From an optimization exercise on the open Yosys and OpenROAD flow, aimed at small area and a short achievable clock period; shortcuts taken in it are not production practice. At most, simulation tests tie the RTL to the original design; equivalence was not proved. Not every run is shown, and edits may drop behaviour that the tests do not exercise. No functional check of the RTL was part of runs 3 to 5. The flow treats the clock pin as an ideal source, which a real chip does not have.

## flow/design.v in outline (module list and top-level ports)
// module full_adder: 6 lines
// module half_adder: 6 lines
// module times3: 15 lines
// module fir_pp_gen: 178 lines
// module sel3: 3 lines
// module sel2: 3 lines
// module fir_filter_16_tap: 2331 lines
module fir_filter_16_tap (
    input clk,
    input rst,
    input [15:0] x_in,
    input [15:0] h0, h1, h2, h3, h4, h5, h6, h7,
    input [15:0] h8, h9, h10, h11, h12, h13, h14, h15,
    output reg [31:0] y_out
);
  // ...
==> flow/run.sh <==
#!/bin/bash
# synth_recipe.tcl (not shown) runs the flow's synth.tcl, then flattens the netlist and writes it again
# the make line also repeats each setting of config.mk as NAME=value (left out here)
make -C /OpenROAD-flow-scripts/flow DESIGN_CONFIG=/design/flow/config.mk WORK_HOME=/design/flow/orfs CLKGATE_MAP_FILE= SYNTH_SCRIPT=/design/flow/synth_recipe.tcl finish
==> flow/config.mk <==
export PLATFORM = sky130hd
export DESIGN_NAME = fir_filter_16_tap
export DESIGN_NICKNAME = fir_filter_16_tap
export VERILOG_FILES = /design/flow/design.v
export SDC_FILE = /design/flow/constraint.sdc
export NUM_CORES = 8
export LEC_CHECK = 0
export CAP_MARGIN = 20
export CORE_MARGIN = 2
export CORE_UTILIZATION = 30
export SLEW_MARGIN = 20
export SYNTH_HIERARCHICAL = 1
==> flow/constraint.sdc <==
create_clock -name core_clock -period 25.0 [get_ports {clk}]
set_input_delay 5.0000 -clock core_clock [delete_from_list [all_inputs] [get_ports {clk}]]
set_output_delay 5.0000 -clock core_clock [all_outputs]
set_load 0.01 [all_outputs]
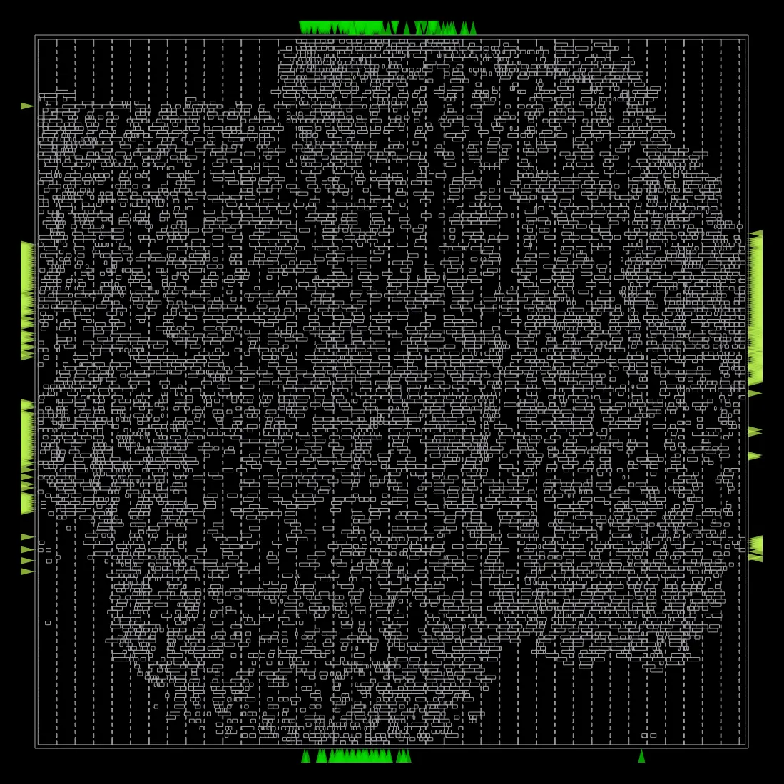
Run 1: placed standard cells
Seq cells: 288
non-filler instance count after layout: 10572
core area: 279000 um2
Finished Core Util: 34.8%
Seq/total area: 7.41%

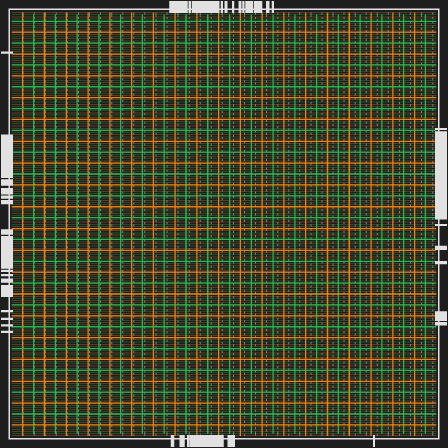
Run 1: floorplan with the power grid
Pins as bars on the die edge. Tap cells in grey.
legend:
  orange:
    net: VSS
  green:
    net: VDD
rows: 194
met1 rails: 195
tap cells: 3724
signal pins: 306
Die Wd: 534 um
Die Y: 534 um

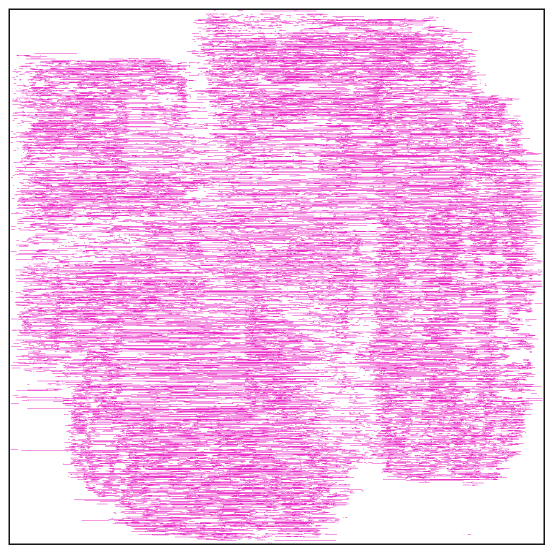
Run 1: signal wires on met1
Scale: 1 px per um.
longest straight run: 257 um
share of all routed wire: 35%
main direction: horizontal

==> summary.txt, run 1 <==
DRT Wirelength=585000 um; CP max FO=19; Hold Worst Slack=622 ps; crit path buf inv count=1; placer congestion estimate=1.08; clock latency on the worst-skew pair=770 ps; Fillers=27368; post-CTS setup buffer count=0; share of cells above drive strength 1=12.0%; I/O pin total=306; most common cell after layout, fill and taps aside=fa_1; Num CTS Buffers=48; Slew headroom=9.49%; ANT nets after route=0; post-cts sizing count=0; first-pass GRT wire length=777000 um; Synth Cell Area=84100 um2; outcome=timing/DRC/antenna clean; Worst path slowest cell=a222oi_1; Final Slew Violations=0; Root Buffer=clkbuf_16; Startpoint Class=flip-flop; routed wl met2=242000 um; worst hold stages=1; min Tclk post-route=15190 ps; register-to-register setup slack=9810 ps; Peak Freq=65.8 MHz; worst path arrival time=15840 ps; total grt overflow=0; Mean Syn Cell Area=14.1 um2; clk sinks=288; Critical Path RT=25650 ps; final hold vios=0; crit share post-route=60.8%; CTS H-tree depth=2; Worst path max stage delay=1050 ps; vias in the first global route=81777; initial antenna violation count=36; largest net degree at the start of global routing=117; clock slew at reported path FFs=60 ps; Iteration-0 DRC Markers=26911; Worst-Margin Slew=1360 ps; Top delay family on crit path=adder cells; met3 WL post-DR=92000 um; gr usage total=40.3%; WL met1=202000 um; vias per cell=7.58; number of cell rows=194
## run 1: metrics by stage
stage	std cells	setup slack (ps)	util, %	area [um2]
4_1_cts	10541	10100	34.8	97100
2_1_floorplan	5969	11750	-	84200
5_1_grt	10566	9680	34.8	97200
3_5_place_dp	10456	9620	34.2	95400
3_3_place_gp	10438	9500	34.1	95300
6_report	10572	9810	34.8	97200
## run 1: layer usage
| layer | vias up | track usage, % |
|---|---|---|
| met2 | 8438 | 57.5 |
| met5 | - | 0 |
| met3 | 1671 | 18.5 |
| li1 | 27395 | - |
| met4 | 22 | 25.6 |
| met1 | 42650 | 49.2 |
## run 1: cell type report
cell class                      instances  area (um2)  area share, %
Clock inverter                         24         249          0.256
Inverter                              288        1090           1.12
Antenna cell                           18        45.0         0.0463
Timing Repair Buffer                  808        6810           7.01
Tap cell                             3724        4660           4.79
Multi-Input combinational cell       5361       75800           77.9
Clock buffer                           61        1380           1.42
Sequential cell                       288        7210           7.41
Run 1, signal metal coverage by tile:
27 x 27 tiles, from black (low) to pale yellow (high), scaled to the fullest tile. Values are wire area over tile area, all layers added.
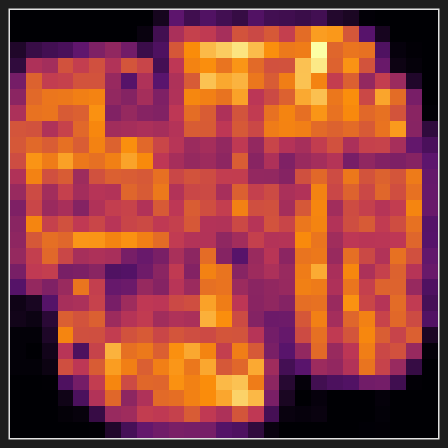

## Run 2: what changed since run 1
==> flow/flow/run.sh (new file) <==
#!/bin/bash
set -euo pipefail
MARGIN=${SETUP_MARGIN_NS:-11.5}
bash standard.sh \
  "BUFFER_PORTS_ARGS=-buffer_cell sky130_fd_sc_hd__buf_2" \
  "SETUP_SLACK_MARGIN=$MARGIN" \
  finish > flow_make.log 2>&1
==> flow/standard.sh (new file) <==
#!/bin/bash
# synth_recipe.tcl (not shown) runs the flow's synth.tcl, then flattens the netlist and writes it again
# the make line also repeats each setting of config.mk as NAME=value (left out here)
make -C /OpenROAD-flow-scripts/flow DESIGN_CONFIG=/design/flow/config.mk WORK_HOME=/design/flow/orfs CLKGATE_MAP_FILE= SYNTH_SCRIPT=/design/flow/synth_recipe.tcl "${@:-finish}"
removed: flow/run.sh
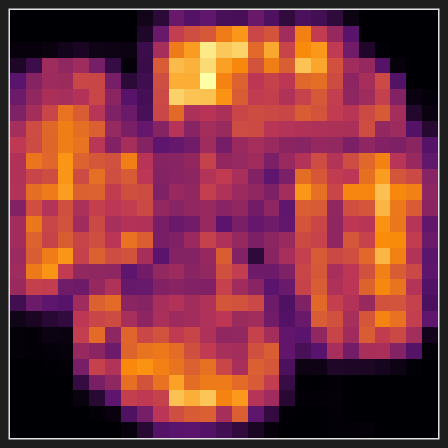
Run 2: signal metal coverage by tile
27 x 27 tiles, from black (low) to pale yellow (high), scaled to the fullest tile. Values are wire area over tile area, all layers added.
nearly empty tiles: 15%
mean over tiles: 0.38
fullest tile: 0.98
tiles over half the peak: 37%

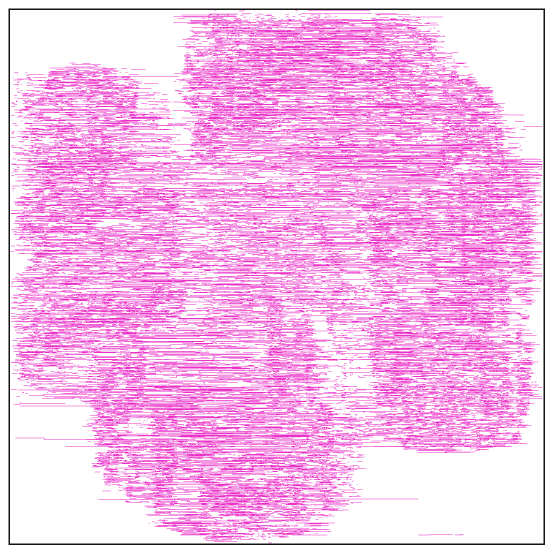
Run 2: signal wires on met1
Scale: 1 px per um.
share of all routed wire: 34%
nets with wire on the layer: 8826
wire length on this layer: 198 mm
main direction: horizontal
longest straight run: 210 um
DRT Wirelength: 585000 um
via count: 82280
met1 usage in global routing: 48.7%

==> run 2 against run 1 <==
Via count increased by 2.6%; sequential cell count unchanged; area after synthesis unchanged; clock skew increased by 17 ps; wire length about the same; highest routed layer unchanged.
==> summary.txt, run 2 <==
Cells after Synth=5955 (unchanged); vias in the first global route=83020 (was 81777); most common cell after layout, fill and taps aside=fa_1 (unchanged); Critical Path RT=25670 ps (was 25650 ps); Fillers=27234 (was 27368); ANT nets after route=0 (unchanged); share of cells above drive strength 1=25.6% (was 12.0%); final hold vios=0 (unchanged); initial antenna violation count=29 (was 36); CP max FO=15 (was 19); Worst path slowest cell=nor2b_2 (was a222oi_1); min Tclk post-route=13670 ps (was 15190 ps); Finished Core Util=35.5% (was 34.8%); Die Y=534 um (unchanged); core area=279000 um2 (unchanged); Slew headroom=10.9% (was 9.49%); clock slew at reported path FFs=60 ps (about the same); crit share post-route=54.7% (was 60.8%); Worst path max stage delay=1040 ps (was 1050 ps); first-pass GRT wire length=775000 um (was 777000 um); worst path arrival time=14340 ps (was 15840 ps); DR pass1 iterations=22 (was 19); most frequent cells in the layout=2058 x fa_1, 1920 x a222oi_1, 620 x buf_4 (was 2469 x fa_1, 1920 x a222oi_1, 481 x buf_4); clk sinks=288 (unchanged); Peak Freq=73.2 MHz (was 65.8 MHz); clock buffer depth=3 (unchanged); total grt overflow=0 (unchanged); Top delay family on crit path=adder cells (unchanged); gr usage total=40.1% (was 40.3%); largest net degree at the start of global routing=107 (was 117); Iteration-0 DRC Markers=28192 (was 26911); worst hold stages=1 (unchanged); register-to-register setup slack=11410 ps (was 9810 ps); clock latency on the worst-skew pair=780 ps (was 770 ps); Worst-Margin Slew=1330 ps (was 1360 ps); Setup WS post-layout=11330 ps (was 9810 ps); Final Slew Violations=0 (unchanged); Post-Place Worst Slack=9970 ps (was 9620 ps); Num CTS Buffers=50 (was 48); Mean Syn Cell Area=14.1 um2 (unchanged); Startpoint Class=primary input (was flip-flop); CTS H-tree depth=2 (unchanged); Synth Cell Area=84100 um2 (unchanged); I/O pin total=306 (unchanged); Root Buffer=clkbuf_16 (unchanged); Hold Path Class=reg -> reg (unchanged); placer congestion estimate=1.09 (was 1.08); Final Skew=52.8 ps (was 36.0 ps); crit path buf inv count=2 (was 1); outcome=timing/DRC/antenna clean (unchanged)
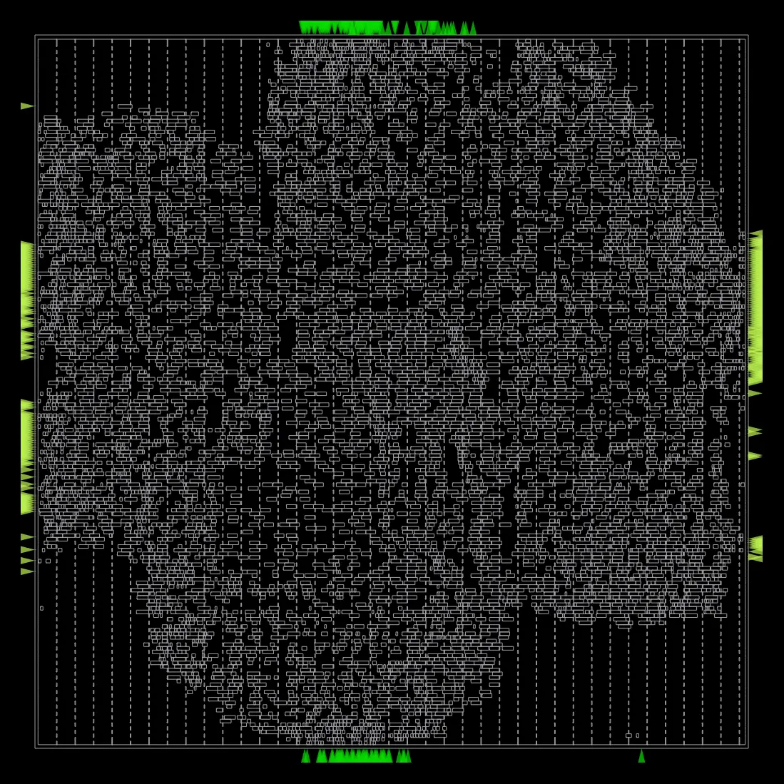
Run 2: placed standard cells
number of cell rows: 194
# Taps: 3724
non-filler instance count after layout: 10752

run 2: routing by layer:
layer,global-route usage (%),share of wire (%),vias up
met1,48.7,34,43184
met5,0.533,0.056,-
met3,19.0,17,2156
met2,57.3,41,9163
met4,24.8,8.8,24
li1,-,-,27753
run 2: metrics by stage:
step	std cells	hold slack, ps	cell area (um2)
after global routing	10748	527	99200
after global placement	10467	618	94000
after floorplan	5969	523	84200
after CTS	10676	592	98000
final	10752	522	99200
after detailed placement	10484	626	94100
run 2: final cells by class:
type / instances / area, um2 / share of cell area [%]
repair buffers: 988 / 7060 / 7.12
clock inverters: 29 / 423 / 0.426
multi-input cells: 5361 / 77300 / 77.9
diodes: 10 / 25.0 / 0.0252
clock buffers: 64 / 1420 / 1.43
well taps: 3724 / 4660 / 4.70
inverters: 288 / 1090 / 1.10
flip-flops and latches: 288 / 7240 / 7.30
run 2: what timing repair did:
action	in CTS	in global routing
resized for setup	425	181
pin swaps	275	284
buffers inserted	99	57
setup endpoints to repair	13	12
endpoints found under the hold margin	0	0
--- run 3 (changed files replaced; the others as in run 2) ---
removed: flow/flow/run.sh
removed: flow/standard.sh
==> flow/design.v <==
module full_adder (a,b,cin,sum,carry);
    input a, b, cin;
    output sum, carry;
    assign sum = a ^ b ^ cin;
    assign carry = (a & b) | (b & cin) | (a & cin);
endmodule
module half_adder (a,b,sum,carry);
    input a, b;
    output sum, carry;
    assign sum = a ^ b;
    assign carry = a & b;
endmodule
module ripple_carry_adder_32bit(A, B, Cin, Sum);
    input [31:0] A, B;
    input Cin;
    output [31:0] Sum;
    wire [31:0] carry;
    full_adder FA0(A[0], B[0], Cin, Sum[0], carry[0]);
    full_adder FA1(A[1], B[1], carry[0], Sum[1], carry[1]);
    full_adder FA2(A[2], B[2], carry[1], Sum[2], carry[2]);
    full_adder FA3(A[3], B[3], carry[2], Sum[3], carry[3]);
    full_adder FA4(A[4], B[4], carry[3], Sum[4], carry[4]);
    full_adder FA5(A[5], B[5], carry[4], Sum[5], carry[5]);
    full_adder FA6(A[6], B[6], carry[5], Sum[6], carry[6]);
    full_adder FA7(A[7], B[7], carry[6], Sum[7], carry[7]);
    full_adder FA8(A[8], B[8], carry[7], Sum[8], carry[8]);
    full_adder FA9(A[9], B[9], carry[8], Sum[9], carry[9]);
    full_adder FA10(A[10], B[10], carry[9], Sum[10], carry[10]);
    full_adder FA11(A[11], B[11], carry[10], Sum[11], carry[11]);
    full_adder FA12(A[12], B[12], carry[11], Sum[12], carry[12]);
    full_adder FA13(A[13], B[13], carry[12], Sum[13], carry[13]);
    full_adder FA14(A[14], B[14], carry[13], Sum[14], carry[14]);
    full_adder FA15(A[15], B[15], carry[14], Sum[15], carry[15]);
    full_adder FA16(A[16], B[16], carry[15], Sum[16], carry[16]);
    full_adder FA17(A[17], B[17], carry[16], Sum[17], carry[17]);
    full_adder FA18(A[18], B[18], carry[17], Sum[18], carry[18]);
    full_adder FA19(A[19], B[19], carry[18], Sum[19], carry[19]);
    full_adder FA20(A[20], B[20], carry[19], Sum[20], carry[20]);
    full_adder FA21(A[21], B[21], carry[20], Sum[21], carry[21]);
    full_adder FA22(A[22], B[22], carry[21], Sum[22], carry[22]);
    full_adder FA23(A[23], B[23], carry[22], Sum[23], carry[23]);
    full_adder FA24(A[24], B[24], carry[23], Sum[24], carry[24]);
    full_adder FA25(A[25], B[25], carry[24], Sum[25], carry[25]);
    full_adder FA26(A[26], B[26], carry[25], Sum[26], carry[26]);
    full_adder FA27(A[27], B[27], carry[26], Sum[27], carry[27]);
    full_adder FA28(A[28], B[28], carry[27], Sum[28], carry[28]);
    full_adder FA29(A[29], B[29], carry[28], Sum[29], carry[29]);
    full_adder FA30(A[30], B[30], carry[29], Sum[30], carry[30]);
    full_adder FA31(A[31], B[31], carry[30], Sum[31], carry[31]);
endmodule
module booth_multiplier_16x16 (
    input  [15:0] A,
    input  [15:0] B,
    output [31:0] P
);
    reg [31:0] product;
    reg [33:0] temp;  
    reg [31:0] partial_sum;
    integer i;
    always @(*) begin
        product = 32'd0;
        temp = {B, 1'b0};   
        for (i = 0; i < 16; i = i + 1) begin
            case ({temp[i+1], temp[i]})
                2'b01: partial_sum = A << i;        
                2'b10: partial_sum = ~(A << i) + 1;  
                default: partial_sum = 32'd0;
            endcase
            product = product + partial_sum;
        end
    end
    assign P = product;
endmodule
module fir_filter_16_tap (
    input clk, 
    input rst, 
    input [15:0] x_in, 
    input [15:0] h0, h1, h2, h3, h4, h5, h6, h7,
    input [15:0] h8, h9, h10, h11, h12, h13, h14, h15,
    output reg [31:0] y_out
);
    reg [15:0] tap0, tap1, tap2, tap3, tap4, tap5, tap6, tap7;
    reg [15:0] tap8, tap9, tap10, tap11, tap12, tap13, tap14, tap15;
    wire [31:0] p0, p1, p2, p3, p4, p5, p6, p7;
    wire [31:0] p8, p9, p10, p11, p12, p13, p14, p15;
    booth_multiplier_16x16 m0 (.A(tap0), .B(h0), .P(p0));
    booth_multiplier_16x16 m1 (.A(tap1), .B(h1), .P(p1));
    booth_multiplier_16x16 m2 (.A(tap2), .B(h2), .P(p2));
    booth_multiplier_16x16 m3 (.A(tap3), .B(h3), .P(p3));
    booth_multiplier_16x16 m4 (.A(tap4), .B(h4), .P(p4));
    booth_multiplier_16x16 m5 (.A(tap5), .B(h5), .P(p5));
    booth_multiplier_16x16 m6 (.A(tap6), .B(h6), .P(p6));
    booth_multiplier_16x16 m7 (.A(tap7), .B(h7), .P(p7));
    booth_multiplier_16x16 m8 (.A(tap8), .B(h8), .P(p8));
    booth_multiplier_16x16 m9 (.A(tap9), .B(h9), .P(p9));
    booth_multiplier_16x16 m10 (.A(tap10), .B(h10), .P(p10));
    booth_multiplier_16x16 m11 (.A(tap11), .B(h11), .P(p11));
    booth_multiplier_16x16 m12 (.A(tap12), .B(h12), .P(p12));
    booth_multiplier_16x16 m13 (.A(tap13), .B(h13), .P(p13));
    booth_multiplier_16x16 m14 (.A(tap14), .B(h14), .P(p14));
    booth_multiplier_16x16 m15 (.A(tap15), .B(h15), .P(p15));
    wire [31:0] sum0, sum1, sum2, sum3, sum4, sum5, sum6, sum7;
    wire [31:0] sum8, sum9, sum10, sum11, sum12, sum13, sum14;
    ripple_carry_adder_32bit adder0 (.A(p0), .B(p1), .Cin(1'b0), .Sum(sum0));
    ripple_carry_adder_32bit adder1 (.A(p2), .B(p3), .Cin(1'b0), .Sum(sum1));
    ripple_carry_adder_32bit adder2 (.A(p4), .B(p5), .Cin(1'b0), .Sum(sum2));
    ripple_carry_adder_32bit adder3 (.A(p6), .B(p7), .Cin(1'b0), .Sum(sum3));
    ripple_carry_adder_32bit adder4 (.A(p8), .B(p9), .Cin(1'b0), .Sum(sum4));
    ripple_carry_adder_32bit adder5 (.A(p10), .B(p11), .Cin(1'b0), .Sum(sum5));
    ripple_carry_adder_32bit adder6 (.A(p12), .B(p13), .Cin(1'b0), .Sum(sum6));
    ripple_carry_adder_32bit adder7 (.A(p14), .B(p15), .Cin(1'b0), .Sum(sum7));
    ripple_carry_adder_32bit adder8 (.A(sum0), .B(sum1), .Cin(1'b0), .Sum(sum8));
    ripple_carry_adder_32bit adder9 (.A(sum2), .B(sum3), .Cin(1'b0), .Sum(sum9));
    ripple_carry_adder_32bit adder10 (.A(sum4), .B(sum5), .Cin(1'b0), .Sum(sum10));
    ripple_carry_adder_32bit adder11 (.A(sum6), .B(sum7), .Cin(1'b0), .Sum(sum11));
    ripple_carry_adder_32bit adder12 (.A(sum8), .B(sum9), .Cin(1'b0), .Sum(sum12));
    ripple_carry_adder_32bit adder13 (.A(sum10), .B(sum11), .Cin(1'b0), .Sum(sum13));
    ripple_carry_adder_32bit adder14 (.A(sum12), .B(sum13), .Cin(1'b0), .Sum(sum14));
    always @(posedge clk or posedge rst) begin
        if (rst) begin
            tap0 <= 16'd0; tap1 <= 16'd0; tap2 <= 16'd0; tap3 <= 16'd0;
            tap4 <= 16'd0; tap5 <= 16'd0; tap6 <= 16'd0; tap7 <= 16'd0;
            tap8 <= 16'd0; tap9 <= 16'd0; tap10 <= 16'd0; tap11 <= 16'd0;
            tap12 <= 16'd0; tap13 <= 16'd0; tap14 <= 16'd0; tap15 <= 16'd0;
            y_out <= 32'd0;
        end else begin
            tap15 <= tap14; tap14 <= tap13; tap13 <= tap12; tap12 <= tap11;
            tap11 <= tap10; tap10 <= tap9; tap9 <= tap8; tap8 <= tap7;
            tap7 <= tap6; tap6 <= tap5; tap5 <= tap4; tap4 <= tap3;
            tap3 <= tap2; tap2 <= tap1; tap1 <= tap0; tap0 <= x_in;
            y_out <= sum14;
        end
    end
endmodule
==> flow/run.sh <==
#!/bin/bash
# synth_recipe.tcl (not shown) runs the flow's synth.tcl, then flattens the netlist and writes it again
# the make line also repeats each setting of config.mk as NAME=value (left out here)
make -C /OpenROAD-flow-scripts/flow DESIGN_CONFIG=/design/flow/config.mk WORK_HOME=/design/flow/orfs CLKGATE_MAP_FILE= SYNTH_SCRIPT=/design/flow/synth_recipe.tcl finish
==> flow/config.mk <==
export PLATFORM = sky130hd
export DESIGN_NAME = fir_filter_16_tap
export DESIGN_NICKNAME = fir_filter_16_tap
export VERILOG_FILES = /design/flow/design.v
export SDC_FILE = /design/flow/constraint.sdc
export NUM_CORES = 8
export LEC_CHECK = 0
export CAP_MARGIN = 20
export CORE_MARGIN = 2
export CORE_UTILIZATION = 40
export SLEW_MARGIN = 20
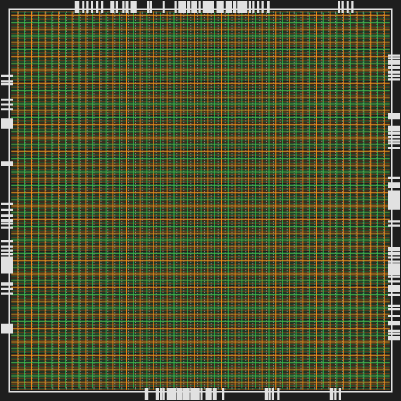
Run 3: floorplan with the power grid
Scale: 0.5 px per um. Pins as bars on the die edge. Tap cells in grey.
legend:
  green:
    net: VDD
  orange:
    net: VSS
signal pins: 306
rows: 278
met4 straps: 55
core area: 573000 um2
Die Y: 762 um

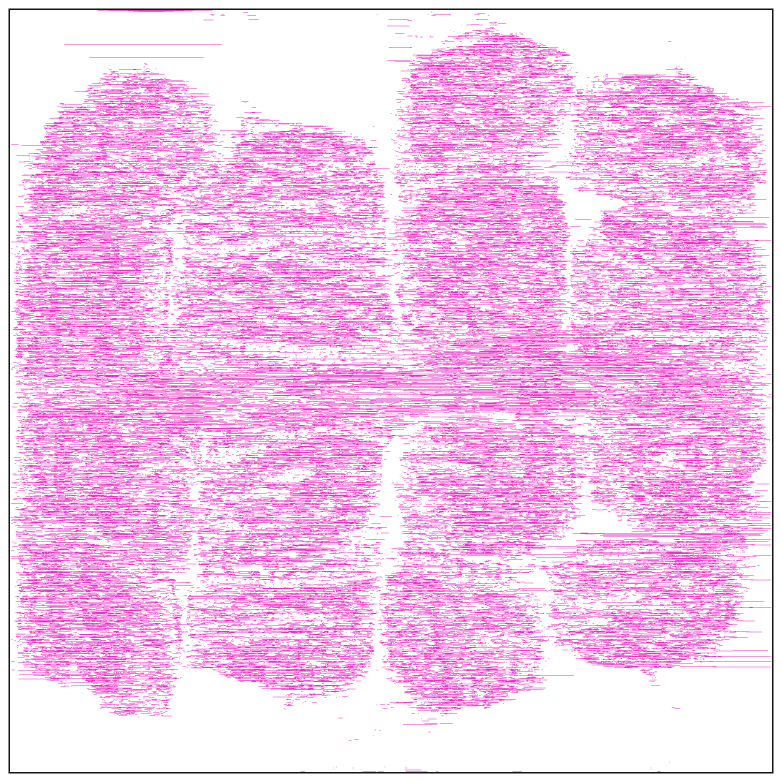
Run 3: signal wires on met1
Scale: 1 px per um.
nets with wire on the layer: 29291
wire length on this layer: 330 mm
main direction: horizontal
share of all routed wire: 36%

==> run 3 against run 2 <==
Critical path depth increased by 39; critical path type unchanged; fmax decreased by 44%; sequential cell count unchanged; wire length increased by 55%; utilization increased by 7.4 points; global-route usage decreased by 9.1 points; hold slack got worse by 140 ps; still clean; register-to-register slack got worse by 8000 ps; clock skew decreased by 27 ps.
==> summary.txt, run 3 <==
Startpoint Class=primary input (unchanged); Setup WS post-layout=789 ps (was 11330 ps); Post-Place Worst Slack=196 ps (was 9970 ps); clock slew at reported path FFs=80 ps (was 60 ps); largest net degree at the start of global routing=79 (was 107); CTS H-tree depth=1 (was 2); Peak Freq=41.3 MHz (was 73.2 MHz); most common cell after layout, fill and taps aside=fa_1 (unchanged); Final Skew=26.0 ps (was 52.8 ps); worst path arrival time=24800 ps (was 14340 ps); Synth Cell Area=230000 um2 (was 84100 um2); final hold vios=0 (unchanged); clk sinks=288 (unchanged); worst hold stages=0 (was 1); Worst path max stage delay=680 ps (was 1040 ps); vias per cell=5.93 (was 7.65); Slew headroom=19.9% (was 10.9%); crit share post-route=96.8% (was 54.7%); post-CTS setup buffer count=0 (was 99); CP max FO=6 (was 15); Critical Path RT=25590 ps (was 25670 ps); share of cells above drive strength 1=6.27% (was 25.6%); ANT nets after route=0 (unchanged); Die Wd=762 um (was 534 um); outcome=timing/DRC/antenna clean (unchanged); vias in the first global route=202280 (was 83020); Final Slew Violations=0 (unchanged); initial antenna violation count=77 (was 29); DR pass1 iterations=9 (was 22)
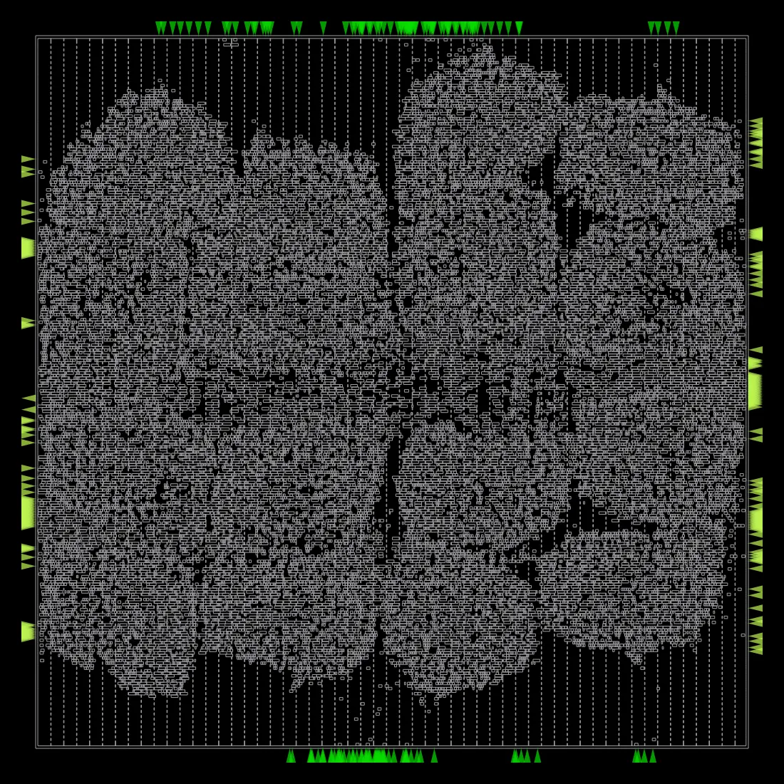
Run 3: placed standard cells
non-filler instance count after layout: 33010
number of cell rows: 278
Finished Core Util: 42.9%
# Taps: 7560
Seq/total area: 2.93%

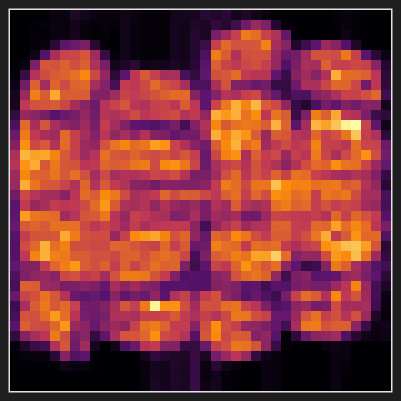
Run 3: signal metal coverage by tile
Scale: 0.5 px per um. 38 x 38 tiles, from black (low) to pale yellow (high), scaled to the fullest tile. Values are wire area over tile area, all layers added.
fullest tile: 0.70
emptiest ninth of the die: lower right
nearly empty tiles: 13%
mean over tiles: 0.27
via count: 195897
gr usage total: 31.0%
WL/cell: 27.5 um
DRT Wirelength: 908000 um

## run 3: cell types whose count changed in the layout (fill, tap and decap cells not counted), moves of 732 or more
cell	before	now
inv_1	271	3910
o21ai_0	19	1610
nor3_1	2	955
a22o_1	0	754
fa_1	2058	5378
a21oi_1	6	1429
ha_1	46	1423
a222oi_1	1920	0
nor2_1	17	1145
nand2_1	229	2006
xnor2_1	48	780
a22oi_1	0	1307
## run 3: stage by stage
step	util, %	instance area (um2)	cells	hold WS, ps
6_report	42.9	246000	33010	379
5_1_grt	42.9	246000	32996	384
4_1_cts	42.9	246000	32962	379
3_5_place_dp	42.7	245000	32908	361
3_3_place_gp	42.7	245000	32907	360
2_1_floorplan	-	230000	25953	349
## run 3: area by class of cell
cell class / count / area [um2]
Inverter: 3922 / 14700
Clock inverter: 17 / 236
Antenna cell: 48 / 120
Multi-Input combinational cell: 19494 / 200000
Clock buffer: 37 / 838
Timing Repair Buffer: 1644 / 13200
Tap cell: 7560 / 9460
Fill cell: 56424 / 327000
Sequential cell: 288 / 7210
## run 3: critical path: cells and delay by family
kind,cells,cell delay [ps]
AOI/OAI and AO/OA,1,340
xor gates and xnor gates,14,2800
adders and majority gates,35,14650
buffers and inverters,12,1730
and+or+nand+nor,1,260
## run 3: per-layer routing
| metal | part of all wire (%) | GRT usage, % | vias to the layer above |
|---|---|---|---|
| li1 | - | - | 82552 |
| met1 | 36 | 38.7 | 99401 |
| met2 | 45 | 48.2 | 11567 |
| met3 | 9.4 | 5.71 | 2371 |
| met4 | 9.2 | 23.2 | 6 |
| met5 | 0.0082 | 0.0164 | - |
## run 3: cells by family after synthesis
family	share of synthesized area (%)
XOR/XNOR	3.88
buffers and inverters	10.1
flip-flops	3.14
AO/OA/AOI/OAI	16.9
adder cells (fa/ha/maj)	54.6
AND/OR/NAND/NOR	11.4
## Run 4: large edit since run 3, in outline
flow/design.v: 134 -> 2560 lines; modules unchanged: 2
  times3: new, 15 lines
  fir_pp_gen: new, 186 lines
  sel3: new, 3 lines
  sel2: new, 3 lines
  dec_u: new, 5 lines
  dec_s: new, 5 lines
  fir_filter_16_tap: edited, 61 -> 2331 lines
  removed: ripple_carry_adder_32bit, booth_multiplier_16x16
==> module times3 as of run 4 <==
module times3 (
    input  [15:0] a,
    output [17:0] t
);
    wire [16:0] c;
    assign t[0] = a[0];
    half_adder h1 (.a(a[1]), .b(a[0]), .sum(t[1]), .carry(c[2]));
    genvar i;
    generate
        for (i = 2; i < 16; i = i + 1) begin : fa_
            full_adder f (.a(a[i]), .b(a[i-1]), .cin(c[i]), .sum(t[i]), .carry(c[i+1]));
        end
    endgenerate
    half_adder h16 (.a(a[15]), .b(c[16]), .sum(t[16]), .carry(t[17]));
endmodule
==> module sel3 as of run 4 <==
module sel3 (input d1, x1, d2, x2, d3, x3, output y);
    assign y = ~((d1 & x1) | (d2 & x2) | (d3 & x3));
endmodule
==> module dec_s as of run 4 <==
module dec_s (input h15, h14, output dp1, dm1, dm2);
    assign dp1 = ~h15 &  h14;
    assign dm1 =  h15 &  h14;
    assign dm2 =  h15 & ~h14;
endmodule
==> module sel2 as of run 4 <==
module sel2 (input d1, x1, d2, x2, output y);
    assign y = ~((d1 & x1) | (d2 & x2));
endmodule
==> module dec_u as of run 4 <==
module dec_u (input h1, h0, output d1, d2, d3);
    assign d1 = ~h1 &  h0;
    assign d2 =  h1 & ~h0;
    assign d3 =  h1 &  h0;
endmodule
==> flow/flow/run.sh (new file) <==
#!/bin/bash
set -euo pipefail
MARGIN=${SETUP_MARGIN_NS:-11.5}
bash standard.sh \
  "BUFFER_PORTS_ARGS=-buffer_cell sky130_fd_sc_hd__buf_2" \
  "SETUP_SLACK_MARGIN=$MARGIN" \
  "FASTROUTE_TCL=$PWD/flow/fastroute.tcl" \
  finish > flow_make.log 2>&1
==> flow/flow/fastroute.tcl (new file) <==
# Global-routing capacity derating: met1 and met2 carry most of the cells' pin access, so the
# global router is steered towards met3-met5 to leave the detailed router room there.
set_global_routing_layer_adjustment met1 0.6
set_global_routing_layer_adjustment met2 0.45
set_global_routing_layer_adjustment met3-$::env(MAX_ROUTING_LAYER) 0.1

set_routing_layers -clock $::env(MIN_CLK_ROUTING_LAYER)-$::env(MAX_ROUTING_LAYER)
set_routing_layers -signal $::env(MIN_ROUTING_LAYER)-$::env(MAX_ROUTING_LAYER)
==> flow/standard.sh (new file) <==
#!/bin/bash
# synth_recipe.tcl (not shown) runs the flow's synth.tcl, then flattens the netlist and writes it again
# the make line also repeats each setting of config.mk as NAME=value (left out here)
make -C /OpenROAD-flow-scripts/flow DESIGN_CONFIG=/design/flow/config.mk WORK_HOME=/design/flow/orfs CLKGATE_MAP_FILE= SYNTH_SCRIPT=/design/flow/synth_recipe.tcl "${@:-finish}"
--- a/flow/config.mk
+++ b/flow/config.mk
@@ -8,4 +8,5 @@
 export CAP_MARGIN = 20
 export CORE_MARGIN = 2
-export CORE_UTILIZATION = 40
+export CORE_UTILIZATION = 30
 export SLEW_MARGIN = 20
+export SYNTH_HIERARCHICAL = 1
removed: flow/run.sh
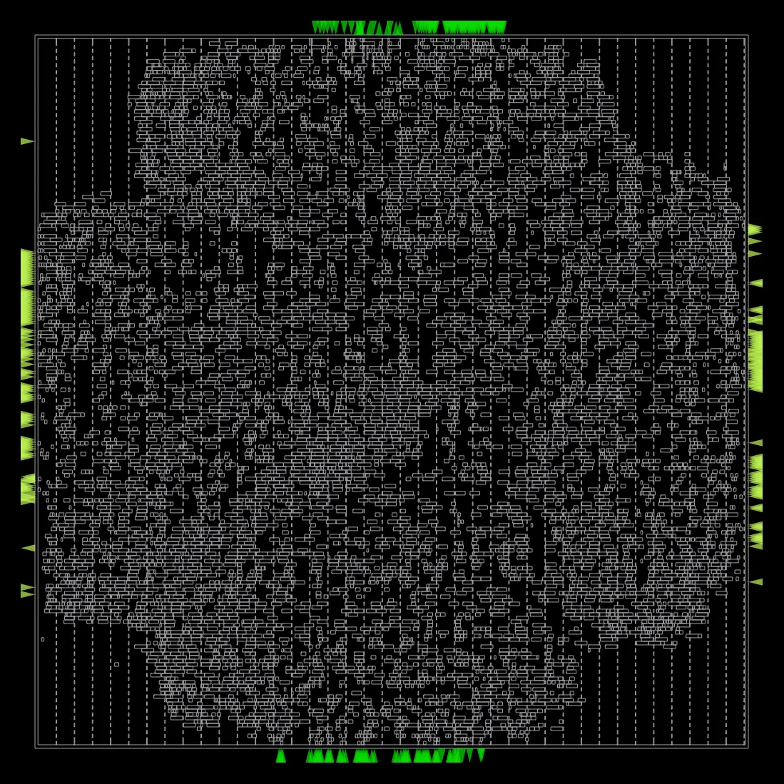
Run 4: placed standard cells
# Taps: 3900
Finished Core Util: 34.5%
non-filler instance count after layout: 11064

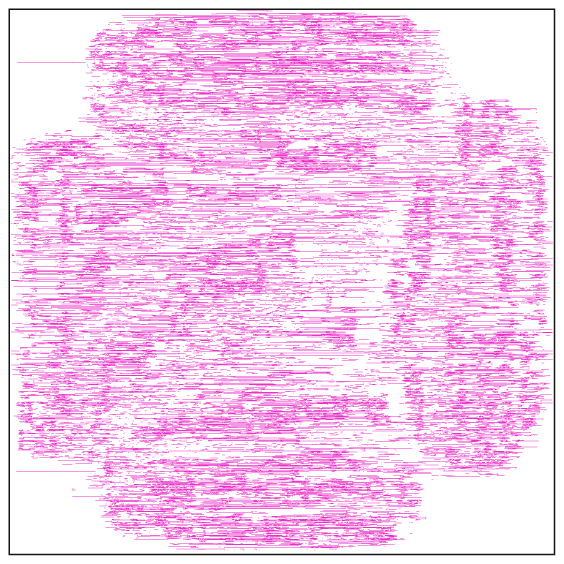
Run 4: signal wires on met1
Scale: 1 px per um.
nets with wire on the layer: 8500
share of all routed wire: 28%
main direction: horizontal

==> run 4 against run 3 <==
Still clean on timing, DRC and antenna; wire length decreased by 39%; register-to-register slack improved by 7800 ps; area after synthesis decreased by 62%; die area decreased by 49%; via count decreased by 60%; highest routed layer unchanged.
==> summary.txt, run 4 <==
outcome=timing/DRC/antenna clean (unchanged); worst hold stages=1 (was 0); vias in the first global route=94535 (was 202280); Critical Path RT=25690 ps (was 25590 ps); min Tclk post-route=13790 ps (was 24210 ps); Fillers=28622 (was 56424); total grt overflow=0 (unchanged); clock latency on the worst-skew pair=800 ps (was 710 ps); most common cell after layout, fill and taps aside=fa_1 (unchanged); Die Wd=544 um (was 762 um); CTS H-tree depth=2 (was 1); initial antenna violation count=71 (was 77); register-to-register setup slack=11210 ps (was 3380 ps); Slew headroom=11.5% (was 19.9%); first-pass GRT wire length=755000 um (was 1350000 um); Die Y=544 um (was 762 um); crit share post-route=55.2% (was 96.8%); DR pass1 iterations=17 (was 9); CP max FO=3 (was 6); Worst path max stage delay=960 ps (was 680 ps); Cells after DPL=10759 (was 32908); clk sinks=288 (unchanged); ANT nets after route=0 (unchanged); Iteration-0 DRC Markers=13202 (was 22226); worst path arrival time=14480 ps (was 24800 ps); Startpoint Class=flip-flop (was primary input); Hold Path Class=reg -> reg (unchanged); Worst-Margin Slew=1320 ps (was 1190 ps); number of cell rows=198 (was 278); I/O pin total=306 (unchanged)
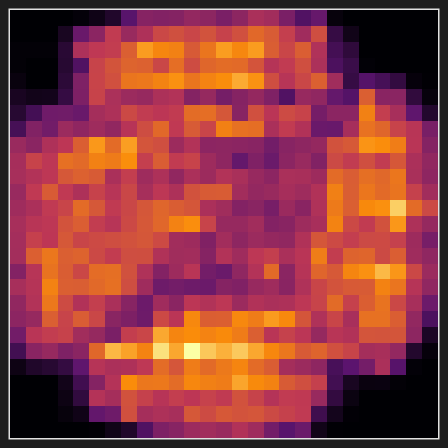
Run 4: signal metal coverage by tile
27 x 27 tiles, from black (low) to pale yellow (high), scaled to the fullest tile. Values are wire area over tile area, all layers added.
mean over tiles: 0.39
nearly empty tiles: 11%
tiles over half the peak: 43%
WL/cell: 50.1 um
DRT Wirelength: 555000 um
via count: 79197

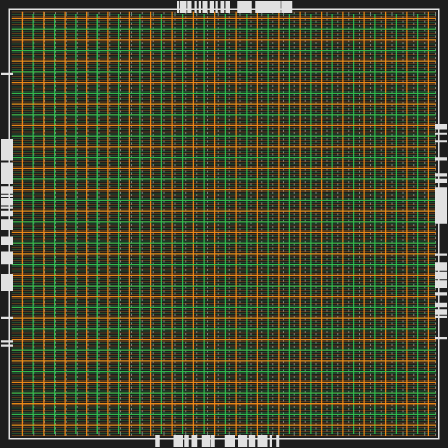
Run 4: floorplan with the power grid
Pins as bars on the die edge. Tap cells in grey.
legend:
  orange:
    net: VSS
  green:
    net: VDD
met1 rails: 199
met4 straps: 39

[run 4: layout make-up]
cell class | count | area (um2) | share of cell area (%)
Multi-Input combinational cell | 5746 | 80400 | 80.3
Antenna cell | 80 | 200 | 0.200
Inverter | 287 | 1080 | 1.08
Sequential cell | 288 | 7250 | 7.25
Clock buffer | 65 | 1380 | 1.38
Clock inverter | 26 | 353 | 0.353
Tap cell | 3900 | 4880 | 4.88
Timing Repair Buffer | 672 | 4520 | 4.52
[run 4: per-layer routing]
layer | track usage [%] | part of all wire [%]
met1 | 60.5 | 28
met5 | 5.13 | 0.40
met3 | 37.2 | 22
met2 | 62.1 | 35
met4 | 41.9 | 15
[run 4: what timing repair did]
action | in CTS | in global routing
pin swaps | 275 | 205
cloned | 0 | 0
setup endpoints to repair | 16 | 14
gates resized for setup | 408 | 120
buffers inserted | 79 | 30
[run 4: metrics by stage]
| step | area, um2 | setup slack (ps) | hold WS [ps] | util (%) |
|---|---|---|---|---|
| after CTS | 99000 | 11300 | 575 | 34.1 |
| final | 100000 | 11210 | 594 | 34.5 |
| after global placement | 95300 | 9710 | 617 | 32.8 |
| after floorplan | 87500 | 11830 | 523 | - |
| after detailed placement | 95300 | 9750 | 622 | 32.8 |
| after global routing | 100000 | 11030 | 622 | 34.4 |
[run 4: worst max-delay path, delay by kind of cell (launching register included)]
family          cells  cell delay, ps
compound gates      5            1950
xor+xnor            1             210
fa+ha+maj          27           10850
buf+inv             1             130
flops               1             400
simple gates        1             130
--- run 5: outline of the changes from run 4 ---
flow/design.v: 2560 -> 2542 lines; modules unchanged: 5
  fir_pp_gen: edited, 186 -> 178 lines
  fir_filter_16_tap: edited, 2331 -> 2331 lines
  removed: dec_u, dec_s
==> flow/run.sh (new file) <==
#!/bin/bash
# synth_recipe.tcl (not shown) runs the flow's synth.tcl, then flattens the netlist and writes it again
# the make line also repeats each setting of config.mk as NAME=value (left out here)
make -C /OpenROAD-flow-scripts/flow DESIGN_CONFIG=/design/flow/config.mk WORK_HOME=/design/flow/orfs CLKGATE_MAP_FILE= SYNTH_SCRIPT=/design/flow/synth_recipe.tcl finish
removed: flow/flow/run.sh
removed: flow/flow/fastroute.tcl
removed: flow/standard.sh
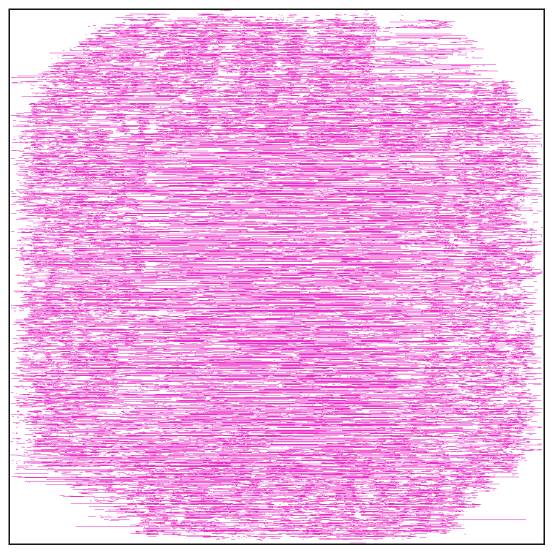
Run 5: signal wires on met1
Scale: 1 px per um.
longest straight run: 280 um
main direction: horizontal
nets with wire on the layer: 8607
share of all routed wire: 35%
wire length on this layer: 249 mm
via count: 82365
met1 usage in global routing: 61.0%

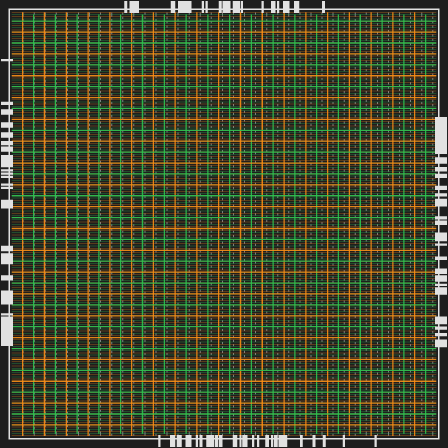
Run 5: floorplan with the power grid
Pins as bars on the die edge. Tap cells in grey.
legend:
  orange:
    net: VSS
  green:
    net: VDD
tap cells: 3724
signal pins: 306
met4 straps: 38

==> run 5 against run 4 <==
Utilization increased by 0.050 points; still clean; final cell count decreased by 5.3%; sequential cell count unchanged; fmax fell by 12%.
==> summary.txt, run 5 <==
outcome=timing/DRC/antenna clean (unchanged); Hold Path Class=reg -> reg (unchanged); first-pass GRT wire length=891000 um (was 755000 um); Die Wd=533 um (was 544 um); vias in the first global route=80453 (was 94535); number of cell rows=194 (was 198); Cells after Synth=5954 (was 6341); vias per cell=7.86 (was 7.16); Num CTS Buffers=46 (was 50); crit share post-route=62.4% (was 55.2%); Final Skew=26.9 ps (was 80.3 ps); most common cell after layout, fill and taps aside=fa_1 (unchanged); clock slew at reported path FFs=70 ps (about the same); I/O pin total=306 (unchanged); Peak Freq=64.1 MHz (was 72.5 MHz); Cell Area, Placed=94700 um2 (was 95300 um2); Iteration-0 DRC Markers=30831 (was 13202); Worst-Margin Slew=1340 ps (was 1320 ps); register-to-register setup slack=9390 ps (was 11210 ps); share of cells above drive strength 1=10.1% (was 26.1%); initial antenna violation count=44 (was 71); Critical Path RT=25670 ps (was 25690 ps); Startpoint Class=flip-flop (unchanged); Fillers=27381 (was 28622); most frequent cells in the layout=2471 x fa_1, 1920 x a222oi_1, 398 x buf_4 (was 2120 x fa_1, 1920 x a222oi_1, 349 x fa_2); ANT nets after route=0 (unchanged); Worst path max stage delay=980 ps (was 960 ps)
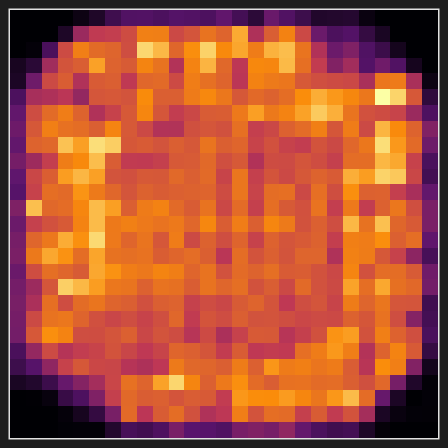
Run 5: signal metal coverage by tile
27 x 27 tiles, from black (low) to pale yellow (high), scaled to the fullest tile. Values are wire area over tile area, all layers added.
fullest tile: 0.86
tiles over half the peak: 73%
nearly empty tiles: 5.5%
mean over tiles: 0.46
WL/cell: 67.3 um
gr usage total: 48.5%
DRT Wirelength: 705000 um

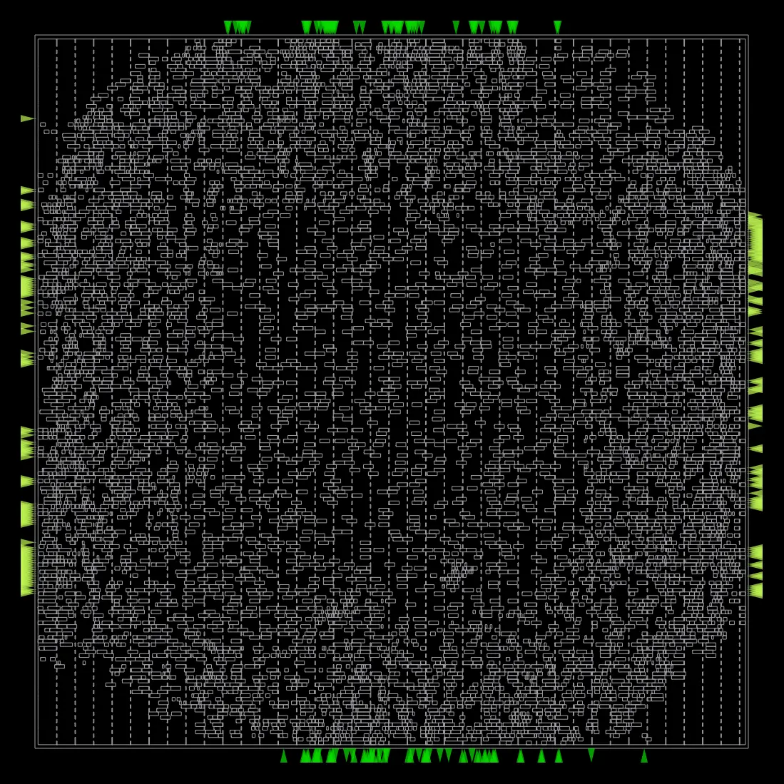
Run 5: placed standard cells
Seq/total area: 7.48%
core area: 279000 um2

[run 5: changes by cell type in the layout (fill, tap and decap cells not counted), moves of 255 or more]
cell and change:
fa_1 +351, fa_2 -349, buf_2 -311, clkdlybuf4s50_1 +305, and2_2 -255, and2b_2 -255
[run 5: layout make-up]
class / instances / area [um2] / area share, %
diodes: 11 / 27.5 / 0.0286
repair buffers: 722 / 6180 / 6.41
well taps: 3724 / 4660 / 4.84
multi-input cells: 5358 / 75600 / 78.5
flip-flops and latches: 288 / 7210 / 7.48
clock buffers: 55 / 1230 / 1.28
inverters: 290 / 1100 / 1.14
clock inverters: 29 / 335 / 0.348
[run 5: worst max-delay path: cells and delay by family, from the launching register on]
family,cells,cell delay [ps]
flops,1,740
xor+xnor,1,200
fa+ha+maj,25,11870
compound gates,5,2570
simple gates,1,90
[run 5: stage by stage]
stage               instances  setup WS (ps)  hold WS (ps)
finish                  10477           9390           639
floorplan                5968          11780           523
global route            10468           9500           656
CTS                     10461           9800           634
detailed placement      10377           9120           628
global placement        10353           8770           624
[run 5: routing by layer]
metal  global-route usage [%]  part of all wire [%]  up-vias
li1                         -                     -    27196
met5                    0.416                 0.063        -
met1                     61.0                    35    43974
met2                     67.0                    40     9316
met3                     19.6                    15     1831
met4                     35.1                   9.7       48
==> run 6: too many edits to list; what changed since run 5 <==
flow/design.v: 2542 -> 2706 lines; modules unchanged: 4
  times3: edited, 15 -> 41 lines
  fir_pp_gen: edited, 178 -> 194 lines
  dec_u: new, 5 lines
  dec_s: new, 5 lines
  fir_filter_16_tap: edited, 2331 -> 2443 lines
==> module times3 as of run 6 <==
module times3 (
    input  [15:0] a,
    output [17:0] t,
    output [0:0] cb
);
    assign t[0] = a[0];
    wire c2;
    half_adder h1 (.a(a[1]), .b(a[0]), .sum(t[1]), .carry(c2));
    wire c3;
    full_adder f2 (.a(a[2]), .b(a[1]), .cin(c2), .sum(t[2]), .carry(c3));
    wire c4;
    full_adder f3 (.a(a[3]), .b(a[2]), .cin(c3), .sum(t[3]), .carry(c4));
    wire c5;
    full_adder f4 (.a(a[4]), .b(a[3]), .cin(c4), .sum(t[4]), .carry(c5));
    wire c6;
    full_adder f5 (.a(a[5]), .b(a[4]), .cin(c5), .sum(t[5]), .carry(c6));
    wire c7;
    full_adder f6 (.a(a[6]), .b(a[5]), .cin(c6), .sum(t[6]), .carry(c7));
    wire c8;
    full_adder f7 (.a(a[7]), .b(a[6]), .cin(c7), .sum(t[7]), .carry(c8));
    wire c9;
    full_adder f8 (.a(a[8]), .b(a[7]), .cin(c8), .sum(t[8]), .carry(c9));
    assign cb[0] = c9;    
    wire c10;
    half_adder h9 (.a(a[9]), .b(a[8]), .sum(t[9]), .carry(c10));
    wire c11;
    full_adder f10 (.a(a[10]), .b(a[9]), .cin(c10), .sum(t[10]), .carry(c11));
    wire c12;
    full_adder f11 (.a(a[11]), .b(a[10]), .cin(c11), .sum(t[11]), .carry(c12));
    wire c13;
    full_adder f12 (.a(a[12]), .b(a[11]), .cin(c12), .sum(t[12]), .carry(c13));
    wire c14;
    full_adder f13 (.a(a[13]), .b(a[12]), .cin(c13), .sum(t[13]), .carry(c14));
    wire c15;
    full_adder f14 (.a(a[14]), .b(a[13]), .cin(c14), .sum(t[14]), .carry(c15));
    wire c16;
    full_adder f15 (.a(a[15]), .b(a[14]), .cin(c15), .sum(t[15]), .carry(c16));
    wire c17;
    half_adder h16 (.a(a[15]), .b(c16), .sum(t[16]), .carry(c17));
    assign t[17] = c17;
endmodule
==> module dec_s as of run 6 <==
module dec_s (input h15, h14, output dp1, dm1, dm2);
    assign dp1 = ~h15 &  h14;
    assign dm1 =  h15 &  h14;
    assign dm2 =  h15 & ~h14;
endmodule
==> module dec_u as of run 6 <==
module dec_u (input h1, h0, output d1, d2, d3);
    assign d1 = ~h1 &  h0;
    assign d2 =  h1 & ~h0;
    assign d3 =  h1 &  h0;
endmodule
==> flow/flow/run.sh (new file) <==
#!/bin/bash
# Own flow: the standard layout (standard.sh: the standard synthesis and ORFS steps),
# with these changes to how the layout is made:
#  - the port buffers are buf_2 cells rather than the cell buffer_ports picks by itself;
#  - the global router's layer capacities (flow/fastroute.tcl) move wiring off met1/met2,
#    which the detailed router otherwise spends most of its time on.
# Constraints (constraint.sdc) and everything else are the standard flow's. make's output goes to
# flow_make.log here; ORFS keeps each step's log under orfs/logs/.
set -euo pipefail
bash standard.sh \
  "BUFFER_PORTS_ARGS=-buffer_cell sky130_fd_sc_hd__buf_2" \
  "SETUP_SLACK_MARGIN=11.5" \
  "POST_CTS_TCL=$PWD/flow/post_cts.tcl" \
  "EXTRA_SETUP_MARGIN=13" \
  "FASTROUTE_TCL=$PWD/flow/fastroute.tcl" \
  finish > flow_make.log 2>&1
==> flow/flow/fastroute.tcl (new file) <==
# Global-routing capacity derating: met1 and met2 carry most of the cells' pin access, so the
# global router is steered towards met3-met5 to leave the detailed router room there.
set_global_routing_layer_adjustment met1 0.6
set_global_routing_layer_adjustment met2 0.45
set_global_routing_layer_adjustment met3-$::env(MAX_ROUTING_LAYER) 0.1

set_routing_layers -clock $::env(MIN_CLK_ROUTING_LAYER)-$::env(MAX_ROUTING_LAYER)
set_routing_layers -signal $::env(MIN_ROUTING_LAYER)-$::env(MAX_ROUTING_LAYER)
==> flow/flow/post_cts.tcl (new file) <==
# Extra setup-repair pass after CTS (see run.sh): a second repair_timing run, aimed at a
# slack of EXTRA_SETUP_MARGIN ns, then the placement is legalized again.
repair_timing -setup -setup_margin $::env(EXTRA_SETUP_MARGIN) -max_passes 300 -verbose
detailed_placement
check_placement -verbose
==> flow/standard.sh (new file) <==
#!/bin/bash
# synth_recipe.tcl (not shown) runs the flow's synth.tcl, then flattens the netlist and writes it again
# the make line also repeats each setting of config.mk as NAME=value (left out here)
make -C /OpenROAD-flow-scripts/flow DESIGN_CONFIG=/design/flow/config.mk WORK_HOME=/design/flow/orfs CLKGATE_MAP_FILE= SYNTH_SCRIPT=/design/flow/synth_recipe.tcl "${@:-finish}"
removed: flow/run.sh
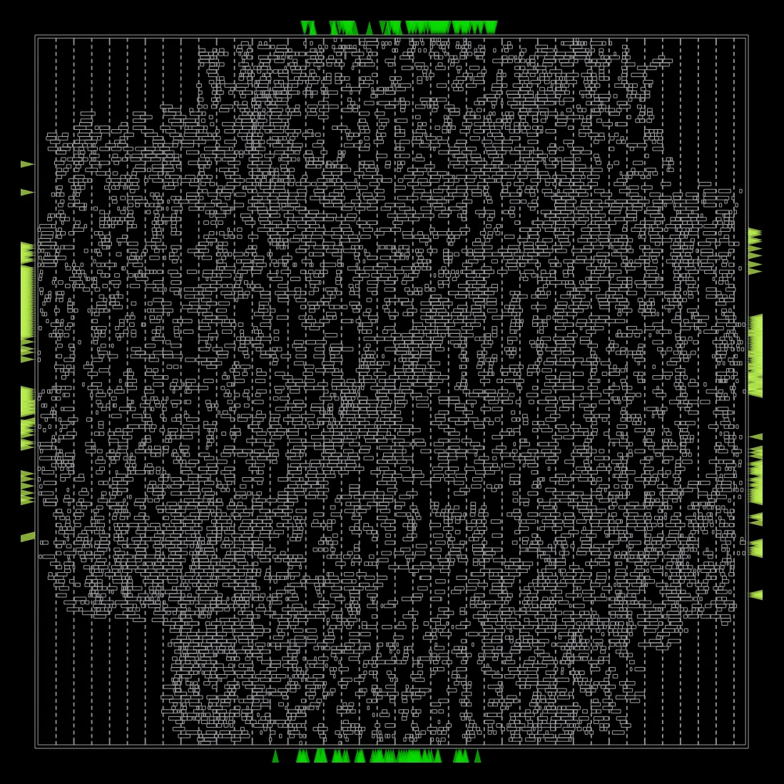
Run 6: placed standard cells
Seq/total area: 7.10%
Fillers: 29366
core area: 299000 um2
Finished Core Util: 33.9%

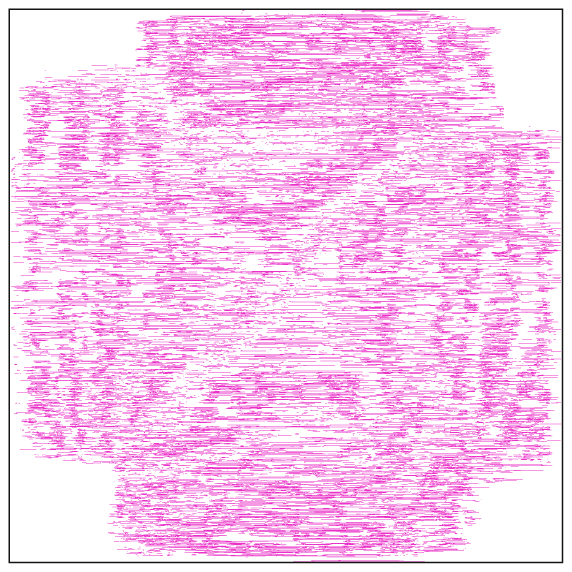
Run 6: signal wires on met1
Scale: 1 px per um.
main direction: horizontal
wire length on this layer: 160 mm
share of all routed wire: 27%
longest straight run: 187 um
nets with wire on the layer: 8711
via count: 80873
met1 usage in global routing: 61.7%

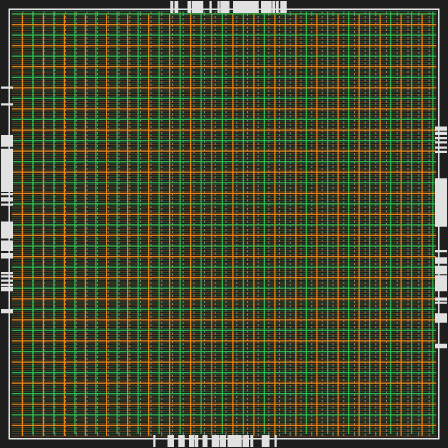
Run 6: floorplan with the power grid
Pins as bars on the die edge. Tap cells in grey.
legend:
  green:
    net: VDD
  orange:
    net: VSS
met1 rails: 202
signal pins: 306

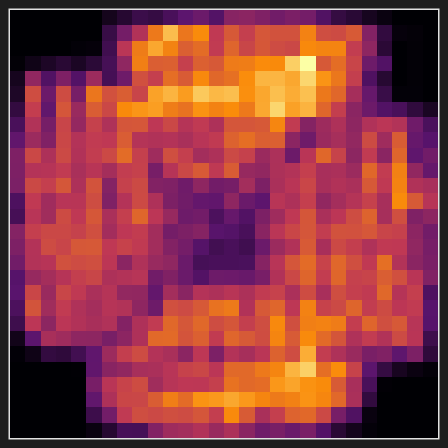
Run 6: signal metal coverage by tile
28 x 28 tiles, from black (low) to pale yellow (high), scaled to the fullest tile. Values are wire area over tile area, all layers added.
nearly empty tiles: 10%
emptiest ninth of the die: lower left
fullest tile: 0.97
mean over tiles: 0.41
tiles over half the peak: 43%

==> run 6 against run 5 <==
Hold slack worse by 4.2 ps; critical path depth fell by 8; sequential share of layout area down 0.38 points; largest cell class unchanged; wire length down 17%; clock skew is 9.2 ps higher; synthesized cell count up 10%; count of clock-buffer cells in the layout up 7; fmax up 17%; still clean on timing, DRC and antenna.
==> summary.txt, run 6 <==
worst path arrival time=13910 ps (was 16270 ps); non-filler instance count after layout=11247 (was 10477); first-pass GRT wire length=792000 um (was 891000 um); Critical Path RT=25610 ps (was 25670 ps); Cells after DPL=11045 (was 10377); vias in the first global route=96295 (was 80453); total grt overflow=0 (unchanged); Synth Cell Area=90000 um2 (was 84100 um2); Die Y=552 um (was 533 um); clk sinks=288 (unchanged); register area=7210 um2 (about the same); most common cell after layout, fill and taps aside=fa_1 (unchanged); number of cell rows=201 (was 194); share of cells above drive strength 1=22.8% (was 10.1%); outcome=timing/DRC/antenna clean (unchanged); DRT Wirelength=585000 um (was 705000 um); Worst path slowest cell=a222oi_1 (unchanged); CP max FO=10 (was 18); final hold vios=0 (unchanged); DR pass1 iterations=17 (was 23); crit share post-route=53.2% (was 62.4%); worst hold stages=1 (unchanged); Final Skew=36.1 ps (was 26.9 ps); register-to-register setup slack=12520 ps (was 9390 ps); placer congestion estimate=1.15 (was 1.12); ANT nets after route=0 (unchanged); Die Wd=552 um (was 533 um); gr usage total=49.0% (was 48.5%); vias per cell=7.19 (was 7.86); Cells after Synth=6575 (was 5954); largest net degree at the start of global routing=76 (was 71); clock slew at reported path FFs=60 ps (was 70 ps); Mean Syn Cell Area=13.7 um2 (was 14.1 um2); WL/cell=52.0 um (was 67.3 um); RSZ-0062 raised after global routing=no (unchanged); Slew headroom=13.9% (was 10.4%); Iteration-0 DRC Markers=13947 (was 30831); Startpoint Class=primary input (was flip-flop); Cell Area, Placed=98000 um2 (was 94700 um2); I/O pin total=306 (unchanged); clock latency on the worst-skew pair=740 ps (was 760 ps); Final Slew Violations=0 (unchanged); Worst-Margin Slew=1290 ps (was 1340 ps); Multi-input gate area=82600 um2 (was 75600 um2)
[run 6: metal layers]
| metal | routed length (um) | vias up | track usage, % | share of wire [%] |
|---|---|---|---|---|
| met5 | 5160 | - | 11.8 | 0.88 |
| met4 | 80100 | 113 | 39.0 | 14 |
| met3 | 128000 | 2743 | 38.4 | 22 |
| met2 | 212000 | 8492 | 65.5 | 36 |
| met1 | 160000 | 40588 | 61.7 | 27 |
| li1 | - | 28937 | - | - |
[run 6: per-stage QoR]
stage	hold WS, ps	setup WS (ps)
5_1_grt	652	11630
3_5_place_dp	607	10460
3_3_place_gp	608	10230
6_report	635	11710
2_1_floorplan	523	12050
[run 6: worst max-delay path: cells and delay by family]
family / cells / cell delay [ps]
AOI/OAI and AO/OA: 5 / 1630
xor gates and xnor gates: 1 / 160
and+or+nand+nor: 3 / 580
buffers and inverters: 1 / 180
adders and majority gates: 14 / 6300
[run 6: cell type report]
class | count | area share (%)
diodes | 73 | 0.180
clock buffers | 62 | 1.37
clock inverters | 29 | 0.355
inverters | 288 | 1.07
multi-input cells | 5965 | 81.4
flip-flops and latches | 288 | 7.10
well taps | 3958 | 4.88
repair buffers | 584 | 3.65
## Run 7: large edit since run 6, in outline
flow/design.v: 2706 -> 2690 lines; modules unchanged: 8
  fir_pp_gen: edited, 194 -> 178 lines
--- a/flow/flow/run.sh
+++ b/flow/flow/run.sh
@@ -10,5 +10,5 @@
 bash standard.sh \
   "BUFFER_PORTS_ARGS=-buffer_cell sky130_fd_sc_hd__buf_2" \
-  "SETUP_SLACK_MARGIN=11.5" \
+  "SETUP_SLACK_MARGIN=13" \
   "POST_CTS_TCL=$PWD/flow/post_cts.tcl" \
   "EXTRA_SETUP_MARGIN=13" \
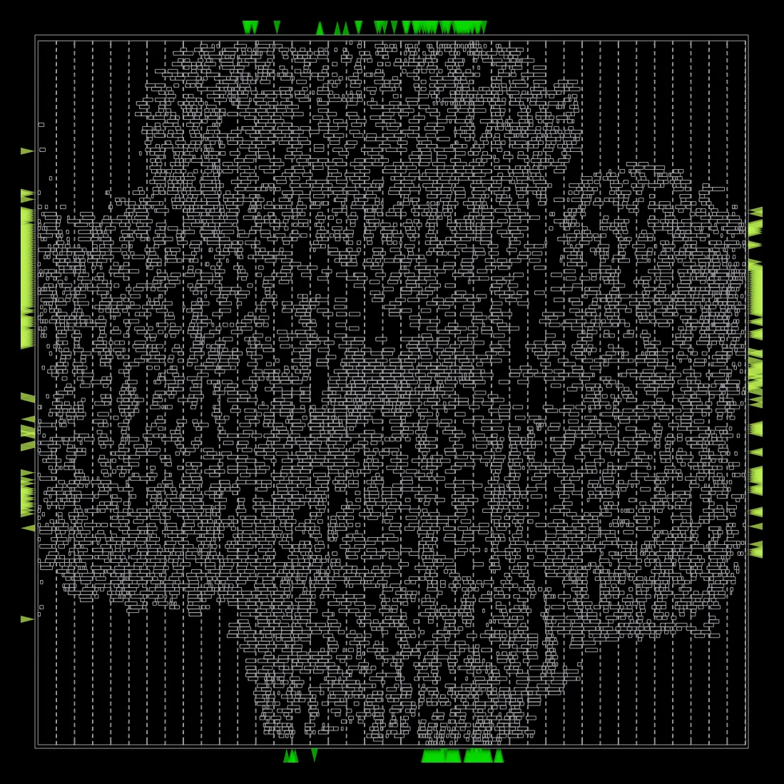
Run 7: placed standard cells
Seq/total area: 6.97%
core area: 289000 um2
non-filler instance count after layout: 11074
# Taps: 3880

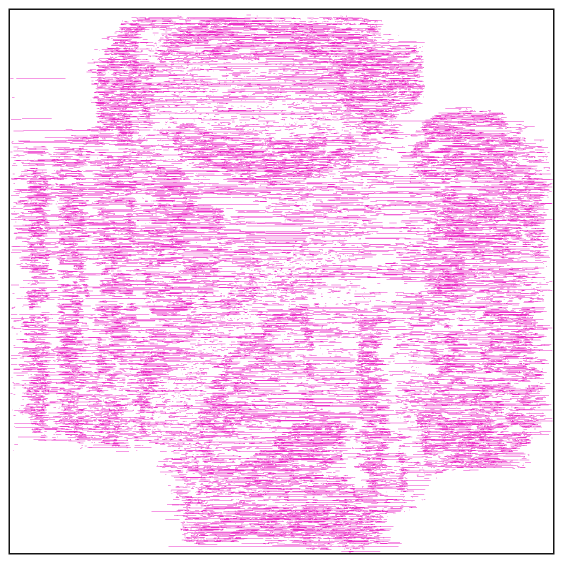
Run 7: signal wires on met1
Scale: 1 px per um.
longest straight run: 145 um
wire length on this layer: 152 mm
main direction: horizontal
via count: 82949
DRT Wirelength: 588000 um
met1 usage in global routing: 57.7%

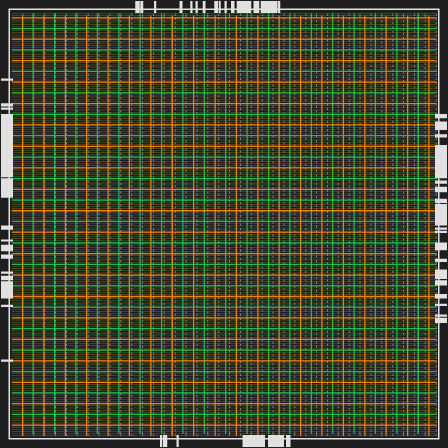
Run 7: floorplan with the power grid
Pins as bars on the die edge. Tap cells in grey.
legend:
  orange:
    net: VSS
  green:
    net: VDD
rows: 197
tap cells: 3880
Die Y: 543 um
Die Wd: 543 um

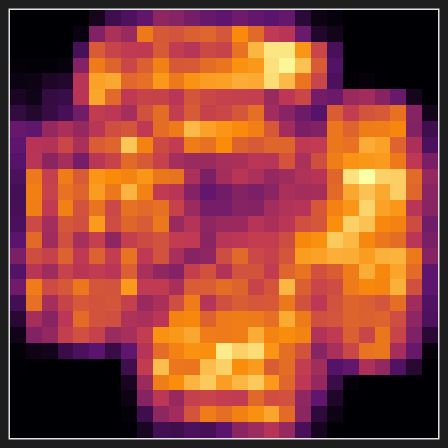
Run 7: signal metal coverage by tile
27 x 27 tiles, from black (low) to pale yellow (high), scaled to the fullest tile. Values are wire area over tile area, all layers added.
mean over tiles: 0.45
tiles over half the peak: 52%
fullest tile: 0.99
nearly empty tiles: 15%
emptiest ninth of the die: lower left

==> run 7 against run 6 <==
Global-route usage rose by 1.4 points; register-to-register slack improved by 280 ps; clock skew rose by 36 ps; final cell count fell by 1.5%; die area fell by 3.2%; highest routed layer unchanged; sequential cell count did not move.
==> summary.txt, run 7 <==
outcome=timing/DRC/antenna clean (unchanged); total grt overflow=0 (unchanged); gr usage total=50.4% (was 49.0%); clk sinks=288 (unchanged); final hold vios=0 (unchanged); Synth Cell Area=87200 um2 (was 90000 um2); Worst-Margin Slew=1280 ps (was 1290 ps); largest net degree at the start of global routing=57 (was 76); Levels on crit path=25 (was 24); share of cells above drive strength 1=28.8% (was 22.8%); Slew headroom=14.8% (was 13.9%); Initial Util=30.2% (was 30.1%); most common cell after layout, fill and taps aside=fa_1 (unchanged); I/O pin total=306 (unchanged); Worst path slowest cell=fa_1 (was a222oi_1); worst hold stages=1 (unchanged); vias per cell=7.49 (was 7.19); placer congestion estimate=1.18 (was 1.15); register-to-register setup slack=12800 ps (was 12520 ps); WL/cell=53.1 um (was 52.0 um); most frequent cells in the layout=2085 x fa_1, 1920 x a222oi_1, 496 x buf_4 (was 2378 x fa_1, 1920 x a222oi_1, 343 x nand2_1); Peak Freq=76.4 MHz (was 75.2 MHz); Final Skew=72.4 ps (was 36.1 ps); CP max FO=7 (was 10); Iteration-0 DRC Markers=14145 (was 13947); Hold Path Class=reg -> reg (unchanged); RSZ-0062 raised after global routing=yes (was no); CTS tree=yes (unchanged); Finished Core Util=35.8% (was 33.9%); Crit Path Class=in -> reg (unchanged); crit share post-route=52.3% (was 53.2%); max reg flops=32 (unchanged); number of cell rows=197 (was 201); Critical Path RT=25650 ps (was 25610 ps); vias in the first global route=99945 (was 96295); Cells after Synth=6191 (was 6575); Final Slew Violations=0 (unchanged); Fillers=27980 (was 29366); Startpoint Class=primary input (unchanged); Mean Syn Cell Area=14.1 um2 (was 13.7 um2); clock slew at reported path FFs=70 ps (was 60 ps); clock latency on the worst-skew pair=790 ps (was 740 ps); DR pass1 iterations=17 (unchanged); crit path buf inv count=3 (was 1); initial antenna violation count=69 (was 81); Top delay family on crit path=adder cells (unchanged); min Tclk post-route=13090 ps (was 13300 ps); Worst path max stage delay=1010 ps (was 1080 ps)
[run 7: layout make-up]
class | instances | area (um2) | area share, %
multi-input cells | 5593 | 81800 | 79.0
diodes | 60 | 150 | 0.145
clock buffers | 60 | 1310 | 1.26
flip-flops and latches | 288 | 7210 | 6.97
clock inverters | 27 | 285 | 0.276
inverters | 288 | 1080 | 1.05
repair buffers | 878 | 6790 | 6.56
well taps | 3880 | 4850 | 4.69
[run 7: metal layers]
layer	up-vias	global-route usage, %	wire (um)
met5	-	19.6	6970
met1	41128	57.7	152000
met4	148	43.9	84700
li1	28344	-	-
met3	3347	42.9	138000
met2	9982	63.6	206000
[run 7: per-stage QoR]
stage / hold slack [ps] / cells / worst slack (ps) / instance area [um2]
detailed placement: 632 / 10556 / 10900 / 96200
finish: 611 / 11074 / 11910 / 103000
global placement: 629 / 10551 / 10910 / 96200
floorplan: 523 / 6205 / 12680 / 88600
global route: 629 / 11048 / 11800 / 103000
## Run 8: what changed since run 7
--- a/flow/flow/run.sh
+++ b/flow/flow/run.sh
@@ -9,7 +9,7 @@
 set -euo pipefail
 bash standard.sh \
   "BUFFER_PORTS_ARGS=-buffer_cell sky130_fd_sc_hd__buf_2" \
-  "SETUP_SLACK_MARGIN=13" \
+  "SETUP_SLACK_MARGIN=11.5" \
   "POST_CTS_TCL=$PWD/flow/post_cts.tcl" \
   "EXTRA_SETUP_MARGIN=13" \
   "FASTROUTE_TCL=$PWD/flow/fastroute.tcl" \
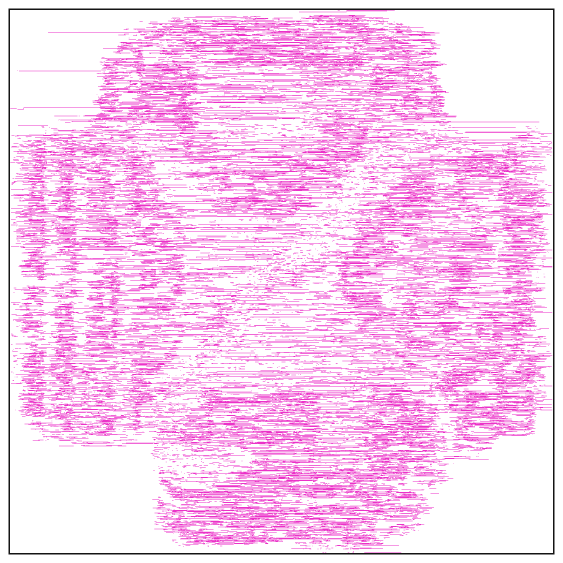
Run 8: signal wires on met1
Scale: 1 px per um.
main direction: horizontal
nets with wire on the layer: 8316
wire length on this layer: 151 mm
DRT Wirelength: 570000 um
via count: 81089
met1 usage in global routing: 58.5%

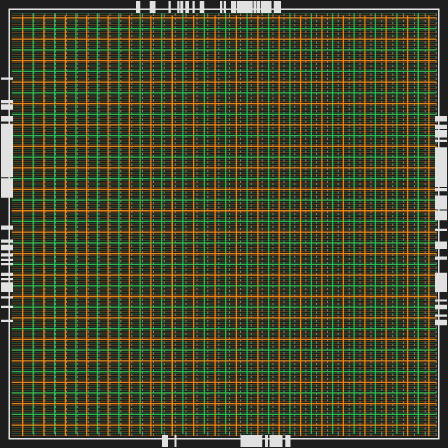
Run 8: floorplan with the power grid
Pins as bars on the die edge. Tap cells in grey.
legend:
  green:
    net: VDD
  orange:
    net: VSS
met1 rails: 198
met5 straps: 39
rows: 197

==> run 8 against run 7 <==
Still clean on timing, DRC and antenna; cell area down 4.4%; area after synthesis unchanged; wire length down 3.1%; largest cell class unchanged; highest routed layer unchanged.
==> summary.txt, run 8 <==
CP max FO=18 (was 7); CTS tree=yes (unchanged); clock slew at reported path FFs=80 ps (was 70 ps); vias in the first global route=98729 (was 99945); vias per cell=7.49 (about the same); Final Cell Area=98900 um2 (was 103000 um2); outcome=timing/DRC/antenna clean (unchanged); GR Util met3=41.6% (was 42.9%); max reg flops=32 (unchanged); total grt overflow=0 (unchanged); grt met2 use=62.9% (was 63.6%); Cell Area, Placed=95500 um2 (was 96200 um2); worst path arrival time=13810 ps (was 13740 ps); Final Slew Violations=0 (unchanged); DR pass1 iterations=17 (unchanged); Final Skew=89.2 ps (was 72.4 ps); Iteration-0 DRC Markers=14425 (was 14145); clk sinks=288 (unchanged); Die Y=543 um (unchanged); Initial Util=30.2% (unchanged); Crit Path Class=in -> reg (unchanged); first-pass GRT wire length=782000 um (was 797000 um); largest net degree at the start of global routing=58 (was 57); Critical Path RT=25660 ps (was 25650 ps); Mean Syn Cell Area=14.1 um2 (unchanged); Slew headroom=2.59% (was 14.8%); share of cells above drive strength 1=19.9% (was 28.8%); Die Wd=543 um (unchanged); placer congestion estimate=1.14 (was 1.18)
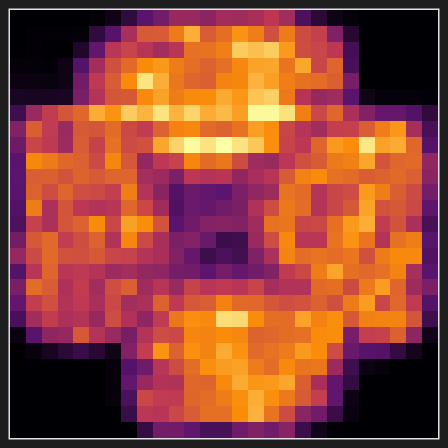
Run 8: signal metal coverage by tile
27 x 27 tiles, from black (low) to pale yellow (high), scaled to the fullest tile. Values are wire area over tile area, all layers added.
densest ninth of the die: top centre
emptiest ninth of the die: lower left
nearly empty tiles: 15%
tiles over half the peak: 51%
gr usage total: 49.2%
WL/cell: 52.6 um

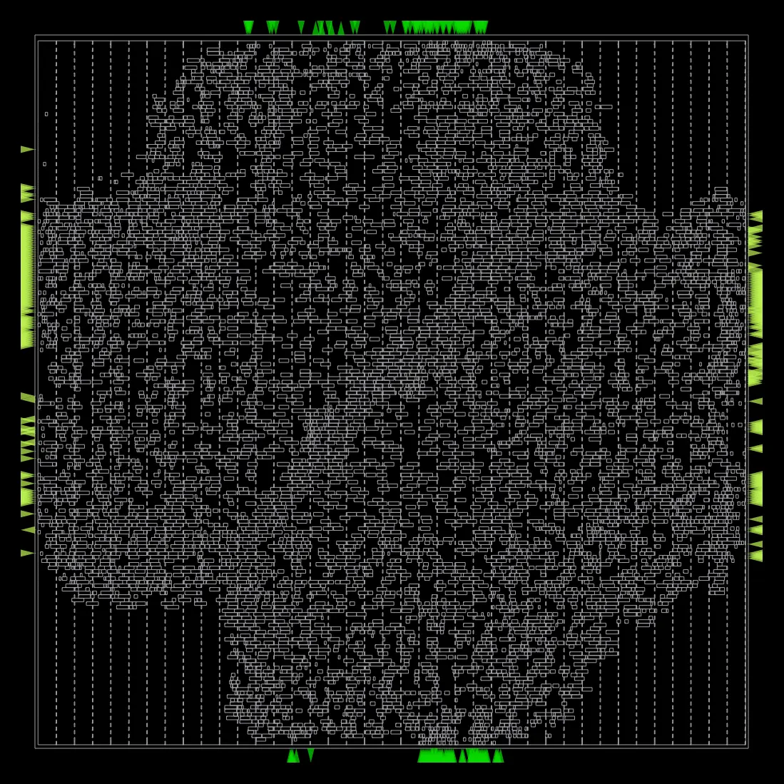
Run 8: placed standard cells
Fillers: 28237
Seq/total area: 7.29%
number of cell rows: 197
non-filler instance count after layout: 10826
Finished Core Util: 34.3%

==> run 8: changes by cell type in the layout (fill, tap and decap cells not counted), moves of 19 or more <==
cell | previous run | this run
and2_2 | 9 | 119
fa_2 | 482 | 149
diode_2 | 60 | 38
and2_4 | 121 | 9
nor2b_1 | 0 | 100
buf_2 | 286 | 305
fa_1 | 2085 | 2418
and2b_4 | 115 | 9
and2b_2 | 16 | 119
nor2b_4 | 127 | 21
buf_12 | 65 | 2
buf_4 | 496 | 325
==> run 8: layout make-up <==
type	instances	area, um2	area share, %
clock buffer	62	1450	1.47
clock inverter	40	515	0.521
multi-input combinational	5581	79500	80.4
timing repair buffer	649	4190	4.23
sequential	288	7210	7.29
antenna	38	95.1	0.0961
inverter	288	1090	1.10
tap	3880	4850	4.91
==> run 8: routing by layer <==
layer / wire length (um) / vias up
met4: 77400 / 110
met1: 151000 / 40492
met5: 5560 / -
met2: 202000 / 9646
met3: 133000 / 3015
li1: - / 27826
==> run 8: per-stage QoR <==
stage / setup slack [ps] / instances / hold WS [ps] / util [%]
floorplan: 12050 / 6205 / 523 / -
global placement: 10190 / 10644 / 612 / 33.1
detailed placement: 10500 / 10650 / 619 / 33.1
global route: 11640 / 10812 / 627 / 34.3
finish: 11850 / 10826 / 617 / 34.3
==> run 8: critical path, delay by kind of cell <==
family / cells / cell delay [ps]
adder cells (fa/ha/maj): 13 / 6370
AO/OA/AOI/OAI: 5 / 1250
AND/OR/NAND/NOR: 3 / 670
XOR/XNOR: 1 / 360
buffers and inverters: 1 / 110
## Run 9: what changed since run 8
--- a/flow/design.v
+++ b/flow/design.v
@@ -89,7 +89,7 @@
     sel3 s0_13 (.d1(d1_0_0), .x1(a[13]), .d2(d2_0_0), .x2(a[12]), .d3(d3_0_0), .x3(t[13]), .y(nb[13]));
     sel3 s0_14 (.d1(d1_0_0), .x1(a[14]), .d2(d2_0_0), .x2(a[13]), .d3(d3_0_0), .x3(t[14]), .y(nb[14]));
     sel3 s0_15 (.d1(d1_0_0), .x1(a[15]), .d2(d2_0_0), .x2(a[14]), .d3(d3_0_0), .x3(t[15]), .y(nb[15]));
-    sel2 s0_16 (.d1(d2_0_0), .x1(a[15]), .d2(d3_0_0), .x2(t[16]), .y(nb[16]));
+    assign nb[16] = ~((d2_0_0 & a[15]) | (d3_0_0 & t[16]));
     assign nb[17] = ~(d3_0_0 & t[17]);
     assign nb[18] = ~(h[2] & a[0]);
     sel3 s1_1 (.d1(d1_1_0), .x1(a[1]), .d2(d2_1_0), .x2(a[0]), .d3(d3_1_0), .x3(t[1]), .y(nb[19]));
@@ -107,7 +107,7 @@
     sel3 s1_13 (.d1(d1_1_0), .x1(a[13]), .d2(d2_1_0), .x2(a[12]), .d3(d3_1_0), .x3(t[13]), .y(nb[31]));
     sel3 s1_14 (.d1(d1_1_0), .x1(a[14]), .d2(d2_1_0), .x2(a[13]), .d3(d3_1_0), .x3(t[14]), .y(nb[32]));
     sel3 s1_15 (.d1(d1_1_0), .x1(a[15]), .d2(d2_1_0), .x2(a[14]), .d3(d3_1_0), .x3(t[15]), .y(nb[33]));
-    sel2 s1_16 (.d1(d2_1_0), .x1(a[15]), .d2(d3_1_0), .x2(t[16]), .y(nb[34]));
+    assign nb[34] = ~((d2_1_0 & a[15]) | (d3_1_0 & t[16]));
     assign nb[35] = ~(d3_1_0 & t[17]);
     assign nb[36] = ~(h[4] & a[0]);
     sel3 s2_1 (.d1(d1_2_0), .x1(a[1]), .d2(d2_2_0), .x2(a[0]), .d3(d3_2_0), .x3(t[1]), .y(nb[37]));
@@ -125,7 +125,7 @@
     sel3 s2_13 (.d1(d1_2_0), .x1(a[13]), .d2(d2_2_0), .x2(a[12]), .d3(d3_2_0), .x3(t[13]), .y(nb[49]));
     sel3 s2_14 (.d1(d1_2_0), .x1(a[14]), .d2(d2_2_0), .x2(a[13]), .d3(d3_2_0), .x3(t[14]), .y(nb[50]));
     sel3 s2_15 (.d1(d1_2_0), .x1(a[15]), .d2(d2_2_0), .x2(a[14]), .d3(d3_2_0), .x3(t[15]), .y(nb[51]));
-    sel2 s2_16 (.d1(d2_2_0), .x1(a[15]), .d2(d3_2_0), .x2(t[16]), .y(nb[52]));
+    assign nb[52] = ~((d2_2_0 & a[15]) | (d3_2_0 & t[16]));
     assign nb[53] = ~(d3_2_0 & t[17]);
     assign nb[54] = ~(h[6] & a[0]);
     sel3 s3_1 (.d1(d1_3_0), .x1(a[1]), .d2(d2_3_0), .x2(a[0]), .d3(d3_3_0), .x3(t[1]), .y(nb[55]));
@@ -143,7 +143,7 @@
     sel3 s3_13 (.d1(d1_3_0), .x1(a[13]), .d2(d2_3_0), .x2(a[12]), .d3(d3_3_0), .x3(t[13]), .y(nb[67]));
     sel3 s3_14 (.d1(d1_3_0), .x1(a[14]), .d2(d2_3_0), .x2(a[13]), .d3(d3_3_0), .x3(t[14]), .y(nb[68]));
     sel3 s3_15 (.d1(d1_3_0), .x1(a[15]), .d2(d2_3_0), .x2(a[14]), .d3(d3_3_0), .x3(t[15]), .y(nb[69]));
-    sel2 s3_16 (.d1(d2_3_0), .x1(a[15]), .d2(d3_3_0), .x2(t[16]), .y(nb[70]));
+    assign nb[70] = ~((d2_3_0 & a[15]) | (d3_3_0 & t[16]));
     assign nb[71] = ~(d3_3_0 & t[17]);
     assign nb[72] = ~(h[8] & a[0]);
     sel3 s4_1 (.d1(d1_4_0), .x1(a[1]), .d2(d2_4_0), .x2(a[0]), .d3(d3_4_0), .x3(t[1]), .y(nb[73]));
@@ -161,7 +161,7 @@
     sel3 s4_13 (.d1(d1_4_0), .x1(a[13]), .d2(d2_4_0), .x2(a[12]), .d3(d3_4_0), .x3(t[13]), .y(nb[85]));
     sel3 s4_14 (.d1(d1_4_0), .x1(a[14]), .d2(d2_4_0), .x2(a[13]), .d3(d3_4_0), .x3(t[14]), .y(nb[86]));
     sel3 s4_15 (.d1(d1_4_0), .x1(a[15]), .d2(d2_4_0), .x2(a[14]), .d3(d3_4_0), .x3(t[15]), .y(nb[87]));
-    sel2 s4_16 (.d1(d2_4_0), .x1(a[15]), .d2(d3_4_0), .x2(t[16]), .y(nb[88]));
+    assign nb[88] = ~((d2_4_0 & a[15]) | (d3_4_0 & t[16]));
     assign nb[89] = ~(d3_4_0 & t[17]);
     assign nb[90] = ~(h[10] & a[0]);
     sel3 s5_1 (.d1(d1_5_0), .x1(a[1]), .d2(d2_5_0), .x2(a[0]), .d3(d3_5_0), .x3(t[1]), .y(nb[91]));
@@ -179,7 +179,7 @@
     sel3 s5_13 (.d1(d1_5_0), .x1(a[13]), .d2(d2_5_0), .x2(a[12]), .d3(d3_5_0), .x3(t[13]), .y(nb[103]));
     sel3 s5_14 (.d1(d1_5_0), .x1(a[14]), .d2(d2_5_0), .x2(a[13]), .d3(d3_5_0), .x3(t[14]), .y(nb[104]));
     sel3 s5_15 (.d1(d1_5_0), .x1(a[15]), .d2(d2_5_0), .x2(a[14]), .d3(d3_5_0), .x3(t[15]), .y(nb[105]));
-    sel2 s5_16 (.d1(d2_5_0), .x1(a[15]), .d2(d3_5_0), .x2(t[16]), .y(nb[106]));
+    assign nb[106] = ~((d2_5_0 & a[15]) | (d3_5_0 & t[16]));
     assign nb[107] = ~(d3_5_0 & t[17]);
     assign nb[108] = ~(h[12] & a[0]);
     sel3 s6_1 (.d1(d1_6_0), .x1(a[1]), .d2(d2_6_0), .x2(a[0]), .d3(d3_6_0), .x3(t[1]), .y(nb[109]));
@@ -197,7 +197,7 @@
     sel3 s6_13 (.d1(d1_6_0), .x1(a[13]), .d2(d2_6_0), .x2(a[12]), .d3(d3_6_0), .x3(t[13]), .y(nb[121]));
     sel3 s6_14 (.d1(d1_6_0), .x1(a[14]), .d2(d2_6_0), .x2(a[13]), .d3(d3_6_0), .x3(t[14]), .y(nb[122]));
     sel3 s6_15 (.d1(d1_6_0), .x1(a[15]), .d2(d2_6_0), .x2(a[14]), .d3(d3_6_0), .x3(t[15]), .y(nb[123]));
-    sel2 s6_16 (.d1(d2_6_0), .x1(a[15]), .d2(d3_6_0), .x2(t[16]), .y(nb[124]));
+    assign nb[124] = ~((d2_6_0 & a[15]) | (d3_6_0 & t[16]));
     assign nb[125] = ~(d3_6_0 & t[17]);
     wire dp1_0, dm1_0, dm2_0;
     dec_s u_decs_0 (.h15(h[15]), .h14(h[14]), .dp1(dp1_0), .dm1(dm1_0), .dm2(dm2_0));
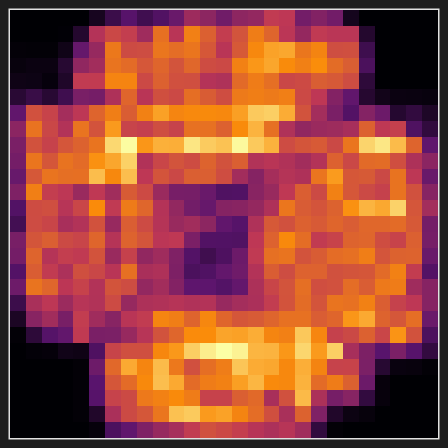
Run 9: signal metal coverage by tile
27 x 27 tiles, from black (low) to pale yellow (high), scaled to the fullest tile. Values are wire area over tile area, all layers added.
fullest tile: 0.94
mean over tiles: 0.44
nearly empty tiles: 12%
tiles over half the peak: 54%
emptiest ninth of the die: lower left
DRT Wirelength: 589000 um
via count: 80938
WL/cell: 54.9 um
gr usage total: 50.9%

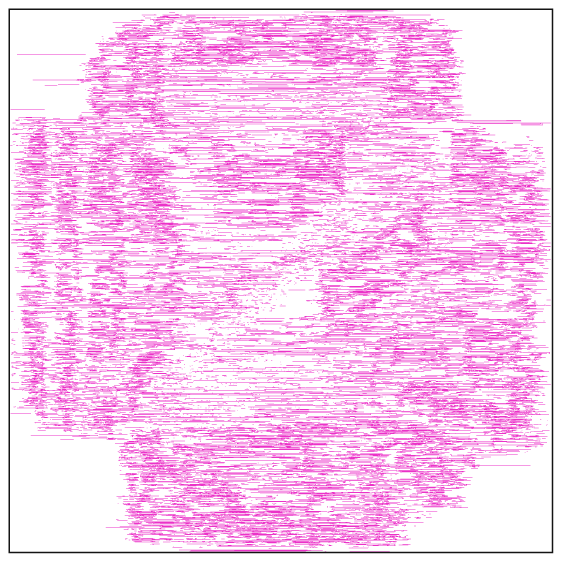
Run 9: signal wires on met1
Scale: 1 px per um.
wire length on this layer: 158 mm
longest straight run: 173 um
main direction: horizontal
nets with wire on the layer: 8282
share of all routed wire: 27%
met1 usage in global routing: 60.9%

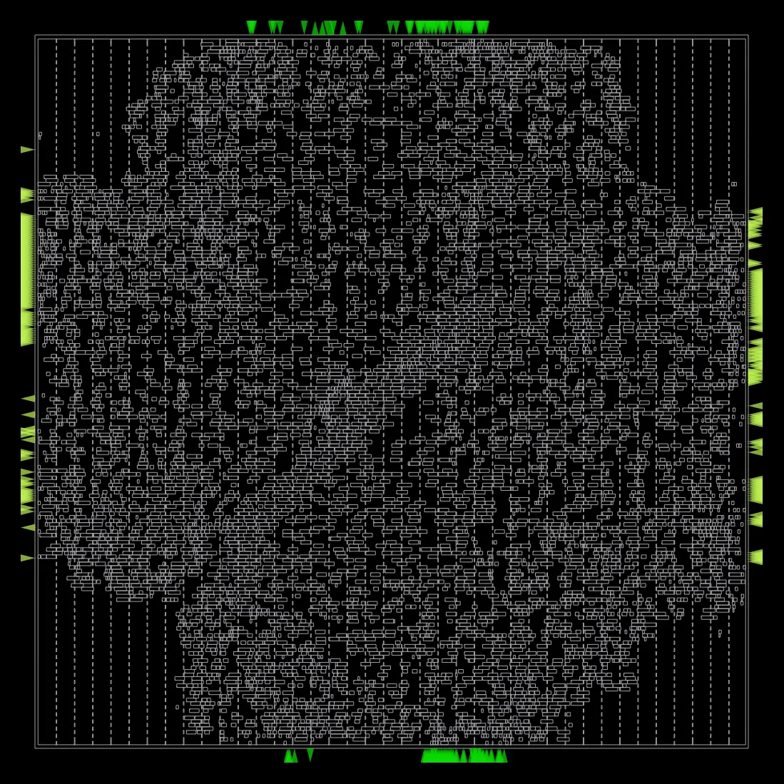
Run 9: placed standard cells
Finished Core Util: 34.1%
# Taps: 3781
Fillers: 28270
Seq/total area: 7.35%
non-filler instance count after layout: 10723

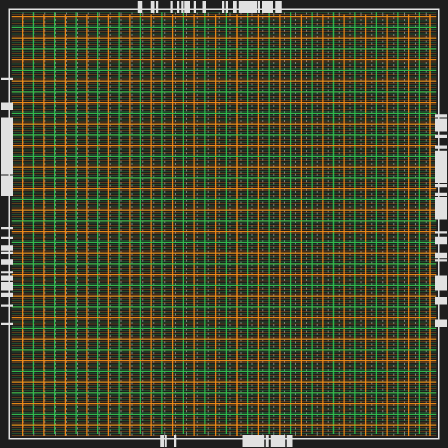
Run 9: floorplan with the power grid
Pins as bars on the die edge. Tap cells in grey.
legend:
  green:
    net: VDD
  orange:
    net: VSS
met1 rails: 198
met4 straps: 39
signal pins: 306
met5 straps: 39
tap cells: 3781

==> run 9 against run 8 <==
Area after synthesis down 0.51%; setup slack improved by 210 ps; largest cell class unchanged; critical path type unchanged; wire length rose by 3.3%; critical endpoint unchanged; still clean.
==> summary.txt, run 9 <==
Die Wd=542 um (was 543 um); Post-Place Worst Slack=10660 ps (was 10500 ps); CTS tree=yes (unchanged); initial antenna violation count=70 (was 65); ANT nets after route=0 (unchanged); Die Y=542 um (was 543 um); Slew headroom=15.1% (was 2.59%); Crit Path Class=in -> reg (unchanged); Final Skew=63.7 ps (was 89.2 ps); register-to-register setup slack=12690 ps (was 12440 ps); clk sinks=288 (unchanged); crit share post-route=51.8% (was 52.6%); Cells after Synth=6207 (was 6191); max reg flops=32 (unchanged); worst path arrival time=13620 ps (was 13810 ps); most common cell after layout, fill and taps aside=fa_1 (unchanged); first-pass GRT wire length=798000 um (was 782000 um); outcome=timing/DRC/antenna clean (unchanged); Hold Path Class=reg -> reg (unchanged); I/O pin total=306 (unchanged); share of cells above drive strength 1=18.8% (was 19.9%); Startpoint Class=primary input (unchanged); total grt overflow=0 (unchanged); largest net degree at the start of global routing=117 (was 58); final hold vios=0 (unchanged); Initial Util=30.1% (was 30.2%); core area=288000 um2 (was 289000 um2); most frequent cells in the layout=2369 x fa_1, 1920 x a222oi_1, 340 x nand2_1 (was 2418 x fa_1, 1920 x a222oi_1, 343 x nand2_1); Iteration-0 DRC Markers=15389 (was 14425); Setup WS post-layout=12050 ps (was 11850 ps); Peak Freq=77.2 MHz (was 76.0 MHz)
run 9: changes by cell type in the layout (fill, tap and decap cells not counted), moves of 4 or more:
cell        previous run  this run
fa_1                2418      2369
xnor2_2                0         5
a22oi_2              112         0
clkbuf_16             55        51
fa_2                 149       198
xnor2_4                5         0
a22oi_1                0       112
buf_2                305       315
buf_4                325       318
clkinvlp_4            11         6
nor2b_1              100       105
clkbuf_1               2         6
run 9: final cells by class:
class                           instances  area share [%]
Antenna cell                           36          0.0919
Clock buffer                           61            1.38
Clock inverter                         31           0.397
Inverter                              288            1.11
Multi-Input combinational cell       5581            80.5
Sequential cell                       288            7.35
Tap cell                             3781            4.82
Timing Repair Buffer                  657            4.32
run 9: critical path: cells and delay by family:
kind,cells,cell delay (ps)
AND/OR/NAND/NOR,3,570
AO/OA/AOI/OAI,3,1270
XOR/XNOR,1,130
buffers and inverters,2,420
adder cells (fa/ha/maj),13,6220
run 9: per-stage QoR:
stage | std cells | utilization (%) | cell area [um2] | hold WS, ps
floorplan | 6221 | - | 86800 | 523
global placement | 10545 | 32.9 | 94800 | 613
detailed placement | 10561 | 33.0 | 94900 | 614
global route | 10710 | 34.1 | 98000 | 631
finish | 10723 | 34.1 | 98100 | 616
run 9: layer usage:
metal,share of wire (%),up-vias,GRT usage [%]
li1,-,27836,-
met1,27,40593,60.9
met2,35,9471,64.3
met3,24,2895,44.6
met4,13,143,40.3
met5,1.0,-,15.4
## Run 10: what changed since run 9
==> flow/flow/run.sh (replaced) <==
#!/bin/bash
# Own flow: the standard layout (standard.sh: the standard synthesis and ORFS steps),
# with these changes to how the layout is made:
#  - the port buffers are buf_1 cells rather than the cell buffer_ports picks by itself;
#  - the global router's layer capacities (flow/fastroute.tcl) move wiring off met1/met2,
#    which the detailed router otherwise spends most of its time on.
# Constraints (constraint.sdc) and everything else are the standard flow's. make's output goes to
# flow_make.log here; ORFS keeps each step's log under orfs/logs/.
set -euo pipefail
bash standard.sh \
  "BUFFER_PORTS_ARGS=-buffer_cell sky130_fd_sc_hd__buf_1" \
  "SETUP_SLACK_MARGIN=11.5" \
  "POST_CTS_TCL=$PWD/flow/post_cts.tcl" \
  "EXTRA_SETUP_MARGIN=13" \
  "FASTROUTE_TCL=$PWD/flow/fastroute.tcl" \
  finish > flow_make.log 2>&1
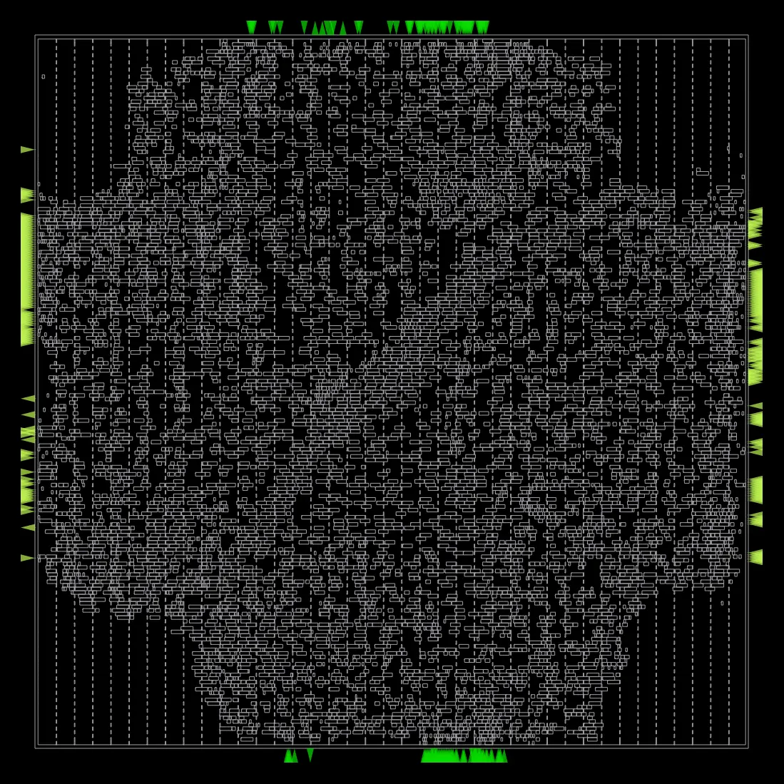
Run 10: placed standard cells
Finished Core Util: 34.3%
Seq/total area: 7.30%

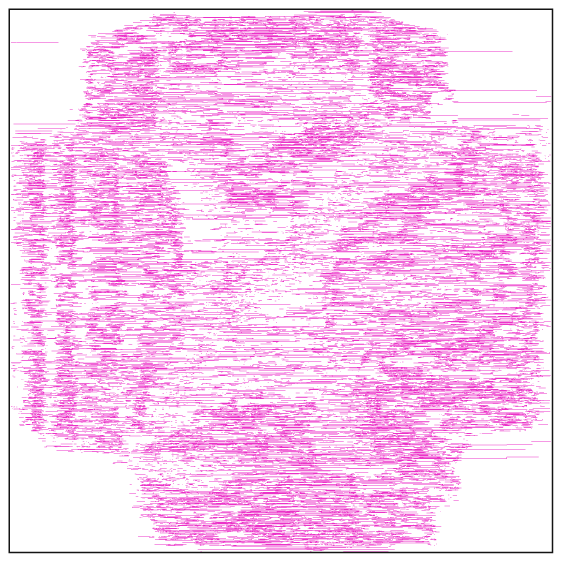
Run 10: signal wires on met1
Scale: 1 px per um.
nets with wire on the layer: 8356
main direction: horizontal
longest straight run: 197 um
share of all routed wire: 27%
DRT Wirelength: 583000 um
met1 usage in global routing: 60.6%
via count: 81545

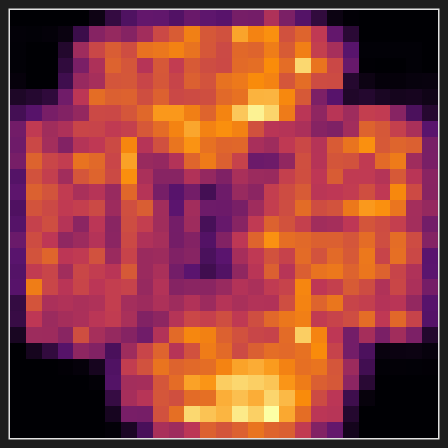
Run 10: signal metal coverage by tile
27 x 27 tiles, from black (low) to pale yellow (high), scaled to the fullest tile. Values are wire area over tile area, all layers added.
tiles over half the peak: 48%
emptiest ninth of the die: lower left
fullest tile: 1.0

==> run 10 against run 9 <==
Final cell count increased by 0.37%; non-clock buffer count increased by 25; utilization increased by 0.22 points; wire length decreased by 0.99%; critical path type unchanged; largest cell class unchanged.
==> summary.txt, run 10 <==
Final Skew=51.6 ps (was 63.7 ps); vias in the first global route=98774 (was 98137); Setup WS post-layout=12090 ps (was 12050 ps); clock slew at reported path FFs=80 ps (about the same); clk sinks=288 (unchanged); Slew headroom=5.53% (was 15.1%); DR pass1 iterations=22 (unchanged); min Tclk post-route=12910 ps (was 12950 ps); gr usage total=50.4% (was 50.9%); most frequent cells in the layout=2330 x fa_1, 1920 x a222oi_1, 344 x nand2_1 (was 2369 x fa_1, 1920 x a222oi_1, 340 x nand2_1); clock latency on the worst-skew pair=810 ps (was 790 ps); first-pass GRT wire length=795000 um (was 798000 um); share of cells above drive strength 1=16.4% (was 18.8%); outcome=timing/DRC/antenna clean (unchanged); CTS tree=yes (unchanged); Synth Cell Area=86700 um2 (unchanged); I/O pin total=306 (unchanged); Iteration-0 DRC Markers=14667 (was 15389); Initial Util=30.1% (unchanged); worst path arrival time=13610 ps (was 13620 ps); Hold Path Class=reg -> reg (unchanged); RSZ-0062 raised after global routing=no (unchanged); vias per cell=7.58 (was 7.55); initial antenna violation count=66 (was 70); Die Wd=542 um (unchanged); max reg flops=32 (unchanged); Fillers=28199 (was 28270)
==> run 10: cell count changes in the layout (fill, tap and decap cells not counted), moves of 30 or more <==
cell | previous run | this run
and2_2 | 118 | 53
and2_4 | 10 | 75
and2b_2 | 117 | 74
and2b_4 | 11 | 54
buf_1 | 0 | 262
buf_2 | 315 | 4
clkbuf_2 | 0 | 37
fa_1 | 2369 | 2330
fa_2 | 198 | 237
nor2b_1 | 105 | 73
nor2b_4 | 19 | 49
==> run 10: stage by stage <==
| stage | instances | hold WS [ps] | cell area (um2) |
|---|---|---|---|
| detailed placement | 10519 | 493 | 94300 |
| floorplan | 6221 | 523 | 86800 |
| finish | 10763 | 497 | 98700 |
| global route | 10730 | 513 | 98600 |
| global placement | 10513 | 495 | 94300 |
==> run 10: final cells by class <==
| class | instances | area [um2] | area share (%) |
|---|---|---|---|
| clock inverter | 36 | 413 | 0.418 |
| tap | 3781 | 4730 | 4.79 |
| antenna | 46 | 115 | 0.117 |
| timing repair buffer | 682 | 4330 | 4.39 |
| inverter | 288 | 1090 | 1.10 |
| multi-input combinational | 5582 | 79400 | 80.5 |
| sequential | 288 | 7210 | 7.30 |
| clock buffer | 60 | 1400 | 1.42 |
==> run 10: critical path: stages <==
cell and delay (ps):
buf_1 220, nor2b_4 190, a222oi_1 1020, fa_1 590
fa_1 480, fa_1 470, fa_1 550, fa_1 740
fa_1 490, fa_1 470, fa_1 450, fa_1 410
fa_1 500, fa_1 430, ha_1 330, ha_4 300
nand3_1 120, or2_2 300, o21ba_4 230, o21bai_2 150
xnor2_2 120
==> run 10: layer usage <==
metal / vias to the layer above / routed length [um] / GRT usage [%]
met3: 3064 / 135000 / 42.8
met5: - / 6500 / 16.3
met2: 9717 / 205000 / 64.2
li1: 27936 / - / -
met1: 40690 / 158000 / 60.6
met4: 138 / 79400 / 41.3
## Run 11: what changed since run 10
==> flow/flow/run.sh (replaced) <==
#!/bin/bash
# Own flow: the standard layout (standard.sh: the standard synthesis and ORFS steps),
# with these changes to how the layout is made:
#  - the port buffers are buf_2 cells rather than the cell buffer_ports picks by itself;
#  - the global router's layer capacities (flow/fastroute.tcl) move wiring off met1/met2,
#    which the detailed router otherwise spends most of its time on.
# Constraints (constraint.sdc) and everything else are the standard flow's. make's output goes to
# flow_make.log here; ORFS keeps each step's log under orfs/logs/.
set -euo pipefail
bash standard.sh \
  "BUFFER_PORTS_ARGS=-buffer_cell sky130_fd_sc_hd__buf_2" \
  "SETUP_SLACK_MARGIN=12.5" \
  "TNS_END_PERCENT=0" \
  "POST_CTS_TCL=$PWD/flow/post_cts.tcl" \
  "EXTRA_SETUP_MARGIN=14" \
  "FASTROUTE_TCL=$PWD/flow/fastroute.tcl" \
  finish > flow_make.log 2>&1
==> flow/flow/post_cts.tcl (replaced) <==
repair_timing -setup -setup_margin $::env(EXTRA_SETUP_MARGIN) -max_passes 300 -repair_tns 0 -verbose
detailed_placement
check_placement -verbose
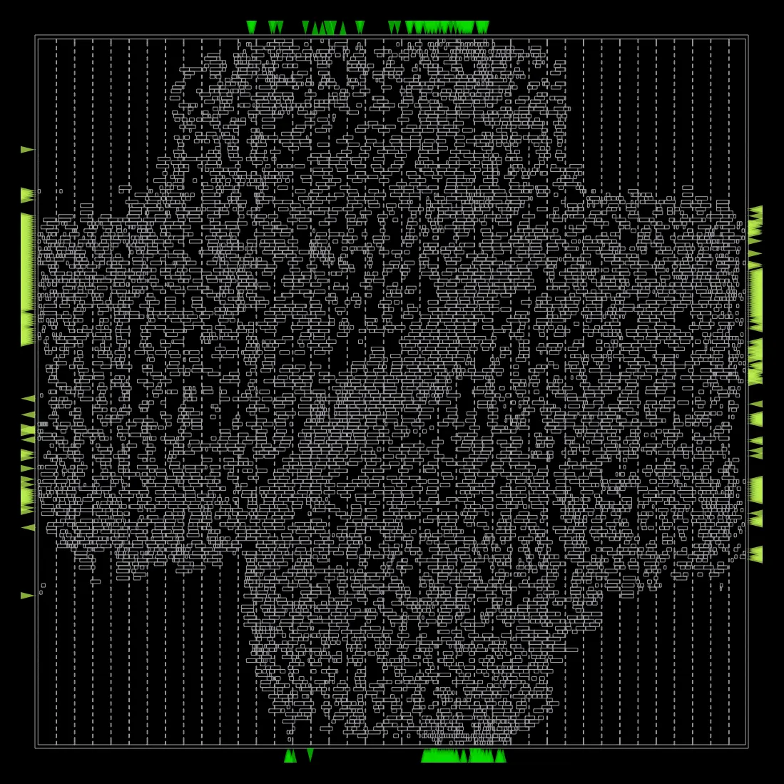
Run 11: placed standard cells
non-filler instance count after layout: 10774
Finished Core Util: 34.2%
Seq/total area: 7.33%
Fillers: 28205

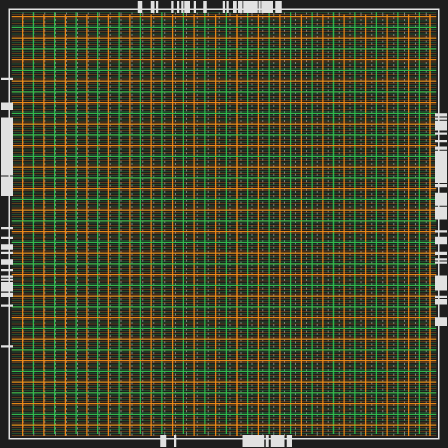
Run 11: floorplan with the power grid
Pins as bars on the die edge. Tap cells in grey.
legend:
  orange:
    net: VSS
  green:
    net: VDD
signal pins: 306
met4 straps: 39
tap cells: 3781

==> run 11 against run 10 <==
Utilization decreased by 0.11 points; cell area fell by 0.33%; non-clock buffer count decreased by 14; count of clock-buffer cells in the layout up 3; setup slack better by 9.7 ps; still clean; die area did not move; register-to-register slack got worse by 200 ps; first-iteration DRC count rose by 1.4%; critical path type unchanged; sequential cell count is the same.
==> summary.txt, run 11 <==
ANT nets after route=0 (unchanged); WL/cell=51.7 um (was 54.2 um); DRT Wirelength=557000 um (was 583000 um); placer congestion estimate=1.17 (was 1.12); vias per cell=7.61 (was 7.58); outcome=timing/DRC/antenna clean (unchanged); worst hold stages=1 (was 0); most common cell after layout, fill and taps aside=fa_1 (unchanged); most frequent CP cell=fa_1 (unchanged); clock latency on the worst-skew pair=800 ps (was 810 ps); Final Slew Violations=0 (unchanged); initial antenna violation count=88 (was 66); via count=82015 (was 81545); Die Wd=542 um (unchanged); Cells after Synth=6207 (unchanged); most frequent cells in the layout=2350 x fa_1, 1920 x a222oi_1, 344 x nand2_1 (was 2330 x fa_1, 1920 x a222oi_1, 344 x nand2_1); Mean Syn Cell Area=14.0 um2 (unchanged); Iteration-0 DRC Markers=14876 (was 14667); DR pass1 iterations=23 (was 22); gr usage total=48.1% (was 50.4%); register-to-register setup slack=12640 ps (was 12840 ps); RSZ-0062 raised after global routing=yes (was no); Slew headroom=14.1% (was 5.53%); Synth Cell Area=86700 um2 (unchanged); min Tclk post-route=12900 ps (was 12910 ps); Worst path max stage delay=880 ps (was 1020 ps); crit share post-route=51.6% (about the same); worst path arrival time=13430 ps (was 13610 ps); core area=288000 um2 (unchanged); Crit Path Class=in -> reg (unchanged); Hold Path Class=reg -> reg (unchanged); Die Y=542 um (unchanged); Initial Util=30.1% (unchanged); Final Skew=70.5 ps (was 51.6 ps); share of cells above drive strength 1=19.2% (was 16.4%); clk sinks=288 (unchanged); clock slew at reported path FFs=90 ps (was 80 ps); crit path cell chain=buf_2 > nor2b_1 > buf_4 > a222oi_1 > fa_1 > fa_1 > fa_1 > fa_1 > fa_1 > fa_1 > fa_1 > fa_1 > fa_1 > ha_1 > fa_1 > fa_2 > ha_4 > nand4_1 > nand2b_1 > nand2_1 > xor2_1 (was buf_1 > nor2b_4 > a222oi_1 > fa_1 > fa_1 > fa_1 > fa_1 > fa_1 > fa_1 > fa_1 > fa_1 > fa_1 > fa_1 > fa_1 > ha_1 > ha_4 > nand3_1 > or2_2 > o21ba_4 > o21bai_2 > xnor2_2); CP max FO=15 (unchanged); vias in the first global route=99203 (was 98774); max reg flops=32 (unchanged); number of cell rows=197 (unchanged); Startpoint Class=primary input (unchanged); Critical Path RT=25540 ps (was 25700 ps); Worst path slowest cell=fa_1 (was a222oi_1); total grt overflow=0 (unchanged); I/O pin total=306 (unchanged); CTS tree=yes (unchanged)
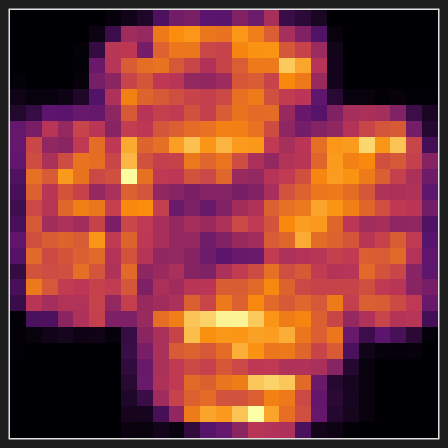
Run 11: signal metal coverage by tile
27 x 27 tiles, from black (low) to pale yellow (high), scaled to the fullest tile. Values are wire area over tile area, all layers added.
nearly empty tiles: 19%
mean over tiles: 0.43
emptiest ninth of the die: lower left
fullest tile: 1.1
tiles over half the peak: 43%

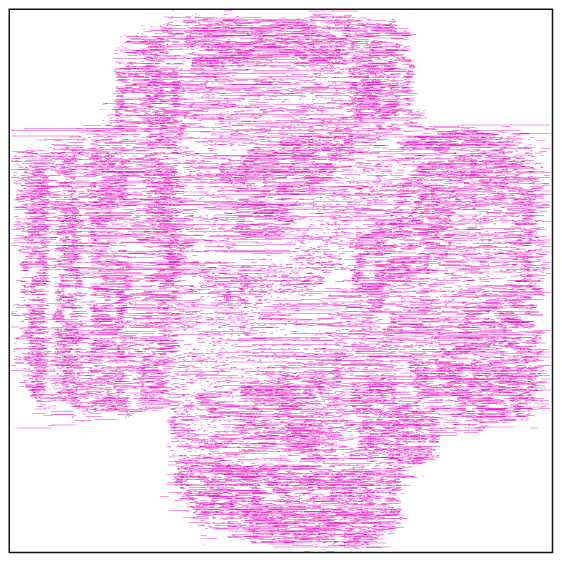
Run 11: signal wires on met1
Scale: 1 px per um.
nets with wire on the layer: 8400
share of all routed wire: 26%

==> run 11: critical path, delay by kind of cell <==
| family | cells | cell delay, ps |
|---|---|---|
| AOI/OAI and AO/OA | 1 | 790 |
| and+or+nand+nor | 4 | 420 |
| buffers and inverters | 2 | 330 |
| xor gates and xnor gates | 1 | 830 |
| adders and majority gates | 13 | 6050 |
==> run 11: stage by stage <==
stage          cells  worst slack, ps  area (um2)  hold WS (ps)
3_5_place_dp   10537            10740       94700           623
2_1_floorplan   6221            12100       86800           523
6_report       10774            12100       98400           609
3_3_place_gp   10524            10080       94700           619
5_1_grt        10744            11960       98300           628
==> run 11: area by class of cell <==
type                            count  area, um2
Tap cell                         3781       4730
Antenna cell                       73        183
Timing Repair Buffer              668       4320
Fill cell                       28205     190000
Inverter                          288       1080
Clock buffer                       63       1380
Sequential cell                   288       7210
Clock inverter                     31        382
Multi-Input combinational cell   5582      79100
==> run 11: per-layer routing <==
metal	vias to the layer above	routed length, um	track usage, %	share of wire, %
met4	168	78800	42.2	14
met3	3300	128000	41.3	23
met5	-	7510	21.2	1.3
li1	27916	-	-	-
met2	9738	196000	60.1	35
met1	40893	147000	54.6	26

[what the ideal ports hide]
In the flow no input, the clock included, has a driving cell. The finished layouts below were timed again as built, in two steps.
Step 1 (the two cells are an assumption about what drives the block):
set clk [get_ports {clk}]
set_driving_cell -lib_cell sky130_fd_sc_hd__clkbuf_16 $clk
set_driving_cell -lib_cell sky130_fd_sc_hd__buf_2 [delete_from_list [all_inputs] $clk]
Step 2 also shifts input and output timing later by t, the mid clock arrival at the registers, as if the neighbouring blocks saw the same clock.
Three values: no drivers, after step 1, after step 2; two values: the first two.
| run | t, ns | slack for setup (ns) | clock arrival spread, ns | slew at the worst register clock pin (ns) | pins driven straight from the clock port |
|---|---|---|---|---|---|
| run 1 | 0.855 | 9.810 / 9.810 / 9.605 | 0.041 / 0.041 | 0.07 / 0.07 | 1 |
| run 2 | 0.845 | 11.334 / 11.410 / 10.564 | 0.061 / 0.061 | 0.08 / 0.08 | 1 |
| run 3 | 0.811 | 0.789 / 0.767 / -0.044 | 0.034 / 0.034 | 0.09 / 0.09 | 1 |
| run 4 | 0.862 | 11.210 / 11.210 / 10.465 | 0.080 / 0.080 | 0.09 / 0.09 | 1 |
| run 5 | 0.851 | 9.393 / 9.393 / 8.721 | 0.028 / 0.028 | 0.07 / 0.07 | 1 |
| run 6 | 0.825 | 11.705 / 11.775 / 10.950 | 0.045 / 0.045 | 0.08 / 0.08 | 1 |
| run 7 | 0.851 | 11.914 / 11.968 / 11.117 | 0.074 / 0.074 | 0.08 / 0.08 | 1 |
| run 8 | 0.877 | 11.846 / 11.905 / 11.027 | 0.089 / 0.089 | 0.08 / 0.08 | 1 |
| run 9 | 0.859 | 12.052 / 12.126 / 11.267 | 0.064 / 0.064 | 0.09 / 0.09 | 1 |
| run 10 | 0.881 | 12.095 / 12.157 / 11.275 | 0.056 / 0.055 | 0.08 / 0.08 | 1 |
| run 11 | 0.864 | 12.105 / 12.183 / 11.319 | 0.071 / 0.070 | 0.09 / 0.09 | 1 |
Met with ideal ports but missed after step 2: setup timing in run 3. For run 3, which loses most, drivers alone change the setup slack by -0.022 ns; drivers and shift together by -0.833 ns.
